Context: an optimization exercise on an open-source flow, tuned for small area, a short achievable clock period and few clock cycles. The choices shown serve that exercise and are no tape-out recipe. At most, simulation tests tie the RTL to the original design; equivalence was not proved. The series may have gaps, and a smaller design here may also do less where the tests do not look. Function not checked in runs 2 and 3: the RTL went through the layout flow alone.

===== flow/config.mk =====
export PLATFORM = sky130hd
export DESIGN_NAME = TopLevel
export DESIGN_NICKNAME = TopLevel
export VERILOG_FILES = /design/flow/design.v
export SDC_FILE = /design/flow/constraint.sdc
export NUM_CORES = 8
export LEC_CHECK = 0
export CAP_MARGIN = 40
export CORE_MARGIN = 2
export CORE_UTILIZATION = 40
export SLEW_MARGIN = 40

===== flow/constraint.sdc =====
create_clock -name core_clock -period 115.0 [get_ports {clock}]
set_input_delay 23.0000 -clock core_clock [delete_from_list [all_inputs] [get_ports {clock}]]
set_output_delay 23.0000 -clock core_clock [all_outputs]
set_load 0.01 [all_outputs]

===== flow/design.v =====
`timescale 1ns / 1ns
module Adder(
    input [31:0] a,
    input [31:0] b,
    output [31:0] sum
    );
    wire [32:0] carry;
    assign carry[0] = 1'b0;
    genvar i;
    generate
        for (i = 0; i < 32; i = i + 1) begin : bit_slice
            assign carry[i + 1] = a[i] * b[i] + (a[i] ^ b[i]) * carry[i];
            assign sum[i] = a[i] ^ b[i] ^ carry[i];
        end
    endgenerate
endmodule
module Shift(input [31:0] B, input[3:0] Op, input [31:0] A, input usigned,output [31:0] res);
	wire [31:0] left_shift;
	wire [31:0] right_shift;
	wire [31:0] aright_shift;
	assign left_shift = B << A[4:0];
	assign right_shift = B >> A[4:0];
	assign aright_shift = $signed(B) >>> A[4:0];
	assign res = (Op[0] == 1)? left_shift : (Op[1] == 1? aright_shift : right_shift);
endmodule
module BitOp(input[31:0] A, input[31:0] B, input[3:0] Op, output [31:0] res);
	wire [31:0] and_res;
	wire [31:0] or_res;
	wire [31:0] xor_res;
	wire [31:0] nor_res;
	assign and_res = A & B;
	assign or_res = A | B;
	assign xor_res = A ^ B;
	assign nor_res = ~or_res;
	assign res = Op[2] == 0? (Op[0] == 0? and_res : or_res) : (Op[0] == 0 ? xor_res : nor_res);
endmodule
module Leg(input[31:0] A, input[31:0] B, input[3:0] Op ,input usigned,output [31:0] res);
    wire less_res, less_equal_res;
    wire greater_res, greater_equal_res;
    wire less_v_res, unsigned_less_v_res, unsigned_less_res;
    wire eq_res;
	assign less_v_res = $signed(A) < $signed(B);
	assign unsigned_less_v_res = A < B;
    assign less_res = $signed(A) < 0;  
	assign less_equal_res = $signed(A) <= 0;
	assign greater_equal_res = $signed(A) >= 0;
	assign greater_res = $signed(A) > 0;
	assign eq_res = A == B;
	assign res = (~Op[3]&&~Op[2]&&~Op[1])?eq_res:(Op[2]==0 && Op[1]==0 && Op[0]==1) ? (usigned==1 ? unsigned_less_v_res: less_v_res):(Op[2]==1 ? (Op[0]==1 ? greater_equal_res : less_res):(Op[0]==1 ? greater_res : less_equal_res)); 	
endmodule
 module ALU(PC, PCSrc, A, B, Op, usigned, C, zero, over);
    input [31:0] PC;
    input [31:0] A;
    input [31:0] B;
    input [3:0] Op;
    input [2:0] PCSrc;
    input usigned;
    output [31:0] C;
    output zero;
    output over;
    wire [31:0] shift_res, aoxn_res, sum_res, leg_res, PC_res;
    wire [31:0] neg_B, b_input;
	wire cout;
	Adder neg(~B, 32'b1, neg_B);
	assign b_input = Op[0]? neg_B : B;
    Shift shift(B, Op, A, usigned, shift_res);
	BitOp bitOp(A, B, Op, aoxn_res);
	Adder adder(A, b_input, sum_res);
	Adder adder_pc(PC, 32'b1000, PC_res);
    Leg leg(A, B, Op, usigned, leg_res);
	assign over = (~Op[3] & ~Op[2] & ~Op[1]) ? ((usigned) & ((A[31] == b_input[31]) & (A[31] != sum_res[31]))) : 0;
    assign C = (PCSrc == 3'b011)? PC_res : (Op[3]? ((~Op[2] & ~Op[1] & Op[0])? leg_res : shift_res) : ((~Op[2] & ~Op[1])? sum_res : (Op[2] & Op[1])? (B << 16) : aoxn_res));
    assign zero = (C == 0) ? 1 : 0;
endmodule
`timescale 1ns / 1ns
module CU(PC, Inst, Func, busy, EX_md, B_code, RegDst, Se, RegWrite, ALUXSrc, ALUYSrc, ALUControl, MemWrite, PCSrc, MemtoReg, load_option, save_option, usigned, c_adventure, md_control, md_start, is_md, next_inst, block);
    input [5:0] Func;
    input [31:0] PC, Inst;
    input c_adventure, busy, EX_md, next_inst;
    output RegDst, Se, RegWrite, ALUXSrc, ALUYSrc, MemWrite, MemtoReg, usigned, md_start, B_code, block, is_md;
    output [2:0] PCSrc, load_option, md_control;
    output [1:0] save_option;
    output [3:0] ALUControl;
    wire R_type=~Inst[31] & ~Inst[30] & ~Inst[29] & ~Inst[28] & ~Inst[27] & ~Inst[26];
    wire ID_lb = Inst[31] & ~Inst[30] & ~Inst[29] & ~Inst[28] & ~Inst[27] & ~Inst[26];
    wire ID_lbu = Inst[31] & ~Inst[30] & ~Inst[29] & Inst[28] & ~Inst[27] & ~Inst[26];
    wire ID_lh = Inst[31] & ~Inst[30] & ~Inst[29] & ~Inst[28] & ~Inst[27] & Inst[26];
    wire ID_lhu = Inst[31] & ~Inst[30] & ~Inst[29] & Inst[28] & ~Inst[27] & Inst[26];
    wire ID_lw = Inst[31] & ~Inst[30] & ~Inst[29] & ~Inst[28] & Inst[27] & Inst[26];
    wire ID_sb = Inst[31] & ~Inst[30] & Inst[29] & ~Inst[28] & ~Inst[27] & ~Inst[26];
    wire ID_sh = Inst[31] & ~Inst[30] & Inst[29] & ~Inst[28] & ~Inst[27] & Inst[26];
    wire ID_sw = Inst[31] & ~Inst[30] & Inst[29] & ~Inst[28] & Inst[27] & Inst[26];
    wire ID_add = R_type & Func[5] & ~Func[4] & ~Func[3] & ~Func[2] & ~Func[1] & ~Func[0];
    wire ID_addu = R_type & Func[5] & ~Func[4] & ~Func[3] & ~Func[2] & ~Func[1] & Func[0];
    wire ID_sub = R_type & Func[5] & ~Func[4] & ~Func[3] & ~Func[2] & Func[1] & ~Func[0];
    wire ID_subu = R_type & Func[5] & ~Func[4] & ~Func[3] & ~Func[2] & Func[1] & Func[0];
    wire ID_sll = R_type & ~Func[5] & ~Func[4] & ~Func[3] & ~Func[2] & ~Func[1] & ~Func[0] & (PC != 0);
    wire ID_srl = R_type & ~Func[5] & ~Func[4] & ~Func[3] & ~Func[2] & Func[1] & ~Func[0];
    wire ID_sra = R_type & ~Func[5] & ~Func[4] & ~Func[3] & ~Func[2] & Func[1] & Func[0];
    wire ID_sllv = R_type & ~Func[5] & ~Func[4] & ~Func[3] & Func[2] & ~Func[1] & ~Func[0];
    wire ID_srlv = R_type & ~Func[5] & ~Func[4] & ~Func[3] & Func[2] & Func[1] & ~Func[0];
    wire ID_srav = R_type & ~Func[5] & ~Func[4] & ~Func[3] & Func[2] & Func[1] & Func[0];
    wire ID_and = R_type & Func[5] & ~Func[4] & ~Func[3] & Func[2] & ~Func[1] & ~Func[0];
    wire ID_or = R_type & Func[5] & ~Func[4] & ~Func[3] & Func[2] & ~Func[1] & Func[0];
    wire ID_xor = R_type & Func[5] & ~Func[4] & ~Func[3] & Func[2] & Func[1] & ~Func[0];
    wire ID_nor = R_type & Func[5] & ~Func[4] & ~Func[3] & Func[2] & Func[1] & Func[0];
    wire ID_addi = ~Inst[31] & ~Inst[30] & Inst[29] & ~Inst[28] & ~Inst[27] & ~Inst[26];
    wire ID_addiu = ~Inst[31] & ~Inst[30] & Inst[29] & ~Inst[28] & ~Inst[27] & Inst[26];
    wire ID_andi = ~Inst[31] & ~Inst[30] & Inst[29] & Inst[28] & ~Inst[27] & ~Inst[26];
    wire ID_ori = ~Inst[31] & ~Inst[30] & Inst[29] & Inst[28] & ~Inst[27] & Inst[26];
    wire ID_xori = ~Inst[31] & ~Inst[30] & Inst[29] & Inst[28] & Inst[27] & ~Inst[26];
    wire ID_lui = ~Inst[31] & ~Inst[30] & Inst[29] & Inst[28] & Inst[27] & Inst[26];
    wire ID_slt = R_type & Func[5] & ~Func[4] & Func[3] & ~Func[2] & Func[1] & ~Func[0];
    wire ID_slti = ~Inst[31] & ~Inst[30] & Inst[29] & ~Inst[28] & Inst[27] & ~Inst[26];
    wire ID_sltiu = ~Inst[31] & ~Inst[30] & Inst[29] & ~Inst[28] & Inst[27] & Inst[26];
    wire ID_sltu = R_type & Func[5] & ~Func[4] & Func[3] & ~Func[2] & Func[1] & Func[0];
    wire ID_beq = ~Inst[31] & ~Inst[30] & ~Inst[29] & Inst[28] & ~Inst[27] & ~Inst[26];
    wire ID_bne = ~Inst[31] & ~Inst[30] & ~Inst[29] & Inst[28] & ~Inst[27] & Inst[26];
    wire ID_blez = ~Inst[31] & ~Inst[30] & ~Inst[29] & Inst[28] & Inst[27] & ~Inst[26];
    wire ID_bgtz = ~Inst[31] & ~Inst[30] & ~Inst[29] & Inst[28] & Inst[27] & Inst[26];
    wire ID_bltz = ~Inst[31] & ~Inst[30] & ~Inst[29] & ~Inst[28] & ~Inst[27] & Inst[26] & ~Inst[16];
    wire ID_bgez = ~Inst[31] & ~Inst[30] & ~Inst[29] & ~Inst[28] & ~Inst[27] & Inst[26] & Inst[16];
    wire ID_j = ~Inst[31] & ~Inst[30] & ~Inst[29] & ~Inst[28] & Inst[27] & ~Inst[26];
    wire ID_jal = ~Inst[31] & ~Inst[30] & ~Inst[29] & ~Inst[28] & Inst[27] & Inst[26];
    wire ID_jalr = R_type & ~Func[5] & ~Func[4] & Func[3] & ~Func[2] & ~Func[1] & Func[0];
    wire ID_jr = R_type & ~Func[5] & ~Func[4] & Func[3] & ~Func[2] & ~Func[1] & ~Func[0];
    wire ID_mult = R_type & ~Func[5] & Func[4] & Func[3] & ~Func[2] & ~Func[1] & ~Func[0];
    wire ID_multu = R_type & ~Func[5] & Func[4] & Func[3] & ~Func[2] & ~Func[1] & Func[0];
    wire ID_div = R_type & ~Func[5] & Func[4] & Func[3] & ~Func[2] & Func[1] & ~Func[0];
    wire ID_divu = R_type & ~Func[5] & Func[4] & Func[3] & ~Func[2] & Func[1] & Func[0];
    wire ID_mthi = R_type & ~Func[5] & Func[4] & ~Func[3] & ~Func[2] & ~Func[1] & Func[0];
    wire ID_mtlo = R_type & ~Func[5] & Func[4] & ~Func[3] & ~Func[2] & Func[1] & Func[0];
    wire ID_mfhi = R_type & ~Func[5] & Func[4] & ~Func[3] & ~Func[2] & ~Func[1] & ~Func[0];
    wire ID_mflo = R_type & ~Func[5] & Func[4] & ~Func[3] & ~Func[2] & Func[1] & ~Func[0];
    assign RegDst = ID_lb | ID_lbu | ID_lh | ID_lhu | ID_lw | ID_addi | ID_addiu | ID_andi | ID_ori | ID_xori | ID_lui | ID_slti | ID_sltiu;
    assign Se = ID_lb | ID_lbu | ID_lh | ID_lhu | ID_lw | ID_sb | ID_sh | ID_sw | ID_addi | ID_addiu | ID_slti | ID_sltiu | ID_beq | ID_bne | ID_blez | ID_bgtz | ID_bltz | ID_bgez;
    assign RegWrite = ID_lb | ID_lbu | ID_lh | ID_lhu | ID_lw | ID_add | ID_addu | ID_sub | ID_subu | ID_sll | ID_srl | ID_sra | ID_sllv | ID_srlv | ID_srav | ID_and | ID_or | ID_xor | ID_nor | ID_addi | ID_addiu | ID_andi | ID_ori | ID_xori | ID_lui | ID_slt | ID_slti | ID_sltiu | ID_sltu | ID_mfhi | ID_mflo | ID_jalr;
    assign ALUXSrc = ID_sll | ID_srl | ID_sra;
    assign ALUYSrc = ID_add | ID_addu | ID_sub | ID_subu | ID_and | ID_or | ID_xor | ID_nor | ID_slt | ID_sltu | ID_beq | ID_bne | ID_j | ID_jal | ID_jalr | ID_jr | ID_sll | ID_srl | ID_sra | ID_sllv | ID_srlv | ID_srav;
    assign ALUControl[0] =ID_sub | ID_subu | ID_sll | ID_sllv | ID_or | ID_nor | ID_ori | ID_slt | ID_slti | ID_sltiu | ID_sltu | ID_beq | ID_bne | ID_bgtz | ID_bgez;
    assign ALUControl[1] =ID_sll | ID_sllv | ID_and | ID_or | ID_andi | ID_ori | ID_lui | ID_blez | ID_bgtz | ID_sra | ID_srav;
    assign ALUControl[2] =ID_sll | ID_sllv | ID_xor | ID_nor | ID_xori | ID_lui | ID_bltz | ID_bgez | ID_sra | ID_srav;
    assign ALUControl[3] =ID_srl | ID_sra | ID_srlv | ID_srav | ID_slt | ID_slti | ID_sltiu | ID_sltu | ID_blez | ID_bgtz | ID_bltz | ID_bgez | ID_sll | ID_sllv;
    assign MemWrite = ID_sb | ID_sh | ID_sw;
    assign PCSrc[0] = (ID_blez & c_adventure) | (ID_bgtz & c_adventure)| (ID_bltz & c_adventure)| (ID_bgez & c_adventure)| ID_jal | ID_jalr | (ID_beq & c_adventure) | (ID_bne & ~c_adventure);
    assign PCSrc[1] = ID_j | ID_jal;
    assign PCSrc[2] = ID_jalr | ID_jr;
    assign MemtoReg = ID_lb | ID_lbu | ID_lh | ID_lhu | ID_lw;
    assign load_option[0] = ID_lb | ID_lbu | ID_lh | ID_lhu;
    assign load_option[1] = ID_lh | ID_lhu;
    assign load_option[2] = ID_lh | ID_lb;
    assign save_option[0] = ID_sb;
    assign save_option[1] = ID_sh;
    assign usigned = ID_lbu | ID_lhu | ID_addu | ID_subu | ID_addiu | ID_sltiu | ID_sltu;
    assign B_code = Inst[16];
    assign md_control[0] = ID_multu | ID_divu | ID_mtlo | ID_mflo;
    assign md_control[1] = ID_div | ID_divu | ID_mtlo | ID_mthi;
    assign md_control[2] = ID_multu | ID_mult | ID_div | ID_divu;
    assign md_start = ID_multu | ID_mult | ID_div | ID_divu | ID_mthi | ID_mtlo | ID_mfhi | ID_mflo;
    assign is_md = ID_multu | ID_divu | ID_div | ID_divu;
    assign block = (EX_md | next_inst) & md_start;
endmodule
`timescale 1ns / 1ns
module Save2BE(
    save_option, BE
);
    input [1:0] save_option;
    output [3:0] BE;
    wire sb = ~save_option[1] & save_option[0];
    wire sh = save_option[1] & ~save_option[0];
    wire sw = ~save_option[1] & ~save_option[0];
    assign BE[0] = sb | sh | sw;
    assign BE[1] = sh | sw;
    assign BE[2] = sw;
    assign BE[3] = sw;    
endmodule 
module DataMemory(
    Addr, BE, Din, MemWrite, mem_we, mem_be, mem_wdata
);
    input [31:0] Din;
    input [31:0] Addr;
    input [3:0] BE;
    input MemWrite;
    output mem_we;
    output reg [3:0] mem_be;
    output reg [31:0] mem_wdata;
    wire [7:0] Din_b;
    wire [15:0] Din_h;
    assign Din_b = Din[7:0];
    assign Din_h = Din[15:0];
    always @(*) begin
        mem_be = 4'b0000;
        mem_wdata = Din;
        if (BE[3] == 1) begin
            mem_be = 4'b1111;
        end else if (BE[1] == 1) begin
            mem_wdata = {Din_h, Din_h};
            if (Addr[1] == 1) begin
                mem_be = 4'b1100;
            end else begin
                mem_be = 4'b0011;
            end
        end else if (BE[0] == 1) begin
            mem_wdata = {Din_b, Din_b, Din_b, Din_b};
            if (Addr[1] == 1) begin
                if (Addr[0] == 1) begin
                    mem_be = 4'b1000;
                end else begin
                    mem_be = 4'b0100;
                end
            end else begin
                if (Addr[0] == 1) begin
                    mem_be = 4'b0010;
                end else begin
                    mem_be = 4'b0001;
                end   
            end
        end
    end
    assign mem_we = MemWrite && (mem_be != 4'b0000);
endmodule
`timescale 1ns / 1ns
module FU(
    EX_RegWrite, EX_WriteReg, EX_MemtoReg, ME_RegWrite, ME_WriteReg, ME_MemtoReg, EX_PCSrc, ME_PCSrc, 
    ID_rs, ID_rt, ID_FA, ID_FB, ID_Op, ID_func, c_adventure, stall, stall2, EX_start
);
    input [4:0] EX_WriteReg, ME_WriteReg, ID_rs, ID_rt;
    input EX_RegWrite, ME_RegWrite, EX_MemtoReg, ME_MemtoReg, c_adventure, EX_start;
    input [5:0] ID_Op, ID_func;
    input [2:0] EX_PCSrc, ME_PCSrc;
    output reg [1:0] ID_FA, ID_FB;
    output stall, stall2;
    wire R_type = ~ID_Op[5] & ~ID_Op[4] & ~ID_Op[3] & ~ID_Op[2] & ~ID_Op[1] & ~ID_Op[0];
    wire ID_beq = ~ID_Op[5] & ~ID_Op[4] & ~ID_Op[3] & ID_Op[2] & ~ID_Op[1] & ~ID_Op[0];
    wire ID_bne = ~ID_Op[5] & ~ID_Op[4] & ~ID_Op[3] & ID_Op[2] & ~ID_Op[1] & ID_Op[0];
    wire ID_jalr = R_type & ~ID_func[5] & ~ID_func[4] & ID_func[3] & ~ID_func[2] & ~ID_func[1] & ID_func[0];
    wire ID_lui = ~ID_Op[5] & ~ID_Op[4] & ID_Op[3] & ID_Op[2] & ID_Op[1] & ID_Op[0];
    wire ID_jr = R_type & ~ID_func[5] & ~ID_func[4] & ID_func[3] & ~ID_func[2] & ~ID_func[1] & ~ID_func[0];
    wire ID_bz = ~ID_Op[5] & ~ID_Op[4] & ~ID_Op[3] & ((ID_Op[2] & ID_Op[1]) | (~ID_Op[2] & ~ID_Op[1] & ID_Op[0]));
    wire ID_rs_early = ID_beq | ID_bne | ID_jalr | ID_jr | ID_bz;
    wire ID_rt_early = ID_beq | ID_bne;
    wire EX_late = (EX_RegWrite == 1) & (EX_WriteReg != 0) & (EX_start | (EX_PCSrc == 3'b101));
    wire ME_load = (ME_RegWrite == 1) & (ME_MemtoReg == 1) & (ME_WriteReg != 0);
    wire stall_early = (((ID_rs_early & (ID_rs == EX_WriteReg)) | (ID_rt_early & (ID_rt == EX_WriteReg))) & EX_late) |
                       (((ID_rs_early & (ID_rs == ME_WriteReg)) | (ID_rt_early & (ID_rt == ME_WriteReg))) & ME_load);
    always @ (*) begin
        ID_FA = 2'b00;
        if ((((ID_rs == EX_WriteReg) & (EX_WriteReg != 0) & (EX_RegWrite == 1)) | ((ID_rs == 5'b11111) & (EX_PCSrc == 3'b011))) & ~(ID_jr & EX_MemtoReg)) begin
            ID_FA = 2'b01;
        end else if ((((ID_rs == ME_WriteReg) & (ME_WriteReg != 0) & (ME_RegWrite == 1)) | ((ID_rs == 5'b11111) & (ME_PCSrc == 3'b011))) & ~(ID_jr & ME_MemtoReg)) begin
            ID_FA = 2'b10;
        end
    end
    always @ (*) begin
        ID_FB = 2'b00;
        if (((ID_rt == EX_WriteReg) & (EX_WriteReg != 0) & (EX_RegWrite == 1)) | ((ID_rt == 5'b11111) & (EX_PCSrc == 3'b011))) begin
            ID_FB = 2'b01;
        end else if (((ID_rt == ME_WriteReg) & (ME_WriteReg != 0) & (ME_RegWrite == 1)) | ((ID_rt == 5'b11111) & (ME_PCSrc == 3'b011))) begin
            ID_FB = 2'b10;
        end
    end
    assign stall = stall2 | stall_early | (((ID_rs == EX_WriteReg) | (ID_rt == EX_WriteReg)) & (EX_MemtoReg == 1) & (EX_WriteReg != 0) & (EX_RegWrite == 1) & ~ID_lui) | (((ID_rs == ME_WriteReg) | (ID_rt == ME_WriteReg)) & (ME_MemtoReg == 1) & (ME_WriteReg != 0) & (ME_RegWrite == 1) & ID_beq);
    assign stall2 = ((ID_rs == EX_WriteReg) | (ID_rt == EX_WriteReg)) & (EX_MemtoReg == 1) & (EX_WriteReg != 0) & (EX_RegWrite == 1) & ID_beq;
endmodule
`timescale 1ns / 1ns
module MUX2X5(rd, rt, RegDst, Y);
    input [4:0] rd, rt;
    input RegDst;
    output [4:0] Y;
    function [4:0] select;
        input [4:0] rd, rt;
        input RegDst;
        case(RegDst)
            1:select = rt;
            0:select = rd;
        endcase
    endfunction
    assign Y = select(rd, rt, RegDst);
endmodule
module MUX2X32(A, B, signal, C);
    input [31:0] A, B;
    input signal;
    output [31:0] C;
    function [31:0] select;
        input [31:0] A, B;
        input signal;
        case(signal)
            0: select = A;
            1: select = B;
        endcase
    endfunction
    assign C = select(A, B, signal);
endmodule
module MUX3X32(A, B, C, signal, D);
    input [31:0] A, B, C;
    input [1:0] signal;
    output [31:0] D;
    function [31:0] select;
        input [31:0] A, B, C;
        input [1:0] signal;
        case(signal)
            2'b00: select = A;
            2'b01: select = B;
            2'b10: select = C;
        endcase
    endfunction
    assign D = select (A, B, C, signal);
endmodule
module MUX3X32_WriteInput(A, B, C, signal, D);
    input [31:0] A, B, C;
    input [1:0] signal;
    output [31:0] D;
    function [31:0] select;
        input [31:0] A, B, C;
        input [1:0] signal;
        case(signal)
            2'b00: select = A;
            2'b01: select = C;
            2'b10: select = B;
            2'b11: select = C;
        endcase
    endfunction
    assign D = select (A, B, C, signal);
endmodule
module MUX4X32_addr (PCAdd4, B, J, Jr, PCSrc, choice);
    input [31:0] PCAdd4, B, J, Jr;
    input [2:0] PCSrc;
    output [31:0] choice;
    function [31:0] select;
        input [31:0] PCAdd4, B, J, Jr;
        input [2:0] PCSrc;
        case(PCSrc)
            3'b000: select = PCAdd4;
            3'b001: select = B;
            3'b010: select = J;
            3'b011: select = J;
            3'b100: select = Jr;
            3'b101: select = Jr;
        endcase
    endfunction
    assign choice = select (PCAdd4, B, J, Jr, PCSrc);
endmodule
module MUX5X32(A, B, D, C, E, signal, F);
    input [31:0] A, B, D, C, E;
    input [2:0] signal;
    output [31:0] F;
    function [31:0] select;
        input [31:0] A, B, D, C, E;
        input [2:0] signal;
        case(signal)
            3'b000: select = E;
            3'b101: select = A;
            3'b001: select = B;
            3'b111: select = D;
            3'b011: select = C;
        endcase
    endfunction
    assign F = select(A, B, D, C, E, signal);
endmodule
module MultiplicationDivisionUnit(
    input logic reset,
    input logic clock,
    input logic [31:0] operand1,
    input logic [31:0] operand2,
    input logic [2:0] operation,
    input logic start,
    output logic busy,
    output logic [31:0] dataRead
);
localparam MUL_DELAY_CYCLES = 1;
localparam DIV_DELAY_CYCLES = 1;
localparam logic [2:0] MDU_READ_HI            = 3'd0;
localparam logic [2:0] MDU_READ_LO            = 3'd1;
localparam logic [2:0] MDU_WRITE_HI           = 3'd2;
localparam logic [2:0] MDU_WRITE_LO           = 3'd3;
localparam logic [2:0] MDU_START_SIGNED_MUL   = 3'd4;
localparam logic [2:0] MDU_START_UNSIGNED_MUL = 3'd5;
localparam logic [2:0] MDU_START_SIGNED_DIV   = 3'd6;
localparam logic [2:0] MDU_START_UNSIGNED_DIV = 3'd7;
logic [31:0] hi, lo;
logic remainingCycleCount;      
logic [31:0] savedOperand1, savedOperand2;
logic [2:0] savedOperation;
logic [63:0] resultSignedMul;
logic [63:0] resultUnsignedMul;
logic [63:0] resultSignedDiv;
logic [63:0] resultUnsignedDiv;
logic [31:0] magnitude1, magnitude2;
assign magnitude1 = savedOperand1[31] ? -savedOperand1 : savedOperand1;
assign magnitude2 = savedOperand2[31] ? -savedOperand2 : savedOperand2;
always_comb begin
    resultSignedMul   = $signed(savedOperand1) * $signed(savedOperand2);
    resultUnsignedMul = savedOperand1 * savedOperand2;
    resultSignedDiv   = {
        savedOperand1[31] ? -(magnitude1 % magnitude2) : (magnitude1 % magnitude2),
        (savedOperand1[31] ^ savedOperand2[31]) ? -(magnitude1 / magnitude2) : (magnitude1 / magnitude2)
    };
    resultUnsignedDiv = {
        savedOperand1 % savedOperand2,
        savedOperand1 / savedOperand2
    };
end
always_ff @ (posedge clock) begin
    if (reset) begin
        hi <= 0;
        lo <= 0;
        remainingCycleCount <= 0;
    end
    else begin
        if (remainingCycleCount != 0)
            remainingCycleCount <= remainingCycleCount - 1;
        if (remainingCycleCount == 1)
            case (savedOperation)
                MDU_START_SIGNED_MUL:   {hi, lo} <= resultSignedMul;
                MDU_START_UNSIGNED_MUL: {hi, lo} <= resultUnsignedMul;
                MDU_START_SIGNED_DIV:   if (savedOperand2 != 0) {hi, lo} <= resultSignedDiv;
                MDU_START_UNSIGNED_DIV: if (savedOperand2 != 0) {hi, lo} <= resultUnsignedDiv;
            endcase
        else if (remainingCycleCount == 0) begin
            case (operation)
                MDU_START_SIGNED_MUL, MDU_START_UNSIGNED_MUL,
                MDU_START_SIGNED_DIV, MDU_START_UNSIGNED_DIV: begin
                    if (start) begin
                        case (operation)
                            MDU_START_SIGNED_MUL, MDU_START_UNSIGNED_MUL: remainingCycleCount <= MUL_DELAY_CYCLES;
                            MDU_START_SIGNED_DIV, MDU_START_UNSIGNED_DIV: remainingCycleCount <= DIV_DELAY_CYCLES;
                        endcase
                        savedOperand1 <= operand1;
                        savedOperand2 <= operand2;
                        savedOperation <= operation;
                    end
                end
                MDU_WRITE_HI: hi <= operand1;
                MDU_WRITE_LO: lo <= operand1;
            endcase
        end
    end
end
always_comb
    busy = remainingCycleCount != 0;
always_comb begin
    dataRead = 0;
    case (operation)
        MDU_READ_HI: dataRead = hi;
        MDU_READ_LO: dataRead = lo;
    endcase
end
endmodule
`timescale 1ns / 1ns
module PC(NextPC, clock, reset, address, stall, stall2, block);  
    input clock;
    input reset;     
    input[31:0] NextPC;
    input stall, stall2, block;
    output reg[31:0] address;
    wire enable;
    assign enable = ~stall & ~stall2 & ~block;
    always @(posedge clock) begin  
        if (reset) begin
            address <= 32'h00003000; 
        end else if(enable == 1) begin
            address <= NextPC;  
        end
    end  
endmodule
`timescale 1ns / 1ns
module PCAdd4(PC, PCAdd4);
    input [31:0] PC;
    output [31:0] PCAdd4;
    Adder adder(PC, 32'b100, PCAdd4);
endmodule
`timescale 1ns / 1ns
module REG_EX_MEM(
    EX_RegWrite, EX_RegDst, EX_MemWrite, EX_MemtoReg, EX_WriteReg, EX_Qb, EX_Alu_Result, EX_load_option, EX_save_option, EX_PC, EX_PCSrc, EX_md_Result, EX_start, clock, reset, busy, 
    ME_RegWrite, ME_RegDst, ME_MemWrite, ME_MemtoReg, ME_WriteReg, ME_Qb, ME_Result, ME_load_option, ME_save_option, ME_PC, ME_PCSrc
);
    input [31:0] EX_Alu_Result, EX_md_Result, EX_Qb, EX_PC;
    input [4:0] EX_WriteReg;
    input [2:0] EX_load_option, EX_PCSrc;
    input [1:0] EX_save_option;
    input clock, reset;
    input EX_RegWrite, EX_RegDst, EX_MemWrite, EX_MemtoReg, EX_start, busy;
    output reg [31:0] ME_Result, ME_Qb, ME_PC;
    output reg [4:0] ME_WriteReg;
    output reg [2:0] ME_load_option, ME_PCSrc;
    output reg [1:0] ME_save_option;
    output reg ME_RegWrite, ME_RegDst, ME_MemWrite, ME_MemtoReg;
    always @(posedge clock) begin  
      if (reset) begin
          ME_Result <= 0;
          ME_MemtoReg <= 0;
          ME_MemWrite <= 0;
          ME_Qb <= 0;
          ME_RegDst <= 0;
          ME_RegWrite <= 0;
          ME_WriteReg <= 0;
          ME_load_option <= 0;
          ME_save_option <= 0;
          ME_PC <= 0;
          ME_PCSrc <= 0;
      end else begin
        ME_Result <= (EX_start & ~busy)? EX_md_Result : EX_Alu_Result;
        ME_MemtoReg <= EX_MemtoReg;
        ME_MemWrite <= EX_MemWrite;
        ME_Qb <= EX_Qb;
        ME_RegDst <= EX_RegDst;
        ME_RegWrite <= EX_RegWrite;
        ME_WriteReg <= EX_WriteReg;
        ME_load_option <= EX_load_option;
        ME_save_option <= EX_save_option;
        ME_PC <= EX_PC;
        ME_PCSrc <= EX_PCSrc;
      end
    end
endmodule
`timescale 1ns / 1ns
module REG_ID_EX(ID_B_code, ID_sa, ID_RegDst, ID_RegWrite, ID_ALUXSrc, ID_ALUYSrc, ID_ALUControl, ID_MemWrite, ID_MemtoReg, ID_WriteReg, ID_usigned, ID_Qa, ID_Qb, ID_Ext32, ID_FA, ID_FB, ID_load_option, ID_save_option, ID_PC, ID_PCSrc, ID_md_control, ID_start, ID_md, clock, reset,
                 EX_B_code, EX_sa, EX_RegDst, EX_RegWrite, EX_ALUXSrc, EX_ALUYSrc, EX_ALUControl, EX_MemWrite, EX_MemtoReg, EX_WriteReg, EX_usigned, EX_Qa, EX_Qb, EX_Ext32, EX_FA, EX_FB, EX_load_option, EX_save_option, EX_PC, EX_PCSrc, EX_md_control, EX_start, EX_md, stall, stall2, block);
    input [31:0] ID_Qa, ID_Qb, ID_Ext32, ID_sa, ID_PC;
    input [4:0] ID_WriteReg;
    input [1:0] ID_FA, ID_FB;
    input [3:0] ID_ALUControl;
    input [2:0] ID_load_option, ID_PCSrc, ID_md_control;
    input [1:0] ID_save_option;
    input clock, reset, stall, stall2, block;
    input ID_RegDst, ID_RegWrite, ID_ALUYSrc, ID_MemWrite, ID_MemtoReg, ID_ALUXSrc, ID_usigned, ID_B_code, ID_start, ID_md;
    wire enable;
    assign enable = ~stall & ~stall2 & ~block;
    output reg [31:0] EX_Qa, EX_Qb, EX_Ext32, EX_sa, EX_PC;
    output reg [1:0] EX_FA, EX_FB;
    output reg [3:0] EX_ALUControl;
    output reg [4:0] EX_WriteReg;
    output reg [2:0] EX_load_option, EX_PCSrc, EX_md_control;
    output reg [1:0] EX_save_option;
    output reg EX_RegDst, EX_RegWrite, EX_ALUYSrc, EX_MemWrite, EX_MemtoReg, EX_ALUXSrc, EX_usigned, EX_B_code, EX_start, EX_md;
    always @(posedge clock) begin  
        if (reset || enable == 0) begin  
            EX_sa <= 0;
            EX_ALUControl <= 0;
            EX_ALUXSrc <= 0;
            EX_ALUYSrc <= 0;
            EX_Ext32 <= 0;
            EX_FA <= 0;
            EX_FB <= 0;
            EX_MemtoReg <= 0;
            EX_MemWrite <= 0;
            EX_Qa <= 0;
            EX_Qb <= 0;
            EX_RegDst <= 0;
            EX_RegWrite <= 0;
            EX_WriteReg <= 0;  
            EX_usigned <= 0;
            EX_B_code <= 0;
            EX_load_option <= 0;
            EX_save_option <= 0;
            EX_PC <= 0;
            EX_PCSrc <= 0;
            EX_start <= 0;
            EX_md_control <= 0;
            EX_md <= 0;
        end else begin
            EX_sa <= ID_sa;
            EX_ALUControl <= ID_ALUControl;
            EX_ALUXSrc <= ID_ALUXSrc;
            EX_ALUYSrc <= ID_ALUYSrc;
            EX_Ext32 <= ID_Ext32;
            EX_FA <= ID_FA;
            EX_FB <= ID_FB;
            EX_MemtoReg <= ID_MemtoReg;
            EX_MemWrite <= ID_MemWrite;
            EX_Qa <= ID_Qa;
            EX_Qb <= ID_Qb;
            EX_RegDst <= ID_RegDst;
            EX_RegWrite <= ID_RegWrite;
            EX_WriteReg <= ID_WriteReg;  
            EX_usigned <= ID_usigned;
            EX_B_code <= ID_B_code;
            EX_load_option <= ID_load_option;
            EX_save_option <= ID_save_option;
            EX_PC <= ID_PC;
            EX_PCSrc <= ID_PCSrc;
            EX_start <= ID_start;
            EX_md_control <= ID_md_control;
            EX_md <= ID_md;
        end  
    end
endmodule
`timescale 1ns / 1ns
module REG_IF_ID (IF_PCAdd4, IF_Inst, IF_PC, clock, reset, ID_PCAdd4, ID_Inst, ID_PC, stall, stall2, block);
    input [31:0] IF_PCAdd4, IF_Inst, IF_PC;
    input clock, reset, stall, stall2, block;
    output reg [31:0] ID_PCAdd4, ID_Inst, ID_PC;
    wire enable;
    assign enable = ~stall & ~stall2 & ~block;
    always @(posedge clock) begin 
        if (reset) begin
            ID_Inst <= 0;
            ID_PCAdd4 <= 0 ;
            ID_PC <= 0;          
        end else if(enable == 1)begin
            ID_PCAdd4 <= IF_PCAdd4;
            ID_Inst <= IF_Inst;   
            ID_PC <= IF_PC;          
        end
    end  
endmodule
`timescale 1ns / 1ns
module REG_MEM_WB(
    ME_RegWrite, ME_MemtoReg, ME_Alu_Result, ME_Dout, ME_WriteReg, ME_load_option, ME_PC, ME_PCSrc, clock, reset,
    WB_RegWrite, WB_MemtoReg, WB_Alu_Result, WB_Dout, WB_WriteReg, WB_load_option, WB_PC, WB_PCSrc
);
    input [31:0] ME_Alu_Result, ME_Dout, ME_PC;
    input [4:0] ME_WriteReg;
    input [2:0] ME_load_option, ME_PCSrc;
    input clock, reset, ME_RegWrite, ME_MemtoReg;
    output reg [31:0] WB_Alu_Result, WB_Dout, WB_PC;
    output reg [4:0] WB_WriteReg;
    output reg [2:0] WB_load_option, WB_PCSrc;
    output reg WB_RegWrite, WB_MemtoReg;
    always @(posedge clock) begin  
      if (reset) begin
          WB_RegWrite <= 0;
          WB_MemtoReg <= 0;
          WB_Alu_Result <= 0;
          WB_Dout <= 0;
          WB_WriteReg <= 0;
          WB_load_option <= 0;
          WB_PC <= 0;
          WB_PCSrc <= 0;
      end else begin
        WB_RegWrite <= ME_RegWrite;
        WB_MemtoReg <= ME_MemtoReg;
        WB_Alu_Result <= ME_Alu_Result;
        WB_Dout <= ME_Dout;
        WB_WriteReg <= ME_WriteReg;
        WB_load_option <= ME_load_option;
        WB_PC <= ME_PC;
        WB_PCSrc <= ME_PCSrc;
      end
    end
endmodule
`timescale 1ns / 1ns
module RegisterFile(ReadReg1, ReadReg2, rd, WriteData, WriteReg, RegWrite, clock, reset, ReadData1, ReadData2, PCSrc, WB_PC, PC, we, waddr);
    input [4:0] ReadReg1, rd;
    input [4:0] ReadReg2;
    input [31:0] WriteData, PC;
    input [4:0] WriteReg;
    input RegWrite; 
    input clock;
    input reset;
    input [2:0] PCSrc;
    input [31:0] WB_PC;
    output [31:0] ReadData1;
    output [31:0] ReadData2;
    output reg we;
    output reg [4:0] waddr;
    reg [31:0] regFile[1:31];
    assign ReadData1 = (ReadReg1 == 0) ? 32'b0 : (we && waddr == ReadReg1) ? WriteData : regFile[ReadReg1];
    assign ReadData2 = (ReadReg2 == 0) ? 32'b0 : (we && waddr == ReadReg2) ? WriteData : regFile[ReadReg2];
    always @(*) begin
        we = 1'b0;
        waddr = WriteReg;
        if (PCSrc == 3'b101 && RegWrite) begin
            we = (WriteReg != 0);
        end else if (PCSrc == 3'b101) begin
            waddr = rd;
            we = (rd != 0);
        end else if (PCSrc == 3'b011) begin
            waddr = 5'd31;
            we = 1'b1;
        end else if (RegWrite) begin
            we = (WriteReg != 0);
        end 
    end
    always @(posedge clock) begin
        if (we) begin
            regFile[waddr] <= WriteData;
        end
    end
endmodule
`timescale 1ns / 1ns
module Shifter32L2(X,Sh);
    input [31:0] X;
    output [31:0] Sh;
    parameter z=2'b00;
    assign Sh={X[29:0],z};
endmodule
module ShifterCombination(X,PCADD4,Sh);
    input [25:0] X;
    input [31:0] PCADD4;
    output [31:0] Sh;
    parameter z=2'b00;
    assign Sh={PCADD4[31:28],X[25:0],z};
endmodule
`timescale 1ns / 1ns
module EXT16T32 (
    X, Se, Y
);
    input [15:0] X;
    input Se;
    output [31:0] Y;
    wire [31:0] E0, E1;
    wire [15:0] e = {16{X[15]}};
    parameter z = 16'b0;
    assign E0 = {z, X};
    assign E1 = {e, X};
    MUX2X32 mux2x32(E0, E1, Se, Y);
endmodule   
module EXT5T32 (
    sa, Y
);
    input [4:0] sa;
    output [31:0] Y;
    wire [31:0] E;
    parameter z = 27'b0;
    assign Y = {z, sa};
endmodule   
module data_ext_load (
    Dout, Addr, load_option, ext_Dout
);
    input [31:0] Dout;
    input [31:0] Addr;
    input [2:0] load_option;
    output [31:0] ext_Dout;
    wire [31:0] lb, lbu, lh, lhu, lw;
    wire [23:0] e1 = {24{Dout[7]}};
    wire [23:0] e2 = {24{Dout[15]}};
    wire [23:0] e3 = {24{Dout[23]}};
    wire [23:0] e4 = {24{Dout[31]}};
    wire [15:0] e5 = {16{Dout[15]}};
    wire [15:0] e6 = {16{Dout[31]}};
    parameter z1 = 24'b0;
    parameter z2 = 16'b0;
    assign lb = (Addr[1] == 1)? (Addr[0] == 1 ? {e4, Dout[31:24]} : {e3, Dout[23:16]}) : (Addr[0] == 1 ? {e2, Dout[15:8]} : {e1, Dout[7:0]});
    assign lh = (Addr[1] == 1)? {e6, Dout[31:16]} : {e5, Dout[15:0]};
    assign lbu = (Addr[1] == 1)? (Addr[0] == 1 ? {z1, Dout[31:24]} : {z1, Dout[23:16]}) : (Addr[0] == 1 ? {z1, Dout[15:8]} : {z1, Dout[7:0]});
    assign lhu = (Addr[1] == 1)? {z2, Dout[31:16]} : {z2, Dout[15:0]};
    assign lw = Dout;
    MUX5X32 mux5x32(lb, lbu, lh, lhu, lw, load_option, ext_Dout);
endmodule
`timescale 1ns / 1ns
module if_c_adventure(
    A, B, Op, usigned, c_adventure
);
    input [31:0] A, B;
    input [3:0] Op;
    input usigned;
    output c_adventure;
    wire less_res, less_v_res;
    wire unsigned_less_res, unsigned_less_v_res;
    wire less_equal_res;
    wire greater_equal_res;
    wire greater_res;
    wire eq_res;
	assign less_v_res = $signed(A) < $signed(B);
	assign unsigned_less_v_res = A < B ;
    assign less_res = $signed(A) < 0 ; 
	assign less_equal_res = $signed(A) <= 0 ;
	assign greater_equal_res = $signed(A) >= 0 ;
	assign greater_res = $signed(A) > 0 ;
	assign eq_res = A == B;
	assign c_adventure = (~Op[3] & ~Op[2] & ~Op[1]) ? eq_res : (Op[2] == 0 & Op[1] == 0 & Op[0] == 1) ? (usigned == 1 ? unsigned_less_v_res : less_v_res) : (Op[2] == 1 ? (Op[0] == 1 ? greater_equal_res : less_res) : (Op[0] == 1 ? greater_res : less_equal_res)); 	
endmodule
`timescale 1ns / 1ns
module TopLevel(reset, clock, imem_addr, imem_rdata, dmem_addr, dmem_we, dmem_be, dmem_wdata, dmem_rdata, rf_we, rf_waddr, rf_wdata, halt);
    input clock, reset;
    output [31:0] imem_addr;
    input [31:0] imem_rdata;
    output [31:0] dmem_addr;
    output dmem_we;
    output [3:0] dmem_be;
    output [31:0] dmem_wdata;
    input [31:0] dmem_rdata;
    output rf_we;
    output [4:0] rf_waddr;
    output [31:0] rf_wdata;
    output reg halt;
    wire [31:0] WriteInput, Alu_Y, Alu_X;
    wire [3:0] BE;
    wire c_adventure, stall, stall2, over;
    logic busy, block;
    wire Se, zero;
    reg EX_sys, ME_sys, WB_sys;
    wire [31:0] IF_PC, IF_Choose, IF_PCAdd4, IF_Inst;
    wire [31:0] ID_Ext32_L2, ID_B, ID_J, ID_PCAdd4, ID_Qa, ID_Qb, ID_rs, ID_rt, ID_Ext32, ID_Inst, ID_sa, ID_PC;
    wire [4:0] ID_WriteReg;
    wire [3:0] ID_ALUControl;
    wire [2:0] ID_PCSrc, ID_load_option, ID_md_control;
    wire [1:0] ID_FB, ID_FA, ID_save_option;
    wire ID_RegDst, ID_RegWrite, ID_ALUXSrc, ID_ALUYSrc, ID_MemtoReg, ID_MemWrite, ID_usigned, ID_B_code, ID_start, ID_md;
    wire [31:0] EX_NUM_X, EX_NUM_Y, EX_Alu_Result, EX_Qa, EX_Qb, EX_Ext32, EX_sa, EX_PC, EX_md_Result;
    wire [4:0] EX_WriteReg;
    wire [3:0] EX_ALUControl;
    wire [2:0] EX_PCSrc, EX_load_option, EX_md_control;
    wire [1:0] EX_FA, EX_FB, EX_save_option;
    wire EX_MemtoReg, EX_MemWrite, EX_usigned, EX_B_code, EX_RegDst, EX_RegWrite, EX_ALUXSrc, EX_ALUYSrc, EX_start, EX_md;
    logic [2:0] operation;
    wire [31:0] ME_Result, ME_Alu_Result, ME_NUM_Y, ME_Dout, ME_PC;
    wire [4:0] ME_WriteReg;
    wire [2:0] ME_PCSrc, ME_load_option;
    wire [1:0] ME_save_option;
    wire ME_RegDst, ME_MemtoReg, ME_MemWrite, ME_RegWrite;
    wire [31:0] WB_Alu_Result, WB_Dout, WB_ext_Dout, WB_PC;
    wire [4:0] WB_WriteReg;
    wire [2:0] WB_PCSrc, WB_load_option;
    wire WB_MemtoReg, WB_RegWrite;
    MUX4X32_addr mux4x32(IF_PCAdd4, ID_B, ID_J, ID_rs, ID_PCSrc, IF_Choose);
    PC PC(IF_Choose, clock, reset, IF_PC, stall, stall2, block);
    PCAdd4 PCAdd4(IF_PC, IF_PCAdd4);
    assign imem_addr = IF_PC;
    assign IF_Inst = imem_rdata;
    REG_IF_ID REG_IF_ID(IF_PCAdd4, IF_Inst, IF_PC, clock, reset, ID_PCAdd4, ID_Inst, ID_PC, stall, stall2, block);
    always@ (posedge clock) begin
        if (reset) begin
            EX_sys <= 1'b0;
            ME_sys <= 1'b0;
            WB_sys <= 1'b0;
            halt <= 1'b0;
        end else begin
            EX_sys <= (ID_Inst[31:26] == 6'b000000 && ID_Inst[4:0] == 5'b01100) & ~stall & ~stall2 & ~block;
            ME_sys <= EX_sys;
            WB_sys <= ME_sys;
            halt <= halt | WB_sys;
        end
    end
    CU CU(ID_PC, ID_Inst, ID_Inst[5:0], busy, EX_md, ID_B_code, ID_RegDst, Se, ID_RegWrite, ID_ALUXSrc, ID_ALUYSrc, ID_ALUControl, ID_MemWrite, ID_PCSrc, ID_MemtoReg, ID_load_option, ID_save_option, ID_usigned, c_adventure, ID_md_control, ID_start, ID_md, EX_md_control[2], block);
    MUX2X5 mux2x5(ID_Inst[15:11], ID_Inst[20:16], ID_RegDst, ID_WriteReg);
    RegisterFile register_file(ID_Inst[25:21], ID_Inst[20:16], ID_Inst[15:11], WriteInput, WB_WriteReg, WB_RegWrite, clock, reset, ID_Qa, ID_Qb, WB_PCSrc, WB_PC, WB_PC, rf_we, rf_waddr);
    assign rf_wdata = WriteInput;
    if_c_adventure if_c_adventure(ID_rs, ID_rt, ID_ALUControl, ID_usigned, c_adventure);
    FU FU(EX_RegWrite, EX_WriteReg, EX_MemtoReg, ME_RegWrite, ME_WriteReg, ME_MemtoReg, EX_PCSrc, ME_PCSrc, ID_Inst[25:21], ID_Inst[20:16], ID_FA, ID_FB, ID_Inst[31:26], ID_Inst[5:0], c_adventure, stall, stall2, EX_start);
    MUX3X32 mux3x32_ID_X(ID_Qa, EX_Alu_Result, ME_Alu_Result, ID_FA, ID_rs);
    MUX3X32 mux3x32_ID_Y(ID_Qb, EX_Alu_Result, ME_Alu_Result, ID_FB, ID_rt);
    EXT16T32 ext16t32(ID_Inst[15:0], Se, ID_Ext32);
    EXT5T32 ext5t32(ID_Inst[10:6], ID_sa);
    Shifter32L2 shifter(ID_Ext32, ID_Ext32_L2);
    Adder adder(ID_PCAdd4, ID_Ext32_L2, ID_B);
    ShifterCombination get_j_address(ID_Inst[25:0], ID_PCAdd4, ID_J);
    REG_ID_EX REG_ID_EX(ID_B_code, ID_sa, ID_RegDst, ID_RegWrite, ID_ALUXSrc, ID_ALUYSrc, ID_ALUControl, ID_MemWrite, ID_MemtoReg, ID_WriteReg, ID_usigned, ID_Qa, ID_Qb, ID_Ext32, ID_FA, ID_FB, ID_load_option, ID_save_option, ID_PC, ID_PCSrc, ID_md_control, ID_start, ID_md, clock, reset,
                 EX_B_code, EX_sa, EX_RegDst, EX_RegWrite, EX_ALUXSrc, EX_ALUYSrc, EX_ALUControl, EX_MemWrite, EX_MemtoReg, EX_WriteReg, EX_usigned, EX_Qa, EX_Qb, EX_Ext32, EX_FA, EX_FB, EX_load_option, EX_save_option, EX_PC, EX_PCSrc, EX_md_control, EX_start, EX_md, stall, stall2, block);
    assign operation = (EX_md_control == 3'b000) ? 3'd0 :
                   (EX_md_control == 3'b001) ? 3'd1 :
                   (EX_md_control == 3'b010) ? 3'd2 :
                   (EX_md_control == 3'b011) ? 3'd3 :
                   (EX_md_control == 3'b100) ? 3'd4 :
                   (EX_md_control == 3'b101) ? 3'd5 :
                   (EX_md_control == 3'b110) ? 3'd6 : 3'd7;  
    MUX3X32 mux3x32_ex_X(EX_Qa, ME_Alu_Result, WriteInput, EX_FA, EX_NUM_X);
    MUX2X32 choose_alu_x(EX_NUM_X, EX_sa, EX_ALUXSrc, Alu_X);
    MUX3X32 mux3x32_ex_Y(EX_Qb, ME_Alu_Result, WriteInput, EX_FB, EX_NUM_Y);
    MUX2X32 choose_alu_y(EX_Ext32, EX_NUM_Y, EX_ALUYSrc, Alu_Y);
    MultiplicationDivisionUnit MDU(reset, clock, EX_NUM_X, EX_NUM_Y, operation, EX_start, busy, EX_md_Result);
    ALU ALU(EX_PC, EX_PCSrc, Alu_X, Alu_Y, EX_ALUControl, EX_usigned, EX_Alu_Result, zero, over);
    REG_EX_MEM REG_EX_MEM(EX_RegWrite, EX_RegDst, EX_MemWrite, EX_MemtoReg, EX_WriteReg, EX_NUM_Y, EX_Alu_Result, EX_load_option, EX_save_option, EX_PC, EX_PCSrc, EX_md_Result, EX_start, clock, reset, EX_md_control[2], 
                          ME_RegWrite, ME_RegDst, ME_MemWrite, ME_MemtoReg, ME_WriteReg, ME_NUM_Y, ME_Result, ME_load_option, ME_save_option, ME_PC, ME_PCSrc);
    Save2BE save_to_BE(ME_save_option, BE);
    MUX2X32 mux2x32_2(ME_Result, ME_PC + 8, ME_PCSrc[0], ME_Alu_Result);
    DataMemory data_memory(ME_Alu_Result, BE, ME_NUM_Y, ME_MemWrite, dmem_we, dmem_be, dmem_wdata);
    assign dmem_addr = ME_Alu_Result;
    assign ME_Dout = dmem_rdata;
    REG_MEM_WB REG_MEM_WB(ME_RegWrite, ME_MemtoReg, ME_Alu_Result, ME_Dout, ME_WriteReg, ME_load_option, ME_PC, ME_PCSrc, clock, reset,
                          WB_RegWrite, WB_MemtoReg, WB_Alu_Result, WB_Dout, WB_WriteReg, WB_load_option, WB_PC, WB_PCSrc);
    data_ext_load data_ext_load(WB_Dout, WB_Alu_Result, WB_load_option, WB_ext_Dout);
    MUX2X32 mux2x32_3(WB_Alu_Result, WB_ext_Dout, WB_MemtoReg, WriteInput);
endmodule

===== flow/run.sh =====
#!/bin/bash
# synth_recipe.tcl (not shown) runs the flow's synth.tcl, then flattens the netlist and writes it again
# the make line also repeats each setting of config.mk as NAME=value (left out here)
make -C /OpenROAD-flow-scripts/flow DESIGN_CONFIG=/design/flow/config.mk WORK_HOME=/design/flow/orfs CLKGATE_MAP_FILE= SYNTH_SCRIPT=/design/flow/synth_recipe.tcl finish

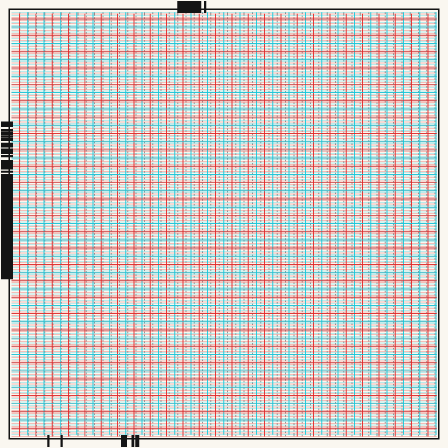
Fig. 1. PDN straps and rails (run 1).
Pins as bars on the die edge. Tap cells in gray.
legend:
  VDD:
    color: cyan
  VSS:
    color: red
met4 straps: 52
signal pins: 206
CORE AREA: 0.498 mm^2
die height: 711 um

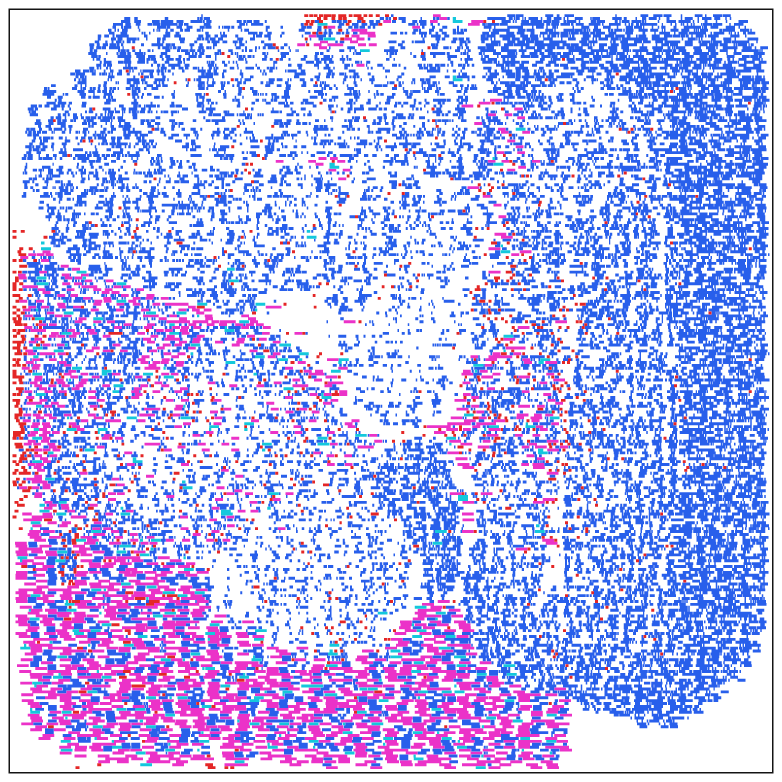
Fig. 2. Placement by cell class (run 1).
legend:
  clock drivers and dummy loads:
    color: cyan
    cells: 311
    share_of_their_area: 2.7%
  flip-flops:
    color: magenta
    cells: 1599
    share_of_their_area: 20%
  other buffers and delay cells:
    color: red
    cells: 1001
    share_of_their_area: 4.0%
  all other logic:
    color: blue
    cells: 19492
    share_of_their_area: 73%
final core utilization: 44.4%
fraction of area in registers: 19.3%
Cell Rows: 259
fin area: 0.221 mm^2

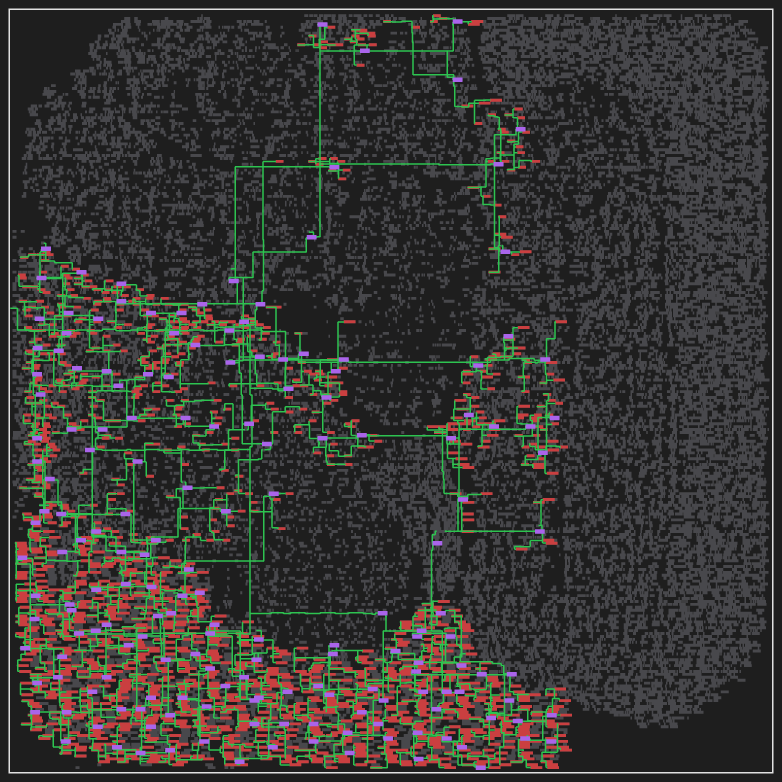
Fig. 3. Routed clock nets over the placement (run 1).
legend:
  cells driving clock nets:
    color: purple
    count: 177
  flip-flops:
    color: red
    count: 1599
  clock wires:
    color: green
    length: 23.6 mm
routed clock nets: 178
Clock Skew: 0.101 ns
clk latency of the worst-skew pair: 0.93 ns

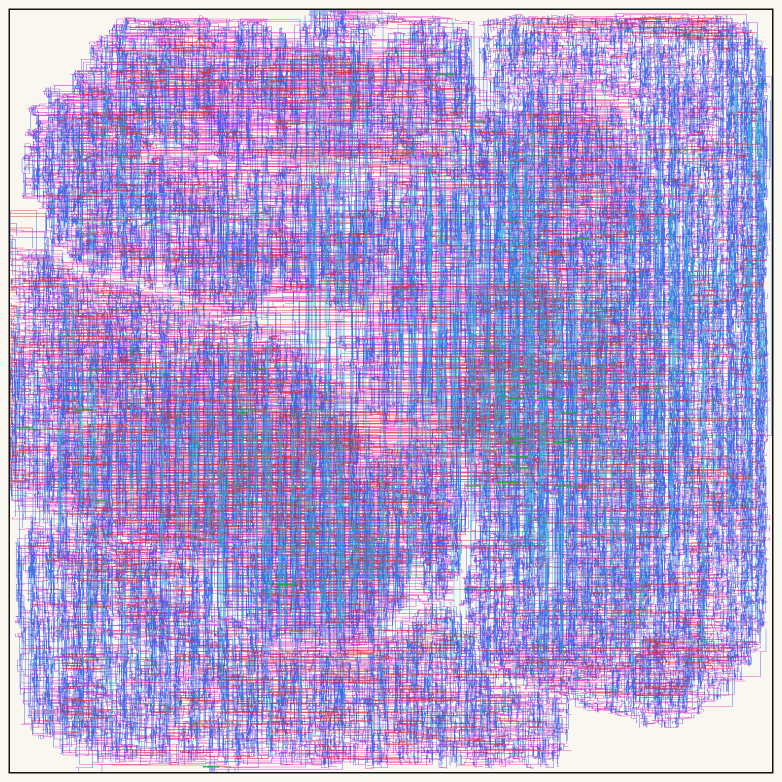
Fig. 4. Routed metal, one color a layer (run 1).
legend:
  met5:
    color: green
    wire_length: 354 um
  met3:
    color: red
    wire_length: 113 mm
  met4:
    color: cyan
    wire_length: 80.3 mm
  met2:
    color: blue
    wire_length: 443 mm
  met1:
    color: magenta
    wire_length: 421 mm
final wirelength: 1060 mm
WL per Instance: 36.3 um
Vias: 187721
GR Util All Layers: 40.7%

==> impl_results.md, run 1 <==
- Status: finished clean
- Hold Vio Cnt, Final: 0
- Initial antenna violation count: 137
- Commonest non-fill, non-tap cell in the layout: nand2_1
- Remaining global-route overflow: 0
- CP Class: flop to flop
- Worst reg2reg setup slack: 17.14 ns
- Fin nets: 25545
- Total area of multi-input combinational cells: 0.148 mm^2
- Sequential cells: 1599
- Post-synthesis xor/xnor area fraction: 4.37%
- Startpoint types: flop
- Drt pass-1 iters: 7
- Fin Setup TNS: 0 ns
- Unrepaired setup endpoints after global routing: no
- Hold Path Stages: 1
- Post-route setup slack: 17.14 ns
- Clock Sinks: 1599
- GR Util met1: 53.5%
- Pre-CTS WS: 19.46 ns
- Fraction of area in multi-input gates: 66.9%
- Met2 GRT Util: 59.5%
- Comb_multi_in: 17459
- Main combinational cell family by area after synthesis: adder cells
- Mapped Area: 0.200 mm^2
- Final period utilization: 85.1%
- Routed wl met3: 113 mm
- Final clock-cell share: 2.61%
- M1 WL: 421 mm
- Buffer share of cell area: 3.83%
- Area after DPL: 0.214 mm^2
- RePlAce Congestion: 1.11
- M3 GR Usage: 10.7%
- First-pass GRT wire length: 1460 mm
- Post-synth top area share: 15.9%
- Non-clk bufs: 1001
- TritonCTS Buffers: 177
- HP Start: REG_EX_MEM.ME_load_option[1]$_SDFF_PP0_
- Worst-path clk slew: 0.06 ns
- CP endpoint: MDU.lo[24]$_SDFFE_PP0P_
- Max-slew headroom: 31.4%
- Metal2 WL: 443 mm
- Hold EP: REG_MEM_WB.WB_load_option[1]$_SDFF_PP0_
- Most common cell in the synthesized netlist: nand2_1
- Detailed placement HPWL: 830 mm
- WP data required: 115.69 ns
- Initial DRC count: 24565
- PortBufs: 205
- Num tapcells: 6655
- Worst Hold Class: flop to flop
- Area grow syn2layout: 10.4%
Testbench counts for the RTL of run 1, summed over its fixed seeds: cycles 1,234,776.
## Run 2: files that changed since run 1, shown whole
==> flow/design.v <==
`timescale 1ns / 1ns
module TopLevel(reset, clock, imem_addr, imem_rdata, dmem_addr, dmem_we, dmem_be, dmem_wdata, dmem_rdata, rf_we, rf_waddr, rf_wdata, halt);
    input clock, reset;
    output [31:0] imem_addr;
    input [31:0] imem_rdata;
    output [31:0] dmem_addr;
    output dmem_we;
    output [3:0] dmem_be;
    output [31:0] dmem_wdata;
    input [31:0] dmem_rdata;
    output rf_we;
    output [4:0] rf_waddr;
    output [31:0] rf_wdata;
    output reg halt;
    reg [31:2] pc;           
    reg [31:0] ir;           
    reg        ir_v;         
    reg [31:0] m_res;        
    reg [31:0] m_sd;         
    reg [3:0]  m_be;
    reg        m_st;
    reg        m_ld;
    reg [2:0]  m_lt;         
    reg        m_we;
    reg [4:0]  m_rd;
    reg [31:0] w_data;
    reg        w_we;
    reg [4:0]  w_rd;
    reg [31:0] hi, lo, md;   
    reg        hi_v, lo_v;   
    assign imem_addr = {pc, 2'b00};
    assign dmem_addr = m_res;
    assign dmem_wdata = m_sd;
    assign dmem_be = m_be;
    assign dmem_we = m_st;
    assign rf_we = w_we;
    assign rf_waddr = w_rd;
    assign rf_wdata = w_data;
    wire [5:0] op = ir[31:26];
    wire [5:0] fn = ir[5:0];
    wire [4:0] rs = ir[25:21];
    wire [4:0] rt = ir[20:16];
    wire [4:0] rd = ir[15:11];
    wire [4:0] sa = ir[10:6];
    wire rtype    = (op == 6'd0);
    wire i_shift  = rtype & (fn[5:3] == 3'b000);
    wire i_jr     = rtype & (fn[5:1] == 5'b00100);           
    wire i_jalr   = i_jr & fn[0];
    wire i_sys    = rtype & (fn[5:2] == 4'b0011);
    wire i_mf     = rtype & (fn[5:3] == 3'b010) & ~fn[0];    
    wire i_mt     = rtype & (fn[5:3] == 3'b010) & fn[0];     
    wire i_md     = rtype & (fn[5:3] == 3'b011);             
    wire i_ralu   = rtype & fn[5];
    wire i_regimm = (op == 6'd1);
    wire i_j      = (op[5:1] == 5'b00001);                   
    wire i_jal    = i_j & op[0];
    wire i_br     = (op[5:2] == 4'b0001);                    
    wire i_ialu   = (op[5:3] == 3'b001);
    wire i_load   = (op[5:3] == 3'b100);
    wire i_store  = (op[5:3] == 3'b101);
    wire wen  = i_shift | i_ralu | i_mf | i_jalr | i_ialu | i_load | i_jal;
    wire [4:0] wdest = i_jal ? 5'd31 : (rtype ? rd : rt);
    wire use_rs = ~i_j;
    wire use_rt = rtype | i_br | i_store;
    wire md_busy;
    wire ld_hazard = m_ld & m_we & ((use_rs & (rs == m_rd)) | (use_rt & (rt == m_rd)));
    wire md_hazard = (i_mf | i_mt | i_md) & md_busy;
    wire stall = ld_hazard | md_hazard;
    wire go = ir_v & ~stall;    
    wire fa_m = m_we & (m_rd == rs);
    wire fa_w = w_we & (w_rd == rs) & ~fa_m;
    wire fb_m = m_we & (m_rd == rt);
    wire fb_w = w_we & (w_rd == rt) & ~fb_m;
    wire [31:0] ra_acc [0:31];
    wire [31:0] rb_acc [0:31];
    assign ra_acc[0] = ({32{fa_m}} & m_res) | ({32{fa_w}} & w_data)
                     | ({32{i_mf & ~fn[1] & hi_v}} & hi) | ({32{i_mf & fn[1] & lo_v}} & lo);
    assign rb_acc[0] = ({32{fb_m}} & m_res) | ({32{fb_w}} & w_data);
    genvar gi;
    generate
        for (gi = 1; gi < 32; gi = gi + 1) begin : RF
            reg [31:0] q;
            always @(posedge clock)
                if (w_we && w_rd == gi)
                    q <= w_data;
            wire sa_sel = (rs == gi) & ~fa_m & ~fa_w;
            wire sb_sel = (rt == gi) & ~fb_m & ~fb_w;
            assign ra_acc[gi] = ra_acc[gi-1] | ({32{sa_sel}} & q);
            assign rb_acc[gi] = rb_acc[gi-1] | ({32{sb_sel}} & q);
        end
    endgenerate
    wire [31:0] a = ra_acc[31];       
    wire [31:0] b_rt = rb_acc[31];    
    wire [31:2] pc4 = pc + 30'd1;
    wire i_lui   = i_ialu & (op[2:0] == 3'b111);
    wire zext    = i_ialu & op[2];
    wire use_imm = i_ialu | i_load | i_store;
    wire link    = i_jal | i_jalr;
    wire [31:0] imm = i_lui ? {ir[15:0], 16'b0} : {{16{~zext & ir[15]}}, ir[15:0]};
    wire [31:0] b = link ? {pc4, 2'b00} : (use_imm ? imm : b_rt);
    wire sub = (i_ralu & ~fn[2] & fn[1]) | (i_ialu & ~op[2] & op[1]) | i_br;
    wire is_logic = (i_ralu & ~fn[3] & fn[2]) | (i_ialu & op[2]) | link;
    wire [1:0] lsel = rtype ? fn[1:0] : op[1:0];
    wire [3:0] lut = link ? 4'b1010 :                          
                     (lsel == 2'b00) ? 4'b1000 :               
                     (lsel == 2'b01) ? 4'b1110 :               
                     (lsel == 2'b10) ? 4'b0110 :               
                     (rtype ? 4'b0001 : 4'b1010);              
    wire [31:0] bx = b ^ {32{sub}};
    wire [31:0] p, g, sum;
    wire [32:0] c;
    assign c[0] = sub;
    generate
        for (gi = 0; gi < 32; gi = gi + 1) begin : ADD
            assign p[gi] = is_logic ? lut[{a[gi], b[gi]}] : (a[gi] ^ bx[gi]);
            assign g[gi] = ~is_logic & a[gi] & bx[gi];
            assign c[gi+1] = g[gi] | (p[gi] & c[gi]);
            assign sum[gi] = p[gi] ^ c[gi];
        end
    endgenerate
    wire zero = (sum == 32'd0);
    wire slt_u = rtype ? fn[0] : op[0];
    wire lt = slt_u ? ~c[32] : ((a[31] ^ b[31]) ? a[31] : sum[31]);
    wire is_slt = (i_ralu & fn[3]) | (i_ialu & ~op[2] & op[1]);
    wire [4:0] shamt = fn[2] ? a[4:0] : sa;
    wire sh_right = fn[1];
    wire [31:0] b_rev, sh_rev;
    generate
        for (gi = 0; gi < 32; gi = gi + 1) begin : REV
            assign b_rev[gi] = b[31-gi];
        end
    endgenerate
    wire [31:0] sh_in = sh_right ? b : b_rev;
    wire [31:0] sh_out = $signed({fn[0] & b[31], sh_in}) >>> shamt;
    generate
        for (gi = 0; gi < 32; gi = gi + 1) begin : REV2
            assign sh_rev[gi] = sh_out[31-gi];
        end
    endgenerate
    wire [31:0] shres = sh_right ? sh_out : sh_rev;
    wire [31:0] res = i_shift ? shres : (is_slt ? {31'b0, lt} : sum);
    wire taken = i_br ? (op[1] ? (op[0] ^ (a[31] | zero)) : (op[0] ^ zero))
                      : (i_regimm & (rt[0] ^ a[31]));
    wire [31:2] btarget = pc + {{14{ir[15]}}, ir[15:0]};
    wire [31:2] npc = (go & i_j) ? {pc[31:28], ir[25:0]} :
                      (go & i_jr) ? a[31:2] :
                      (go & taken) ? btarget : pc4;
    wire [1:0] ssize = op[1:0];    
    wire [3:0] be = ssize[1] ? 4'b1111 :
                    ssize[0] ? (sum[1] ? 4'b1100 : 4'b0011) :
                    (4'b0001 << sum[1:0]);
    wire [31:0] sd = ssize[1] ? b_rt :
                     ssize[0] ? {2{b_rt[15:0]}} : {4{b_rt[7:0]}};
    wire [31:0] dw = dmem_rdata;
    wire [15:0] ld_h = m_res[1] ? dw[31:16] : dw[15:0];
    wire [7:0]  ld_b = m_res[0] ? ld_h[15:8] : ld_h[7:0];
    wire [31:0] ld_val = m_lt[1] ? dw :
                         m_lt[0] ? {{16{~m_lt[2] & ld_h[15]}}, ld_h} :
                                   {{24{~m_lt[2] & ld_b[7]}}, ld_b};
    reg        md_step;      
    reg        md_div;       
    reg        md_sgn;       
    reg [4:0]  md_cnt;
    reg        md_lead;      
    reg        pre_a, pre_d, post_q, post_r;
    assign md_busy = md_step | pre_a | pre_d | post_q | post_r;
    wire neg_lo = pre_a | (~pre_d & ~md_step & post_q);
    wire neg_md = ~pre_a & pre_d;
    wire neg_hi = ~pre_a & ~pre_d & ~md_step & ~post_q & post_r;
    wire mul_last = md_sgn & (md_cnt == 5'd31);
    wire do_neg = pre_a | pre_d | (~md_step & (post_q | post_r));
    reg [32:0] ax, ay;
    reg        aci;
    always @(*) begin
        if (do_neg) begin
            ax = 33'd0;
            ay = ~{1'b0, neg_lo ? lo : (neg_md ? md : hi)};
            aci = 1'b1;
        end else if (md_div) begin
            ax = {hi, lo[31]};
            ay = ~{1'b0, md};
            aci = 1'b1;
        end else begin
            ax = {md_sgn & hi[31], hi};
            ay = lo[0] ? ({md_sgn & md[31], md} ^ {33{mul_last}}) : 33'd0;
            aci = lo[0] & mul_last;
        end
    end
    wire [33:0] as;
    wire [33:0] ac;
    assign ac[0] = aci;
    generate
        for (gi = 0; gi < 33; gi = gi + 1) begin : MDADD
            assign as[gi] = ax[gi] ^ ay[gi] ^ ac[gi];
            assign ac[gi+1] = (ax[gi] & ay[gi]) | (ac[gi] & (ax[gi] ^ ay[gi]));
        end
    endgenerate
    assign as[33] = ac[33];
    wire q_bit = as[33];    
    wire skip4 = md_div & md_lead & (lo[31:28] == 4'd0) & (md_cnt[4:2] != 3'b111);
    wire x_md  = go & i_md;
    wire x_div = fn[1];
    wire x_sgn = ~fn[0];
    wire div0  = (b_rt == 32'd0);
    always @(posedge clock) begin
        if (reset) begin
            md_step <= 1'b0;
            pre_a <= 1'b0;
            pre_d <= 1'b0;
            post_q <= 1'b0;
            post_r <= 1'b0;
            hi_v <= 1'b0;
            lo_v <= 1'b0;
        end else if (x_md & ~(x_div & div0)) begin
            md_div <= x_div;
            md_sgn <= x_sgn;
            md_cnt <= 5'd0;
            md_lead <= 1'b1;
            md_step <= 1'b1;
            hi <= 32'd0;
            lo <= x_div ? a : b_rt;
            md <= x_div ? b_rt : a;
            pre_a <= x_div & x_sgn & a[31];
            pre_d <= x_div & x_sgn & b_rt[31];
            post_q <= x_div & x_sgn & (a[31] ^ b_rt[31]);
            post_r <= x_div & x_sgn & a[31];
            hi_v <= 1'b1;
            lo_v <= 1'b1;
        end else if (go & i_mt) begin
            if (fn[1]) begin
                lo <= a;
                lo_v <= 1'b1;
            end else begin
                hi <= a;
                hi_v <= 1'b1;
            end
        end else if (pre_a) begin
            lo <= as[31:0];
            pre_a <= 1'b0;
        end else if (pre_d) begin
            md <= as[31:0];
            pre_d <= 1'b0;
        end else if (md_step) begin
            md_cnt <= md_cnt + 5'd1;
            if (md_cnt == 5'd31)
                md_step <= 1'b0;
            if (~md_div) begin
                hi <= as[32:1];
                lo <= {as[0], lo[31:1]};
            end else if (skip4) begin
                lo <= {lo[27:0], 4'b0};
                md_cnt <= md_cnt + 5'd4;
            end else begin
                md_lead <= 1'b0;
                hi <= q_bit ? as[31:0] : {hi[30:0], lo[31]};
                lo <= {lo[30:0], q_bit};
            end
        end else if (post_q) begin
            lo <= as[31:0];
            post_q <= 1'b0;
        end else if (post_r) begin
            hi <= as[31:0];
            post_r <= 1'b0;
        end
    end
    always @(posedge clock) begin
        if (reset) begin
            pc <= 30'h00000c00;      
            ir_v <= 1'b0;
            m_we <= 1'b0;
            m_ld <= 1'b0;
            m_st <= 1'b0;
            w_we <= 1'b0;
            halt <= 1'b0;
        end else begin
            if (~stall) begin
                pc <= npc;
                ir <= imem_rdata;
                ir_v <= 1'b1;
            end
            m_we <= go & wen & (wdest != 5'd0);
            m_ld <= go & i_load;
            m_st <= go & i_store;
            w_we <= m_we;
            halt <= halt | (go & i_sys);
        end
        m_res <= res;
        m_sd <= sd;
        m_be <= be;
        m_lt <= op[2:0];
        m_rd <= wdest;
        w_rd <= m_rd;
        w_data <= m_ld ? ld_val : m_res;
    end
endmodule
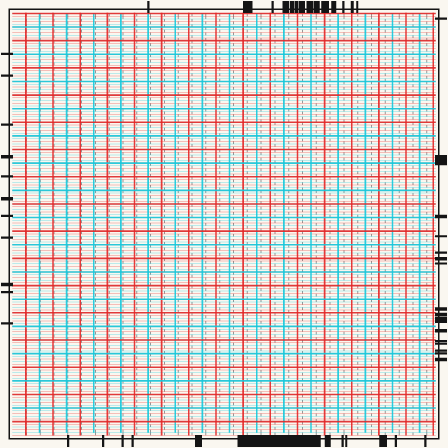
Fig. 5. PDN straps and rails (run 2).
Pins as bars on the die edge. Tap cells in gray.
legend:
  VSS:
    color: red
  VDD:
    color: cyan
signal pins: 206
met1 rails: 156
die height: 428 um
CORE AREA: 0.178 mm^2
Die W: 428 um

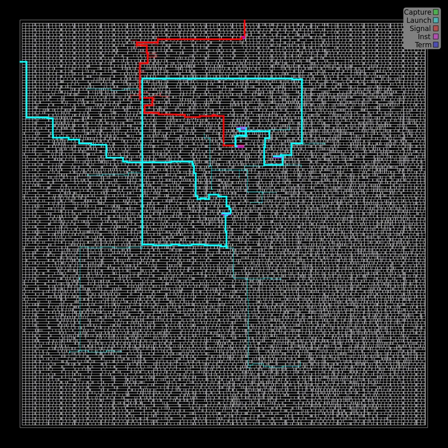
Fig. 6. Critical path on the layout (run 2).
Fin Setup TNS: 0 ns
Layout Cells excl Fill: 9453
final core utilization: 47.1%
minimum clock period: 25.44 ns
post-route setup slack: 89.56 ns

==> run 2 against run 1 <==
Still clean on timing, DRC and antenna; cell area is 62% lower; critical path depth shrank 327; routed wire length shrank 57%; sequential cell count down 315; critical endpoint is now rf_wdata[28]; highest routed layer unchanged.
==> impl_results.md, run 2 <==
- Num tapcells: 2355 (-65%)
- Vias: 73538 (-61%)
- TritonCTS Buffers: 150 (-15%)
- Sequential cells: 1284 (-20%)
- Fin area: 0.0841 mm^2 (-62%)
- Clock Sinks: 1284 (-20%)
- Fraction of area in registers: 44.0% (+25 points)
- RePlAce Congestion: 1.07 (-3.5%)
- Max-slew headroom: 27.4% (-4.1 points)
- M1 WL: 145 mm (-66%)
- Initial antenna violation count: 55 (-60%)
- Total area of multi-input combinational cells: 0.0332 mm^2 (-78%)
- Metal2 WL: 175 mm (-61%)
- CP endpoint: rf_wdata[28]
- WP data required: 92.00 ns (-23.69 ns)
- Unrepaired setup endpoints after global routing: no
- Hold Path Stages: 0 (-1)
- Status: finished clean
- Most common cell in the synthesized netlist: edfxtp_1
- Commonest non-fill, non-tap cell in the layout: edfxtp_1
- Worst-path clk slew: 0.06 ns (about the same)
- Main combinational cell family by area after synthesis: compound AO/OA/AOI/OAI gates
- Initial DRC count: 17215 (-30%)
- Fin nets: 7094 (-72%)
- Worst Hold Class: flop to flop
- Comb_multi_in: 4787 (-73%)
- Worst reg2reg setup slack: 94.11 ns (+76.97 ns)
==> run 3: a larger rewrite; changed files in full <==
==> flow/design.v <==
`timescale 1ns / 1ns
module TopLevel(reset, clock, imem_addr, imem_rdata, dmem_addr, dmem_we, dmem_be, dmem_wdata, dmem_rdata, rf_we, rf_waddr, rf_wdata, halt);
    input clock, reset;
    output [31:0] imem_addr;
    input [31:0] imem_rdata;
    output [31:0] dmem_addr;
    output dmem_we;
    output [3:0] dmem_be;
    output [31:0] dmem_wdata;
    input [31:0] dmem_rdata;
    output rf_we;
    output [4:0] rf_waddr;
    output [31:0] rf_wdata;
    output reg halt;
    reg [31:2] pc;           
    reg [31:0] ir;           
    reg        ir_v;         
    reg [31:0] m_res;        
    reg [3:0]  m_be;
    reg        m_st;
    reg        m_ld;
    reg [2:0]  m_lt;         
    reg        m_we;
    reg [4:0]  m_rd;
    reg [31:0] w_data;
    reg        w_we;
    reg [4:0]  w_rd;
    reg [31:0] hi, lo, md;   
    reg        hi_v, lo_v;   
    reg        hi_neg, lo_neg;   
    assign imem_addr = {pc, 2'b00};
    assign dmem_addr = m_res;
    assign dmem_wdata = md;
    assign dmem_be = m_be;
    assign dmem_we = m_st;
    assign rf_we = w_we;
    assign rf_waddr = w_rd;
    assign rf_wdata = w_data;
    wire [31:2] pc_i;
    wire [31:0] m_res_i, md_i, w_data_i;
    wire [4:0]  w_rd_i;
    wire        w_we_i;
    Iso #(30) iso_pc(pc, pc_i);
    Iso #(32) iso_mres(m_res, m_res_i);
    Iso #(32) iso_md(md, md_i);
    Iso #(32) iso_wdata(w_data, w_data_i);
    Iso #(5)  iso_wrd(w_rd, w_rd_i);
    Iso #(1)  iso_wwe(w_we, w_we_i);
    wire [5:0] op = ir[31:26];
    wire [5:0] fn = ir[5:0];
    wire [4:0] rs = ir[25:21];
    wire [4:0] rt = ir[20:16];
    wire [4:0] rd = ir[15:11];
    wire [4:0] sa = ir[10:6];
    wire rtype    = (op == 6'd0);
    wire i_shift  = rtype & (fn[5:3] == 3'b000);
    wire i_jr     = rtype & (fn[5:1] == 5'b00100);           
    wire i_jalr   = i_jr & fn[0];
    wire i_sys    = rtype & (fn[5:2] == 4'b0011);
    wire i_mf     = rtype & (fn[5:3] == 3'b010) & ~fn[0];    
    wire i_mt     = rtype & (fn[5:3] == 3'b010) & fn[0];     
    wire i_md     = rtype & (fn[5:3] == 3'b011);             
    wire i_ralu   = rtype & fn[5];
    wire i_regimm = (op == 6'd1);
    wire i_j      = (op[5:1] == 5'b00001);                   
    wire i_jal    = i_j & op[0];
    wire i_br     = (op[5:2] == 4'b0001);                    
    wire i_ialu   = (op[5:3] == 3'b001);
    wire i_load   = (op[5:3] == 3'b100);
    wire i_store  = (op[5:3] == 3'b101);
    wire wen  = i_shift | i_ralu | i_mf | i_jalr | i_ialu | i_load | i_jal;
    wire [4:0] wdest = i_jal ? 5'd31 : (rtype ? rd : rt);
    wire use_rs = ~i_j;
    wire use_rt = rtype | i_br | i_store;
    wire md_busy;
    wire ld_hazard = m_ld & m_we & ((use_rs & (rs == m_rd)) | (use_rt & (rt == m_rd)));
    wire md_hazard = (i_mf | i_mt | i_md | i_store) & md_busy;    
    wire stall = ld_hazard | md_hazard;
    wire go = ir_v & ~stall;    
    wire fa_m = m_we & (m_rd == rs);
    wire fa_w = w_we_i & (w_rd_i == rs) & ~fa_m;
    wire fb_m = m_we & (m_rd == rt);
    wire fb_w = w_we_i & (w_rd_i == rt) & ~fb_m;
    wire [30:0] sel_a, sel_b;
    wire [32*31-1:0] rf_q;
    genvar gi;
    generate
        for (gi = 1; gi < 32; gi = gi + 1) begin : RF
            reg [31:0] q;
            always @(posedge clock)
                if (w_we_i && w_rd_i == gi)
                    q <= w_data_i;
            assign rf_q[32*(gi-1) +: 32] = q;
            assign sel_a[gi-1] = (rs == gi) & ~fa_m & ~fa_w;
            assign sel_b[gi-1] = (rt == gi) & ~fb_m & ~fb_w;
        end
    endgenerate
    wire [31:0] a, b_rt;      
    RdPort35 mux_a({sel_a, fa_m, fa_w, i_mf & ~fn[1] & hi_v, i_mf & fn[1] & lo_v},
                   {rf_q, m_res_i, w_data_i, hi, lo}, a);
    RdPort33 mux_b({sel_b, fb_m, fb_w}, {rf_q, m_res_i, w_data_i}, b_rt);
    wire [31:2] pc4;
    Inc30 inc_pc(pc_i, pc4);
    wire i_lui   = i_ialu & (op[2:0] == 3'b111);
    wire zext    = i_ialu & op[2];
    wire use_imm = i_ialu | i_load | i_store;
    wire link    = i_jal | i_jalr;
    wire [31:0] imm = i_lui ? {ir[15:0], 16'b0} : {{16{~zext & ir[15]}}, ir[15:0]};
    wire [31:0] b = link ? {pc4, 2'b00} : (use_imm ? imm : b_rt);
    wire m_sub = (i_ralu & ~fn[2] & fn[1]) | (i_ialu & ~op[2] & op[1]) | i_br;
    wire m_add = (i_ralu & ~fn[3] & ~fn[2] & ~fn[1]) | (i_ialu & ~op[2] & ~op[1]) | i_load | i_store;
    wire m_pass = i_mf | i_mt | i_md;
    wire nega = i_mf ? (fn[1] ? lo_neg : hi_neg) : (i_md & fn[1] & ~fn[0] & a[31]);
    wire [1:0] lsel = rtype ? fn[1:0] : op[1:0];
    wire [3:0] lut = m_sub ? 4'b1001 :                         
                     m_add ? 4'b0110 :                         
                     m_pass ? (nega ? 4'b0011 : 4'b1100) :     
                     link ? 4'b1010 :                          
                     (lsel == 2'b00) ? 4'b1000 :               
                     (lsel == 2'b01) ? 4'b1110 :               
                     (lsel == 2'b10) ? 4'b0110 :               
                     (rtype ? 4'b0001 : 4'b1010);              
    wire genen = m_sub | m_add;
    wire cin = m_sub | (m_pass & nega);
    wire [31:0] sum;
    wire cout;
    Alu alu(a, b, lut, genen, cin, sum, cout);
    wire zero = ~|sum;
    wire slt_u = rtype ? fn[0] : op[0];
    wire lt = slt_u ? ~cout : ((a[31] ^ b[31]) ? a[31] : sum[31]);
    wire is_slt = (i_ralu & fn[3]) | (i_ialu & ~op[2] & op[1]);
    wire [4:0] shamt = fn[2] ? a[4:0] : sa;
    wire sh_right = fn[1];
    wire [31:0] b_rev, sh_out, sh_rev;
    generate
        for (gi = 0; gi < 32; gi = gi + 1) begin : REV
            assign b_rev[gi] = b_rt[31-gi];
            assign sh_rev[gi] = sh_out[31-gi];
        end
    endgenerate
    Shifter shifter(b_rt, b_rev, sh_right, shamt, fn[0] & b_rt[31], sh_out);
    wire [31:0] res;
    AndOrMux #(3) mux_res({i_shift & sh_right, i_shift & ~sh_right, ~i_shift & ~is_slt},
                          {sh_out, sh_rev, sum}, res);
    wire [31:0] res_x = {res[31:1], res[0] | (is_slt & lt)};
    wire taken = i_br ? (op[1] ? (op[0] ^ (a[31] | zero)) : (op[0] ^ zero))
                      : (i_regimm & (rt[0] ^ a[31]));
    wire [31:2] btarget;
    Add30 add_br(pc_i, {{14{ir[15]}}, ir[15:0]}, btarget);
    wire [31:2] npc;
    AndOrMux30 #(4) mux_pc({go & i_j, go & i_jr, go & taken & ~i_j & ~i_jr, ~(go & (i_j | i_jr | taken))},
                           {pc_i[31:28], ir[25:0], a[31:2], btarget, pc4}, npc);
    wire [1:0] ssize = op[1:0];    
    wire st_b = i_store & ~ssize[1] & ~ssize[0];
    wire st_h = i_store & ~ssize[1] & ssize[0];
    wire st_w = ~st_b & ~st_h;
    wire [3:0] be = ssize[1] ? 4'b1111 :
                    ssize[0] ? (sum[1] ? 4'b1100 : 4'b0011) :
                    (4'b0001 << sum[1:0]);
    wire [31:0] sd = {st_w ? b_rt[31:24] : (st_h ? b_rt[15:8] : b_rt[7:0]),
                      st_w ? b_rt[23:16] : b_rt[7:0],
                      st_b ? b_rt[7:0] : b_rt[15:8],
                      b_rt[7:0]};
    wire [31:0] dw = dmem_rdata;
    wire [15:0] ld_h = m_res_i[1] ? dw[31:16] : dw[15:0];
    wire [7:0]  ld_b = m_res_i[0] ? ld_h[15:8] : ld_h[7:0];
    wire [31:0] ld_val = m_lt[1] ? dw :
                         m_lt[0] ? {{16{~m_lt[2] & ld_h[15]}}, ld_h} :
                                   {{24{~m_lt[2] & ld_b[7]}}, ld_b};
    reg        md_step;      
    reg        md_div;       
    reg        md_sgn;       
    reg        md_dneg;      
    reg [4:0]  md_cnt;       
    reg        md_lead;      
    assign md_busy = md_step;
    wire mul_last = md_sgn & (md_cnt[4:1] == 4'b1111);
    wire skip8 = md_div & md_lead & (lo[31:24] == 8'd0) & ~(md_cnt[4] & md_cnt[3]);
    wire skip4 = md_div & md_lead & (lo[31:28] == 4'd0) & ~(md_cnt[4] & md_cnt[3] & md_cnt[2]);
    wire x_md  = go & i_md;
    wire x_div = fn[1];
    wire div0  = (b_rt == 32'd0);
    wire x_start = x_md & ~(x_div & div0);
    wire x_mthi = go & i_mt & ~fn[1];
    wire x_mtlo = go & i_mt & fn[1];
    wire s_mul = md_step & ~md_div;
    wire s_sk8 = md_step & skip8;
    wire s_sk4 = md_step & skip4 & ~skip8;
    wire s_div = md_step & md_div & ~skip4 & ~skip8;
    wire [31:0] hi_n, lo_n;
    MduPath mdu(hi, lo, md_i, sum, md_div, md_sgn, md_dneg, mul_last, x_mthi, x_start | x_mtlo,
                s_mul, s_div, s_sk4, s_sk8, hi_n, lo_n);
    always @(posedge clock) begin
        if (reset) begin
            md_step <= 1'b0;
            hi_v <= 1'b0;
            lo_v <= 1'b0;
        end else begin
            if (x_start) begin
                md_div <= x_div;
                md_sgn <= ~x_div & ~fn[0];
                md_dneg <= x_div & ~fn[0] & b_rt[31];
                md_cnt <= 5'd0;
                md_lead <= 1'b1;
                md_step <= 1'b1;
                hi_neg <= x_div & ~fn[0] & a[31];
                lo_neg <= x_div & ~fn[0] & (a[31] ^ b_rt[31]);
                hi_v <= 1'b1;
                lo_v <= 1'b1;
            end else if (md_step) begin
                if (~md_div) begin
                    md_cnt <= md_cnt + 5'd2;
                    if (md_cnt[4:1] == 4'b1111)
                        md_step <= 1'b0;
                end else if (skip8) begin
                    md_cnt <= md_cnt + 5'd8;
                end else if (skip4) begin
                    md_cnt <= md_cnt + 5'd4;
                end else begin
                    md_cnt <= md_cnt + 5'd1;
                    if (md_cnt == 5'd31)
                        md_step <= 1'b0;
                    md_lead <= 1'b0;
                end
            end
            if (x_mthi) begin
                hi_neg <= 1'b0;
                hi_v <= 1'b1;
            end
            if (x_mtlo) begin
                lo_neg <= 1'b0;
                lo_v <= 1'b1;
            end
        end
        if (x_start | x_mthi | md_step)
            hi <= hi_n;
        if (x_start | x_mtlo | md_step)
            lo <= lo_n;
        if (x_start | (go & i_store))
            md <= sd;
    end
    always @(posedge clock) begin
        if (reset) begin
            pc <= 30'h00000c00;      
            ir_v <= 1'b0;
            m_we <= 1'b0;
            m_ld <= 1'b0;
            m_st <= 1'b0;
            w_we <= 1'b0;
            halt <= 1'b0;
        end else begin
            if (~stall) begin
                pc <= npc;
                ir <= imem_rdata;
                ir_v <= 1'b1;
            end
            m_we <= go & wen & (wdest != 5'd0);
            m_ld <= go & i_load;
            m_st <= go & i_store;
            w_we <= m_we;
            halt <= halt | (go & i_sys);
        end
        m_res <= res_x;
        m_be <= be;
        m_lt <= op[2:0];
        m_rd <= wdest;
        w_rd <= m_rd;
        w_data <= m_ld ? ld_val : m_res_i;
    end
endmodule
module MduPath(hi, lo, md, sum, div, sgn, dneg, mul_last, x_hi, x_lo, mul_s, dst, sk4, sk8, hi_n, lo_n);
    input [31:0] hi, lo, md, sum;
    input div, sgn, dneg, mul_last;
    input x_hi, x_lo;            
    input mul_s, dst, sk4, sk8;  
    output [31:0] hi_n, lo_n;
    wire [32:0] x1, y1;
    wire [33:0] s1;
    wire y_t = div ? dneg : lo[0];     
    wire y_f = div & ~dneg;            
    genvar i;
    generate
        for (i = 0; i < 32; i = i + 1) begin : R1
            if (i == 0) begin : B0
                C_MUX2 mx(hi[0], lo[31], div, x1[0]);
            end else begin : BN
                C_MUX2 mx(hi[i], hi[i-1], div, x1[i]);
            end
            C_MUX2 my(y_f, y_t, md[i], y1[i]);
        end
    endgenerate
    assign x1[32] = hi[31] & (div | sgn);
    assign y1[32] = div | (lo[0] & sgn & md[31]);
    Add33 row1(x1, y1, y_f, s1);
    wire q = s1[33];           
    wire [32:0] x2 = {sgn & s1[32], s1[32:1]};
    wire [32:0] y2;
    wire z_t = lo[1] & ~mul_last;      
    wire z_f = lo[1] & mul_last;       
    generate
        for (i = 0; i < 32; i = i + 1) begin : R2
            C_MUX2 my(z_f, z_t, md[i], y2[i]);
        end
    endgenerate
    assign y2[32] = (sgn & md[31]) ? z_t : z_f;
    wire [33:0] s2;
    Add33 row2(x2, y2, z_f, s2);
    wire acc = dst & q;
    wire rej = dst & ~q;
    generate
        for (i = 0; i < 32; i = i + 1) begin : H
            wire t0, t1;
            C_AOI22 g0(mul_s, s2[i+1], acc, s1[i], t0);
            C_AOI22 g1(rej, x1[i], x_hi, sum[i], t1);
            C_NAND2 g2(t0, t1, hi_n[i]);
        end
    endgenerate
    wire [31:0] lo_m = {s2[0], s1[0], lo[31:2]};
    wire [31:0] lo_d = {lo[30:0], q};
    wire [31:0] lo_4 = {lo[27:0], 4'b0};
    wire [31:0] lo_8 = {lo[23:0], 8'b0};
    generate
        for (i = 0; i < 32; i = i + 1) begin : L
            wire t0, t1;
            C_AOI222 g0(mul_s, lo_m[i], dst, lo_d[i], x_lo, sum[i], t0);
            if (i >= 4) begin : S
                C_AOI22 g1(sk4, lo_4[i], sk8, lo_8[i], t1);
                C_NAND2 g2(t0, t1, lo_n[i]);
            end else begin : Z
                assign lo_n[i] = ~t0;
            end
        end
    endgenerate
endmodule
module RdPort35(sel, d, y);
    input [34:0] sel;
    input [32*35-1:0] d;
    output [31:0] y;
    genvar k, j;
    generate
        for (k = 0; k < 32; k = k + 1) begin : BIT
            wire [34:0] col;
            for (j = 0; j < 35; j = j + 1) begin : W
                assign col[j] = d[32*j + k];
            end
            Ao35 ao(sel, col, y[k]);
        end
    endgenerate
endmodule
module RdPort33(sel, d, y);
    input [32:0] sel;
    input [32*33-1:0] d;
    output [31:0] y;
    genvar k, j;
    generate
        for (k = 0; k < 32; k = k + 1) begin : BIT
            wire [32:0] col;
            for (j = 0; j < 33; j = j + 1) begin : W
                assign col[j] = d[32*j + k];
            end
            Ao33 ao(sel, col, y[k]);
        end
    endgenerate
endmodule
module Ao35(s, d, y);
    input [34:0] s, d;
    output y;
    wire [11:0] t;
    wire n0, n1, n2;
    genvar i;
    generate
        for (i = 0; i < 11; i = i + 1) begin : G
            C_AOI222 g(s[3*i], d[3*i], s[3*i+1], d[3*i+1], s[3*i+2], d[3*i+2], t[i]);
        end
    endgenerate
    C_AOI22 g11(s[33], d[33], s[34], d[34], t[11]);
    C_NAND4 h0(t[0], t[1], t[2], t[3], n0);
    C_NAND4 h1(t[4], t[5], t[6], t[7], n1);
    C_NAND4 h2(t[8], t[9], t[10], t[11], n2);
    C_OR3 o(n0, n1, n2, y);
endmodule
module Ao33(s, d, y);
    input [32:0] s, d;
    output y;
    wire [10:0] t;
    wire n0, n1, n2;
    genvar i;
    generate
        for (i = 0; i < 11; i = i + 1) begin : G
            C_AOI222 g(s[3*i], d[3*i], s[3*i+1], d[3*i+1], s[3*i+2], d[3*i+2], t[i]);
        end
    endgenerate
    C_NAND4 h0(t[0], t[1], t[2], t[3], n0);
    C_NAND4 h1(t[4], t[5], t[6], t[7], n1);
    C_NAND3 h2(t[8], t[9], t[10], n2);
    C_OR3 o(n0, n1, n2, y);
endmodule
module AndOrMux #(parameter N = 2) (sel, d, y);
    input [N-1:0] sel;
    input [32*N-1:0] d;
    output reg [31:0] y;
    integer i;
    always @(*) begin
        y = 32'd0;
        for (i = 0; i < N; i = i + 1)
            y = y | ({32{sel[i]}} & d[32*i +: 32]);
    end
endmodule
module AndOrMux30 #(parameter N = 2) (sel, d, y);
    input [N-1:0] sel;
    input [30*N-1:0] d;
    output reg [29:0] y;
    integer i;
    always @(*) begin
        y = 30'd0;
        for (i = 0; i < N; i = i + 1)
            y = y | ({30{sel[i]}} & d[30*i +: 30]);
    end
endmodule
module Alu(a, b, lut, genen, cin, sum, cout);
    input [31:0] a, b;
    input [3:0] lut;
    input genen, cin;
    output [31:0] sum;
    output cout;
    wire [32:0] c;           
    assign c[0] = cin;
    genvar i;
    generate
        for (i = 0; i < 32; i = i + 1) begin : BIT
            wire p, gen;
            C_MUX4 m(lut[0], lut[1], lut[2], lut[3], b[i], a[i], p);
            if (i % 2 == 0) begin : EVEN
                C_AND2 ga(a[i], genen, gen);
                C_MUX2I mc(gen, c[i], p, c[i+1]);    
                C_XOR2 xs(p, c[i], sum[i]);
            end else begin : ODD
                C_NAND2 ga(a[i], genen, gen);
                C_MUX2I mc(gen, c[i], p, c[i+1]);    
                C_XNOR2 xs(p, c[i], sum[i]);
            end
        end
    endgenerate
    assign cout = c[32];
endmodule
module Shifter(d, drev, right, amt, fill, y);
    input [31:0] d, drev;
    input right;
    input [4:0] amt;
    input fill;
    output [31:0] y;
    wire [31:0] l0, l1, l2, l3, l4, l5;
    genvar i;
    generate
        for (i = 0; i < 32; i = i + 1) begin : IN
            C_MUX2I m(drev[i], d[i], right, l0[i]);     
        end
    endgenerate
    ShiftLvl #(1)  s0(l0, amt[0], ~fill, l1);
    ShiftLvl #(2)  s1(l1, amt[1], fill,  l2);    
    ShiftLvl #(4)  s2(l2, amt[2], ~fill, l3);
    ShiftLvl #(8)  s3(l3, amt[3], fill,  l4);    
    ShiftLvl #(16) s4(l4, amt[4], ~fill, l5);
    assign y = l5;
endmodule
module ShiftLvl #(parameter K = 1) (x, s, fill, y);
    input [31:0] x;
    input s, fill;
    output [31:0] y;
    genvar i;
    generate
        for (i = 0; i < 32; i = i + 1) begin : BIT
            if (i + K < 32) begin : IN
                C_MUX2I m(x[i], x[i+K], s, y[i]);
            end else begin : FILL
                C_MUX2I m(x[i], fill, s, y[i]);
            end
        end
    endgenerate
endmodule
module Add33(x, y, ci, s);
    input [32:0] x, y;
    input ci;
    output [33:0] s;
    wire [33:0] c;
    assign c[0] = ci;
    genvar i;
    generate
        for (i = 0; i < 33; i = i + 1) begin : BIT
            assign s[i] = x[i] ^ y[i] ^ c[i];
            assign c[i+1] = (x[i] & y[i]) | (c[i] & (x[i] ^ y[i]));
        end
    endgenerate
    assign s[33] = c[33];
endmodule
module Add30(x, y, s);
    input [29:0] x, y;
    output [29:0] s;
    wire [30:0] c;
    assign c[0] = 1'b0;
    genvar i;
    generate
        for (i = 0; i < 30; i = i + 1) begin : BIT
            assign s[i] = x[i] ^ y[i] ^ c[i];
            assign c[i+1] = (x[i] & y[i]) | (c[i] & (x[i] ^ y[i]));
        end
    endgenerate
endmodule
module Inc30(x, s);
    input [29:0] x;
    output [29:0] s;
    wire [30:0] c;
    assign c[0] = 1'b1;
    genvar i;
    generate
        for (i = 0; i < 30; i = i + 1) begin : BIT
            assign s[i] = x[i] ^ c[i];
            assign c[i+1] = x[i] & c[i];
        end
    endgenerate
endmodule
module C_AOI222(a0, b0, a1, b1, a2, b2, y);
    input a0, b0, a1, b1, a2, b2;
    output y;
    assign y = ~((a0 & b0) | (a1 & b1) | (a2 & b2));
endmodule
module C_AOI22(a0, b0, a1, b1, y);
    input a0, b0, a1, b1;
    output y;
    assign y = ~((a0 & b0) | (a1 & b1));
endmodule
module C_NAND4(a, b, c, d, y);
    input a, b, c, d;
    output y;
    assign y = ~(a & b & c & d);
endmodule
module C_NAND3(a, b, c, y);
    input a, b, c;
    output y;
    assign y = ~(a & b & c);
endmodule
module C_OR3(a, b, c, y);
    input a, b, c;
    output y;
    assign y = a | b | c;
endmodule
module C_MUX4(a0, a1, a2, a3, s0, s1, y);
    input a0, a1, a2, a3, s0, s1;
    output y;
    assign y = s1 ? (s0 ? a3 : a2) : (s0 ? a1 : a0);
endmodule
module C_MUX2(a0, a1, s, y);
    input a0, a1, s;
    output y;
    assign y = s ? a1 : a0;
endmodule
module C_MUX2I(a0, a1, s, y);
    input a0, a1, s;
    output y;
    assign y = ~(s ? a1 : a0);
endmodule
module C_AND2(a, b, y);
    input a, b;
    output y;
    assign y = a & b;
endmodule
module C_NAND2(a, b, y);
    input a, b;
    output y;
    assign y = ~(a & b);
endmodule
module C_XOR2(a, b, y);
    input a, b;
    output y;
    assign y = a ^ b;
endmodule
module C_XNOR2(a, b, y);
    input a, b;
    output y;
    assign y = ~(a ^ b);
endmodule
module Iso #(parameter W = 1) (a, y);
    input [W-1:0] a;
    output [W-1:0] y;
    genvar i;
    generate
        for (i = 0; i < W; i = i + 1) begin : BIT
            C_AND2 g(a[i], a[i], y[i]);
        end
    endgenerate
endmodule
==> flow/config.mk <==
export PLATFORM = sky130hd
export DESIGN_NAME = TopLevel
export DESIGN_NICKNAME = TopLevel
export VERILOG_FILES = /design/flow/design.v
export SDC_FILE = /design/flow/constraint.sdc
export NUM_CORES = 8
export LEC_CHECK = 0
export CAP_MARGIN = 20
export CORE_MARGIN = 2
export CORE_UTILIZATION = 35
export PLACE_DENSITY = 0.45
export SLEW_MARGIN = 20
export SYNTH_HIERARCHICAL = 1
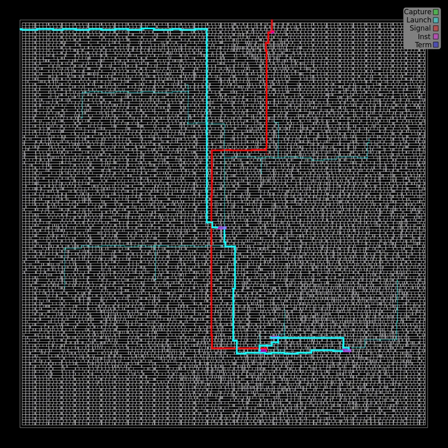
Fig. 7. Critical path on the layout (run 3).
final core utilization: 42.0%
Layout Cells excl Fill: 7261
minimum clock period: 25.29 ns
post-route setup slack: 89.71 ns

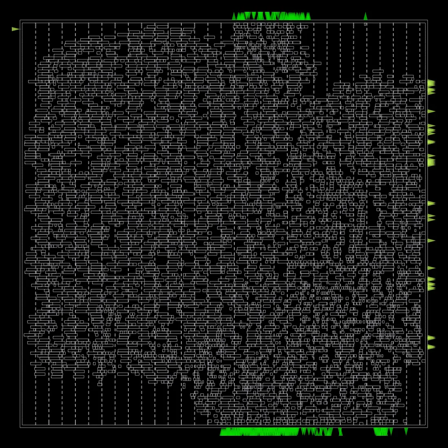
Fig. 8. Cell placement (run 3).
Cell Rows: 154
CORE AREA: 0.176 mm^2
num tapcells: 2340

==> run 3 against run 2 <==
Clock-buffer cell count rose by 5; global-route usage is 17 points lower; cell area decreased by 12%; synthesized cell count fell by 36%; synthesized area is 14% lower; critical path depth stayed put; clock skew decreased by 0.027 ns; critical path type unchanged.
==> impl_results.md, run 3 <==
- Sequential cells: 1251 (-2.6%)
- Fin area: 0.0738 mm^2 (-12%)
- Fraction of area in registers: 49.3% (+5.3 points)
- WP data required: 92.00 ns (about the same)
- Die W: 425 um (-0.73%)
- Fillers: 16193
- Unrepaired setup endpoints after global routing: no
- Clock Sinks: 1251 (-2.6%)
- CTS tree: built
- Top layer in use: met5
- Max FFs per register: 992
- Worst r2r src: md_div$_DFFE_PP_
- M1 WL: 111 mm (-24%)
- Final wirelength: 282 mm
- Yosys warns: 9
- CP Class: flop to primary output
- Commonest non-fill, non-tap cell in the layout: edfxtp_1
- Total area of multi-input combinational cells: 0.0251 mm^2 (-24%)
- CP endpoint: rf_wdata[13]
- Comb_multi_in: 2803 (-41%)
- Die height: 425 um (-0.73%)
- Status: finished clean
- TritonCTS Buffers: 148 (-1.3%)
- Fin nets: 4985 (-30%)
- Worst reg2reg setup slack: 98.57 ns (+4.46 ns)
- Worst slew pin tran: 1.18 ns
- RePlAce Congestion: 0.947 (-11%)
- Fin Setup TNS: 0 ns (unchanged)
- Max-slew headroom: 20.8% (-6.6 points)
- Drt pass-1 iters: 14
- Metal2 WL: 128 mm (-27%)
- Initial antenna violation count: 23 (-58%)
- Worst path bufs/invs: 1
- Worst-path clk slew: 0.05 ns (about the same)
- Initial DRC count: 9263 (-46%)
- Hold Path Stages: 0 (unchanged)
- Inst Count DP: 6976
- Vias: 49094 (-33%)
- CTS Buffer Depth: 3
- Area after DPL: 0.0688 mm^2
- Crit path launch: w_data[13]$_DFF_P_
- Share of cells above drive strength 1: 18.3%
- Detailed placement HPWL: 206 mm
- Area grow syn2layout: 19.2%
- Worst Hold Class: flop to flop
==> run 4: changes to the inputs <==
--- a/flow/design.v
+++ b/flow/design.v
@@ -161,12 +161,20 @@
                       st_w ? b_rt[23:16] : b_rt[7:0],
                       st_b ? b_rt[7:0] : b_rt[15:8],
                       b_rt[7:0]};
-    wire [31:0] dw = dmem_rdata;
-    wire [15:0] ld_h = m_res_i[1] ? dw[31:16] : dw[15:0];
-    wire [7:0]  ld_b = m_res_i[0] ? ld_h[15:8] : ld_h[7:0];
-    wire [31:0] ld_val = m_lt[1] ? dw :
-                         m_lt[0] ? {{16{~m_lt[2] & ld_h[15]}}, ld_h} :
-                                   {{24{~m_lt[2] & ld_b[7]}}, ld_b};
+    wire [31:0] w_d;
+    wire l_b = m_ld & ~m_lt[1] & ~m_lt[0];
+    wire l_h = m_ld & ~m_lt[1] & m_lt[0];
+    wire l_w = m_ld & m_lt[1];
+    wire l_s = ~m_lt[2];
+    wire [1:0] la = m_res_i[1:0];
+    wire a00 = ~la[1] & ~la[0], a01 = ~la[1] & la[0], a10 = la[1] & ~la[0], a11 = la[1] & la[0];
+    LoadAlign ldal(dmem_rdata, m_res_i,
+                   l_w | (l_h & ~la[1]) | (l_b & a00), l_b & a01, (l_h & la[1]) | (l_b & a10), l_b & a11,
+                   l_w | (l_h & ~la[1]), l_h & la[1],
+                   l_w, ~m_ld,
+                   l_b & l_s & a00, l_b & l_s & a01, l_b & l_s & a10, l_b & l_s & a11,
+                   l_h & l_s & ~la[1], l_h & l_s & la[1],
+                   w_d);
     reg        md_step;      
     reg        md_div;       
     reg        md_sgn;       
@@ -217,8 +225,8 @@
                 end else if (skip4) begin
                     md_cnt <= md_cnt + 5'd4;
                 end else begin
-                    md_cnt <= md_cnt + 5'd1;
-                    if (md_cnt == 5'd31)
+                    md_cnt <= md_cnt + 5'd2;
+                    if (md_cnt[4:1] == 4'b1111)
                         md_step <= 1'b0;
                     md_lead <= 1'b0;
                 end
@@ -265,7 +273,7 @@
         m_lt <= op[2:0];
         m_rd <= wdest;
         w_rd <= m_rd;
-        w_data <= m_ld ? ld_val : m_res_i;
+        w_data <= w_d;
     end
 endmodule
 module MduPath(hi, lo, md, sum, div, sgn, dneg, mul_last, x_hi, x_lo, mul_s, dst, sk4, sk8, hi_n, lo_n);
@@ -291,32 +299,40 @@
     endgenerate
     assign x1[32] = hi[31] & (div | sgn);
     assign y1[32] = div | (lo[0] & sgn & md[31]);
-    Add33 row1(x1, y1, y_f, s1);
-    wire q = s1[33];           
-    wire [32:0] x2 = {sgn & s1[32], s1[32:1]};
-    wire [32:0] y2;
-    wire z_t = lo[1] & ~mul_last;      
-    wire z_f = lo[1] & mul_last;       
+    FastAdd33 row1(x1, y1, y_f, s1);
+    wire q1 = s1[33];          
+    wire [32:0] x2, y2;
+    wire [33:0] s2;
+    wire [31:0] r1;            
+    wire z_t = div ? dneg : (lo[1] & ~mul_last);
+    wire z_f = div ? ~dneg : (lo[1] & mul_last);
     generate
         for (i = 0; i < 32; i = i + 1) begin : R2
+            C_MUX2 mr(x1[i], s1[i], q1, r1[i]);
+            if (i == 0) begin : B0
+                C_MUX2 mx(s1[1], lo[30], div, x2[0]);
+            end else begin : BN
+                C_MUX2 mx(s1[i+1], r1[i-1], div, x2[i]);
+            end
             C_MUX2 my(z_f, z_t, md[i], y2[i]);
         end
     endgenerate
-    assign y2[32] = (sgn & md[31]) ? z_t : z_f;
-    wire [33:0] s2;
-    Add33 row2(x2, y2, z_f, s2);
-    wire acc = dst & q;
-    wire rej = dst & ~q;
+    assign x2[32] = div ? r1[31] : (sgn & s1[32]);
+    assign y2[32] = div | ((sgn & md[31]) ? z_t : z_f);
+    FastAdd33 row2(x2, y2, z_f, s2);
+    wire q2 = s2[33];
+    wire acc = dst & q2;
+    wire rej = dst & ~q2;
     generate
         for (i = 0; i < 32; i = i + 1) begin : H
             wire t0, t1;
-            C_AOI22 g0(mul_s, s2[i+1], acc, s1[i], t0);
-            C_AOI22 g1(rej, x1[i], x_hi, sum[i], t1);
+            C_AOI22 g0(mul_s, s2[i+1], acc, s2[i], t0);
+            C_AOI22 g1(rej, x2[i], x_hi, sum[i], t1);
             C_NAND2 g2(t0, t1, hi_n[i]);
         end
     endgenerate
     wire [31:0] lo_m = {s2[0], s1[0], lo[31:2]};
-    wire [31:0] lo_d = {lo[30:0], q};
+    wire [31:0] lo_d = {lo[29:0], q1, q2};
     wire [31:0] lo_4 = {lo[27:0], 4'b0};
     wire [31:0] lo_8 = {lo[23:0], 8'b0};
     generate
@@ -332,6 +348,60 @@
         end
     endgenerate
 endmodule
+module FastAdd33(x, y, ci, s);
+    input [32:0] x, y;
+    input ci;
+    output [33:0] s;
+    wire [33:0] c;             
+    assign c[0] = ci;
+    genvar i;
+    generate
+        for (i = 0; i < 33; i = i + 1) begin : BIT
+            wire p;
+            C_XOR2 xp(x[i], y[i], p);
+            if (i % 2 == 0) begin : EVEN
+                C_MUX2I mc(x[i], c[i], p, c[i+1]);     
+                C_XOR2 xs(p, c[i], s[i]);
+            end else begin : ODD
+                wire xn;
+                C_INV ix(x[i], xn);
+                C_MUX2I mc(xn, c[i], p, c[i+1]);       
+                C_XNOR2 xs(p, c[i], s[i]);
+            end
+        end
+    endgenerate
+    assign s[33] = ~c[33];     
+endmodule
+module LoadAlign(dw, res, s0, s1, s2, s3, t0, t2, u0, sr, eb0, eb1, eb2, eb3, eh0, eh1, y);
+    input [31:0] dw, res;
+    input s0, s1, s2, s3, t0, t2, u0, sr, eb0, eb1, eb2, eb3, eh0, eh1;
+    output [31:0] y;
+    wire nb0, nb1, nh0, nh1, ext_b_n, ext_n;
+    C_AOI22 gb0(eb0, dw[7], eb1, dw[15], nb0);
+    C_AOI22 gb1(eb2, dw[23], eb3, dw[31], nb1);
+    assign ext_b_n = nb0 & nb1;
+    C_AOI22 gh0(eb0, dw[7], eb1 | eh0, dw[15], nh0);
+    C_AOI22 gh1(eb2, dw[23], eb3 | eh1, dw[31], nh1);
+    assign ext_n = nh0 & nh1;
+    genvar i;
+    generate
+        for (i = 0; i < 32; i = i + 1) begin : BIT
+            wire n0, n1;
+            if (i < 8) begin : B
+                C_AOI222 g0(s0, dw[i], s1, dw[i+8], s2, dw[i+16], n0);
+                C_AOI22 g1(s3, dw[i+24], sr, res[i], n1);
+                C_NAND2 g2(n0, n1, y[i]);
+            end else if (i < 16) begin : H
+                C_AOI22 g0(t0, dw[i], t2, dw[i+16], n0);
+                C_AOI22 g1(sr, res[i], 1'b0, 1'b0, n1);
+                C_NAND3 g2(n0, n1, ext_b_n, y[i]);
+            end else begin : W
+                C_AOI22 g0(u0, dw[i], sr, res[i], n0);
+                C_NAND2 g2(n0, ext_n, y[i]);
+            end
+        end
+    endgenerate
+endmodule
 module RdPort35(sel, d, y);
     input [34:0] sel;
     input [32*35-1:0] d;
@@ -589,3 +659,8 @@
         end
     endgenerate
 endmodule
+module C_INV(a, y);
+    input a;
+    output y;
+    assign y = ~a;
+endmodule
--- a/flow/config.mk
+++ b/flow/config.mk
@@ -6,8 +6,13 @@
 export NUM_CORES = 8
 export LEC_CHECK = 0
 export CAP_MARGIN = 20
+export CELL_PAD_IN_SITES_DETAIL_PLACEMENT = 1
+export CELL_PAD_IN_SITES_GLOBAL_PLACEMENT = 1
 export CORE_MARGIN = 2
 export CORE_UTILIZATION = 35
+export CTS_BUF_LIST = sky130_fd_sc_hd__clkbuf_16
+export CTS_CLUSTER_DIAMETER = 100
+export CTS_CLUSTER_SIZE = 22
 export PLACE_DENSITY = 0.45
 export SLEW_MARGIN = 20
 export SYNTH_HIERARCHICAL = 1
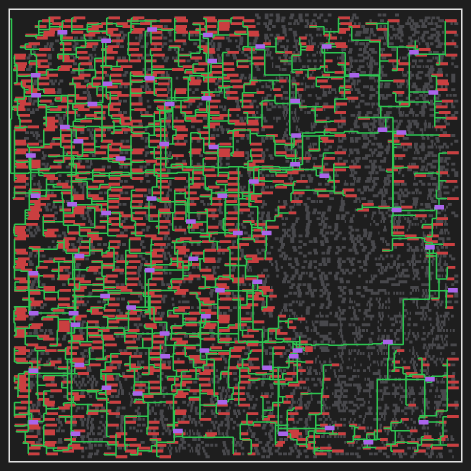
Fig. 9. Routed clock nets over the placement (run 4).
legend:
  clock wires:
    color: green
    length: 17200 um
  flip-flops:
    color: red
    count: 1250
  cells driving clock nets:
    color: purple
    count: 74
routed clock nets: 75
flops lie: spread over the die
Clock Skew: 0.0765 ns
clk latency of the worst-skew pair: 0.78 ns

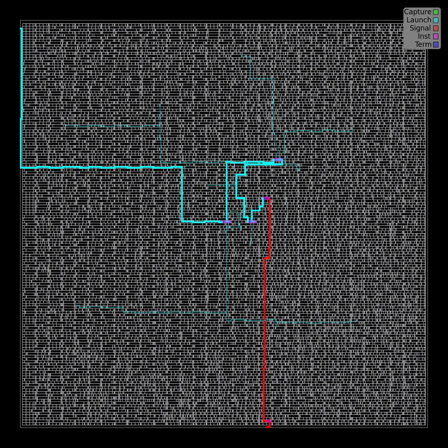
Fig. 10. Critical path on the layout (run 4).
final core utilization: 40.5%
post-route setup slack: 90.05 ns
Layout Cells excl Fill: 7238
minimum clock period: 24.95 ns

==> run 4 against run 3 <==
Routed wire length increased by 6.5%; first-iteration DRC count decreased by 18%; sequential cell count decreased by 1; still clean; final cell count decreased by 0.32%; synthesized area increased by 1.5%; critical path depth unchanged; setup slack improved by 0.34 ns; cell area decreased by 2.0%; fmax increased by 1.3%.
==> impl_results.md, run 4 <==
- Status: finished clean
- Commonest non-fill, non-tap cell in the layout: edfxtp_1
- Vias: 48137 (-1.9%)
- Final wirelength: 300 mm (+6.5%)
- WP data required: 92.00 ns (about the same)
- Fin nets: 4976 (-0.18%)
- Share of cells above drive strength 1: 18.4% (+0.14 points)
- Initial antenna violation count: 30 (+30%)
- Worst-path clk slew: 0.10 ns (+0.05 ns)
- CP Class: flop to primary output
- Fraction of area in registers: 50.3% (+0.98 points)
- Inst Count DP: 7123 (+2.1%)
- Worst reg2reg setup slack: 96.65 ns (-1.92 ns)
- Max FFs per register: 992 (unchanged)
- Area grow syn2layout: 15.0%
- Hold Path Stages: 0 (unchanged)
- Detailed placement HPWL: 222 mm (+7.8%)
- Die W: 428 um (+0.73%)
- Fin Setup TNS: 0 ns (unchanged)
- TritonCTS Buffers: 74 (-50%)
- Top layer in use: met5
- Worst slew pin tran: 1.20 ns (+0.0121 ns)
- Area after DPL: 0.0699 mm^2 (+1.6%)
- Num tapcells: 2355 (+0.64%)
- Clock Sinks: 1250 (-0.080%)
Testbench counts for the RTL of run 4, summed over its fixed seeds: cycles 1,358,024.
==> run 5: changes to the inputs <==
--- a/flow/design.v
+++ b/flow/design.v
@@ -180,9 +180,12 @@
     reg        md_sgn;       
     reg        md_dneg;      
     reg [4:0]  md_cnt;       
+    reg        md_short;     
+    reg        md_fix;       
     reg        md_lead;      
     assign md_busy = md_step;
-    wire mul_last = md_sgn & (md_cnt[4:1] == 4'b1111);
+    wire mul_end = md_short ? (md_cnt[4:1] == 4'b0111) : (md_cnt[4:1] == 4'b1111);
+    wire mul_last = md_sgn & mul_end;
     wire skip8 = md_div & md_lead & (lo[31:24] == 8'd0) & ~(md_cnt[4] & md_cnt[3]);
     wire skip4 = md_div & md_lead & (lo[31:28] == 4'd0) & ~(md_cnt[4] & md_cnt[3] & md_cnt[2]);
     wire x_md  = go & i_md;
@@ -191,13 +194,14 @@
     wire x_start = x_md & ~(x_div & div0);
     wire x_mthi = go & i_mt & ~fn[1];
     wire x_mtlo = go & i_mt & fn[1];
-    wire s_mul = md_step & ~md_div;
+    wire s_mul = md_step & ~md_div & ~md_fix;
+    wire s_fix = md_step & md_fix;
     wire s_sk8 = md_step & skip8;
     wire s_sk4 = md_step & skip4 & ~skip8;
     wire s_div = md_step & md_div & ~skip4 & ~skip8;
     wire [31:0] hi_n, lo_n;
     MduPath mdu(hi, lo, md_i, sum, md_div, md_sgn, md_dneg, mul_last, x_mthi, x_start | x_mtlo,
-                s_mul, s_div, s_sk4, s_sk8, hi_n, lo_n);
+                s_mul, s_div, s_sk4, s_sk8, s_fix, hi_n, lo_n);
     always @(posedge clock) begin
         if (reset) begin
             md_step <= 1'b0;
@@ -209,6 +213,8 @@
                 md_sgn <= ~x_div & ~fn[0];
                 md_dneg <= x_div & ~fn[0] & b_rt[31];
                 md_cnt <= 5'd0;
+                md_short <= fn[0] ? (a[31:16] == 16'd0) : ((a[31:15] == 17'd0) | (a[31:15] == 17'h1ffff));
+                md_fix <= 1'b0;
                 md_lead <= 1'b1;
                 md_step <= 1'b1;
                 hi_neg <= x_div & ~fn[0] & a[31];
@@ -216,10 +222,14 @@
                 hi_v <= 1'b1;
                 lo_v <= 1'b1;
             end else if (md_step) begin
-                if (~md_div) begin
+                if (md_fix) begin
+                    md_step <= 1'b0;
+                end else if (~md_div) begin
                     md_cnt <= md_cnt + 5'd2;
-                    if (md_cnt[4:1] == 4'b1111)
-                        md_step <= 1'b0;
+                    if (mul_end) begin
+                        md_fix <= md_short;
+                        md_step <= md_short;
+                    end
                 end else if (skip8) begin
                     md_cnt <= md_cnt + 5'd8;
                 end else if (skip4) begin
@@ -276,13 +286,14 @@
         w_data <= w_d;
     end
 endmodule
-module MduPath(hi, lo, md, sum, div, sgn, dneg, mul_last, x_hi, x_lo, mul_s, dst, sk4, sk8, hi_n, lo_n);
+module MduPath(hi, lo, md, sum, div, sgn, dneg, mul_last, x_hi, x_lo, mul_s, dst, sk4, sk8, fix, hi_n, lo_n);
     input [31:0] hi, lo, md, sum;
     input div, sgn, dneg, mul_last;
     input x_hi, x_lo;            
     input mul_s, dst, sk4, sk8;  
+    input fix;                   
     output [31:0] hi_n, lo_n;
-    wire [32:0] x1, y1;
+    wire [32:0] x1n, y1n;
     wire [33:0] s1;
     wire y_t = div ? dneg : lo[0];     
     wire y_f = div & ~dneg;            
@@ -290,65 +301,74 @@
     generate
         for (i = 0; i < 32; i = i + 1) begin : R1
             if (i == 0) begin : B0
-                C_MUX2 mx(hi[0], lo[31], div, x1[0]);
+                C_MUX2I mx(hi[0], lo[31], div, x1n[0]);
             end else begin : BN
-                C_MUX2 mx(hi[i], hi[i-1], div, x1[i]);
+                C_MUX2I mx(hi[i], hi[i-1], div, x1n[i]);
             end
-            C_MUX2 my(y_f, y_t, md[i], y1[i]);
+            C_MUX2I my(y_f, y_t, md[i], y1n[i]);
         end
     endgenerate
-    assign x1[32] = hi[31] & (div | sgn);
-    assign y1[32] = div | (lo[0] & sgn & md[31]);
-    FastAdd33 row1(x1, y1, y_f, s1);
+    assign x1n[32] = ~(hi[31] & (div | sgn));
+    assign y1n[32] = ~(div | (lo[0] & sgn & md[31]));
+    FastAdd33N row1(x1n, y1n, ~y_f, s1);
     wire q1 = s1[33];          
-    wire [32:0] x2, y2;
-    wire [33:0] s2;
     wire [31:0] r1;            
+    wire [31:0] xd;            
+    wire [32:0] x2n, y2n;
+    wire [33:0] s2;
     wire z_t = div ? dneg : (lo[1] & ~mul_last);
     wire z_f = div ? ~dneg : (lo[1] & mul_last);
     generate
         for (i = 0; i < 32; i = i + 1) begin : R2
-            C_MUX2 mr(x1[i], s1[i], q1, r1[i]);
             if (i == 0) begin : B0
-                C_MUX2 mx(s1[1], lo[30], div, x2[0]);
+                C_MUX2 mr(lo[31], s1[0], q1, r1[0]);
+                assign xd[0] = lo[30];
             end else begin : BN
-                C_MUX2 mx(s1[i+1], r1[i-1], div, x2[i]);
+                C_MUX2 mr(hi[i-1], s1[i], q1, r1[i]);
+                assign xd[i] = r1[i-1];
             end
-            C_MUX2 my(z_f, z_t, md[i], y2[i]);
+            C_MUX2I mx(s1[i+1], xd[i], div, x2n[i]);
+            C_MUX2I my(z_f, z_t, md[i], y2n[i]);
         end
     endgenerate
-    assign x2[32] = div ? r1[31] : (sgn & s1[32]);
-    assign y2[32] = div | ((sgn & md[31]) ? z_t : z_f);
-    FastAdd33 row2(x2, y2, z_f, s2);
+    assign x2n[32] = ~(div ? r1[31] : (sgn & s1[32]));
+    assign y2n[32] = ~(div | ((sgn & md[31]) ? z_t : z_f));
+    FastAdd33N row2(x2n, y2n, ~z_f, s2);
     wire q2 = s2[33];
+    wire [31:0] hi16 = {{16{sgn & hi[31]}}, hi[31:16]};
+    wire [31:0] lo16 = {hi[15:0], lo[31:16]};
     wire acc = dst & q2;
     wire rej = dst & ~q2;
     generate
         for (i = 0; i < 32; i = i + 1) begin : H
             wire t0, t1;
-            C_AOI22 g0(mul_s, s2[i+1], acc, s2[i], t0);
-            C_AOI22 g1(rej, x2[i], x_hi, sum[i], t1);
+            C_AOI222 g0(mul_s, s2[i+1], acc, s2[i], rej, xd[i], t0);
+            C_AOI22 g1(x_hi, sum[i], fix, hi16[i], t1);
             C_NAND2 g2(t0, t1, hi_n[i]);
         end
     endgenerate
     wire [31:0] lo_m = {s2[0], s1[0], lo[31:2]};
     wire [31:0] lo_d = {lo[29:0], q1, q2};
-    wire [31:0] lo_4 = {lo[27:0], 4'b0};
-    wire [31:0] lo_8 = {lo[23:0], 8'b0};
     generate
         for (i = 0; i < 32; i = i + 1) begin : L
-            wire t0, t1;
+            wire t0, t1, t2;
             C_AOI222 g0(mul_s, lo_m[i], dst, lo_d[i], x_lo, sum[i], t0);
-            if (i >= 4) begin : S
-                C_AOI22 g1(sk4, lo_4[i], sk8, lo_8[i], t1);
-                C_NAND2 g2(t0, t1, lo_n[i]);
+            wire t3;
+            C_NAND2 g4(fix, lo16[i], t3);
+            if (i >= 8) begin : S8
+                C_NAND2 g1(sk4, lo[i-4], t1);
+                C_NAND2 g2(sk8, lo[i-8], t2);
+                C_NAND4 g3(t0, t1, t2, t3, lo_n[i]);
+            end else if (i >= 4) begin : S4
+                C_NAND2 g1(sk4, lo[i-4], t1);
+                C_NAND3 g3(t0, t1, t3, lo_n[i]);
             end else begin : Z
-                assign lo_n[i] = ~t0;
+                C_NAND2 g3(t0, t3, lo_n[i]);
             end
         end
     endgenerate
 endmodule
-module FastAdd33(x, y, ci, s);
+module FastAdd33N(x, y, ci, s);
     input [32:0] x, y;
     input ci;
     output [33:0] s;
@@ -361,16 +381,16 @@
             C_XOR2 xp(x[i], y[i], p);
             if (i % 2 == 0) begin : EVEN
                 C_MUX2I mc(x[i], c[i], p, c[i+1]);     
-                C_XOR2 xs(p, c[i], s[i]);
+                C_XNOR2 xs(p, c[i], s[i]);
             end else begin : ODD
                 wire xn;
                 C_INV ix(x[i], xn);
                 C_MUX2I mc(xn, c[i], p, c[i+1]);       
-                C_XNOR2 xs(p, c[i], s[i]);
+                C_XOR2 xs(p, c[i], s[i]);
             end
         end
     endgenerate
-    assign s[33] = ~c[33];     
+    assign s[33] = c[33];      
 endmodule
 module LoadAlign(dw, res, s0, s1, s2, s3, t0, t2, u0, sr, eb0, eb1, eb2, eb3, eh0, eh1, y);
     input [31:0] dw, res;
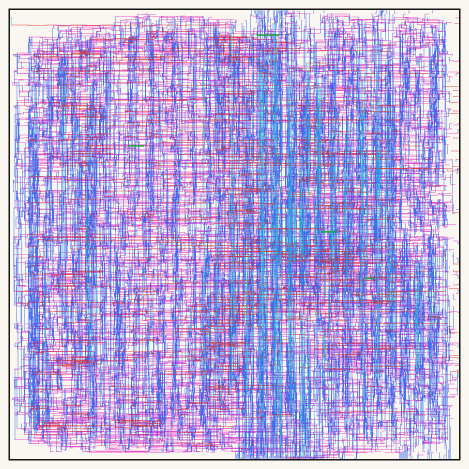
Fig. 11. Routed metal, one color a layer (run 5).
legend:
  met3:
    color: red
    wire_length: 20.6 mm
  met2:
    color: blue
    wire_length: 144 mm
  met1:
    color: magenta
    wire_length: 121 mm
  met5:
    color: green
    wire_length: 55.2 um
  met4:
    color: cyan
    wire_length: 17200 um
final wirelength: 303 mm
WL per Instance: 41.1 um
GR Util All Layers: 32.5%

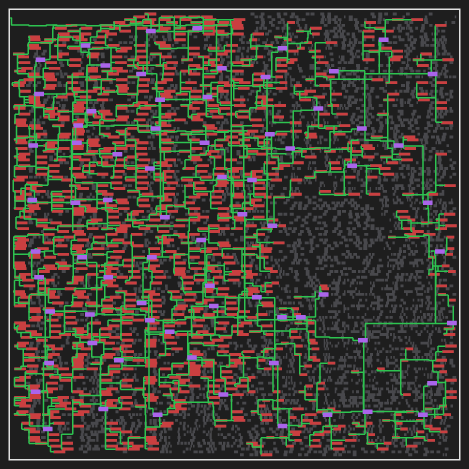
Fig. 12. Routed clock nets over the placement (run 5).
legend:
  clock wires:
    color: green
    length: 16700 um
  cells driving clock nets:
    color: purple
    count: 73
  flip-flops:
    color: red
    count: 1252
routed clock nets: 74
clk latency of the worst-skew pair: 0.74 ns
Clock Skew: 0.0410 ns

==> run 5 against run 4 <==
Still clean; first-iteration DRC count up 8.1%; final cell count up 1.9%; register-to-register slack worse by 0.70 ns; synthesized area down 0.49%; sequential cell count up 2; via count up 3.0%; sequential share of layout area about the same; fmax down 0.12%; critical endpoint is now rf_wdata[22]; largest cell class unchanged; highest routed layer unchanged.
==> impl_results.md, run 5 <==
- Area after DPL: 0.0700 mm^2 (about the same)
- Metal2 WL: 144 mm
- Fraction of area in registers: 50.3% (about the same)
- Num tapcells: 2355 (unchanged)
- Clock Sinks: 1252 (+0.16%)
- Number of library cell types mapped by synthesis: 77
- Vias: 49564 (+3.0%)
- Layout Cells excl Fill: 7373 (+1.9%)
- Commonest non-fill, non-tap cell in the layout: edfxtp_1
- Post-route setup slack: 90.02 ns (-0.0291 ns)
- Main combinational cell family by area after synthesis: compound AO/OA/AOI/OAI gates
- Worst reg2reg setup slack: 95.95 ns (-0.70 ns)
- Worst-path clk slew: 0.10 ns (about the same)
- Inst Count DP: 7251 (+1.8%)
- Share of cells above drive strength 1: 15.0% (-3.5 points)
- Fin nets: 5106 (+2.6%)
- Max Cap Viol: 0
- Initial antenna violation count: 29 (-3.3%)
- Status: finished clean
- Die W: 427 um (-0.24%)
- Cell taking the most area after synthesis: edfxtp_1
- Commonest non-fill, non-tap cells in the layout: edfxtp_1, a222oi_1, mux2i_1
- Detailed placement HPWL: 222 mm (-0.30%)
- Hold Path Stages: 0 (unchanged)
- Hold Vio Cnt, Final: 0
- Top layer in use: met5
- Area grow syn2layout: 15.7%
- Fin Setup TNS: 0 ns (unchanged)
Testbench counts for the RTL of run 5, summed over its fixed seeds: cycles 1,329,352.

==> layout pictures side by side <==
Cell placement.
shot_01.png
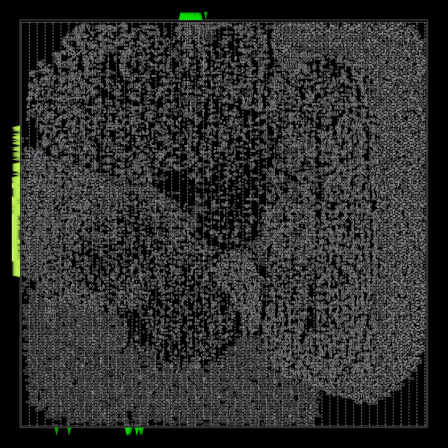
shot_02.png
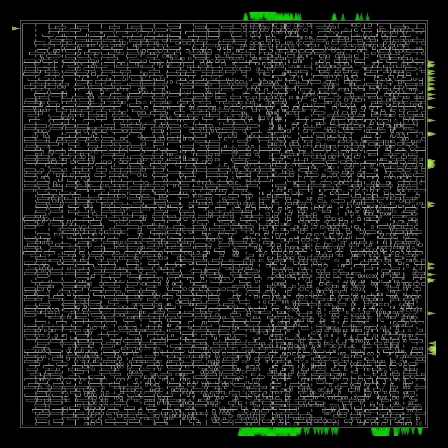
shot_03.png
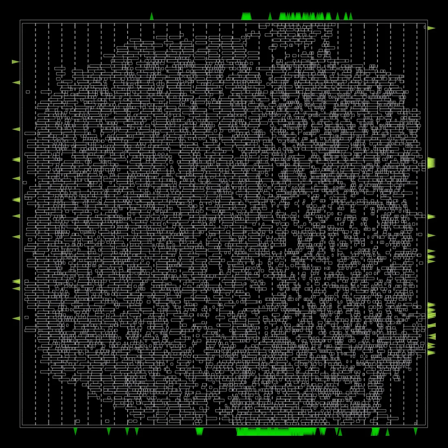
shot_02.png -> run 4
shot_03.png -> run 2
shot_01.png -> run 1
The one with the most sequential cells is shot_01.png.
The one with the most cells is shot_01.png.


==> notes/layouts.md <==
Pictures saved along the way, in no particular order.

Placement by cell class.
(a)
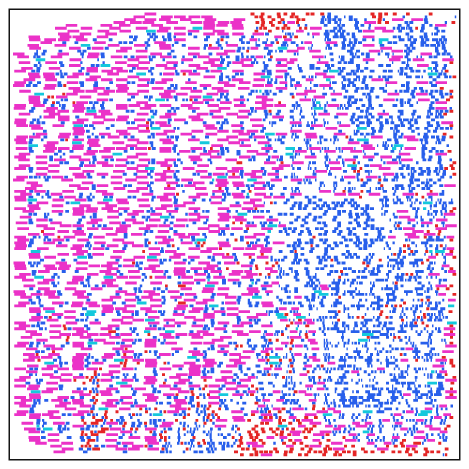
(b)
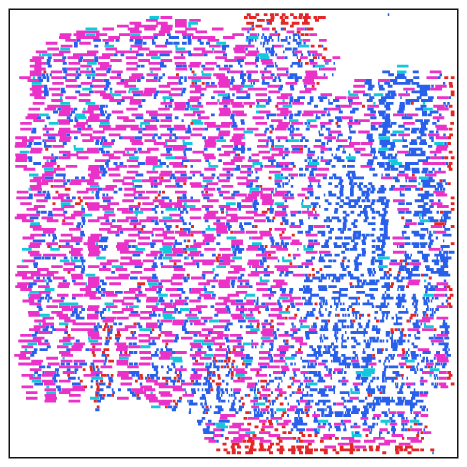
(c)
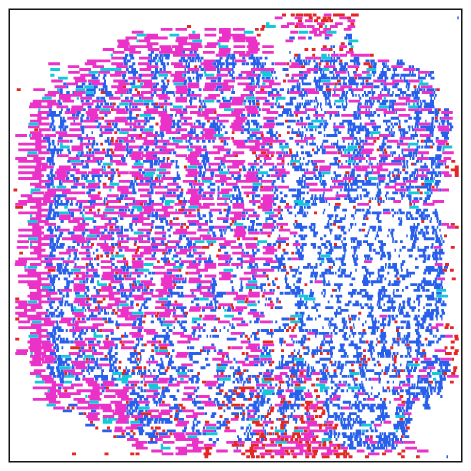
- most cells: (c)
- run 3 = (b)
- run 2 = (c)
- run 5 = (a)

Key to (a):
legend:
  flip-flops:
    color: magenta
    cells: 1252
    share_of_their_area: 52%
  other buffers and delay cells:
    color: red
    cells: 497
    share_of_their_area: 6.3%
  all other logic:
    color: blue
    cells: 3152
    share_of_their_area: 38%
  clock drivers and dummy loads:
    color: cyan
    cells: 104
    share_of_their_area: 3.2%

==> separate check: timing with driven ports <==
No port has a modelled driver above. Below, the same layouts with a new extraction and two added sets of constraints. Step 1 assumes that a clkbuf_16 drives the clock port and a buf_2 every other input. Step 2, shift: input delay + t, output delay - t, t = (earliest + latest rising clock arrival at the registers) / 2. This alone moves slack from input paths to output paths. a / b / c = no drivers / after step 1 / after step 2; a / b = the first two.
run	shift t [ns]	setup slack, ns	worst slew at a driven data input, ns
run 1	0.962	17.143 / 17.143 / 17.143	0.09
run 2	0.955	89.564 / 89.465 / 89.585	0.07
run 3	0.873	89.712 / 89.627 / 89.858	0.08
run 4	0.824	90.047 / 89.966 / 89.732	0.10
run 5	0.808	90.018 / 89.929 / 90.058	0.07
After both steps every run listed still meets setup and hold. The setup slack of run 4, which loses most, moves by -0.081 ns with the drivers and by -0.315 ns with both steps.
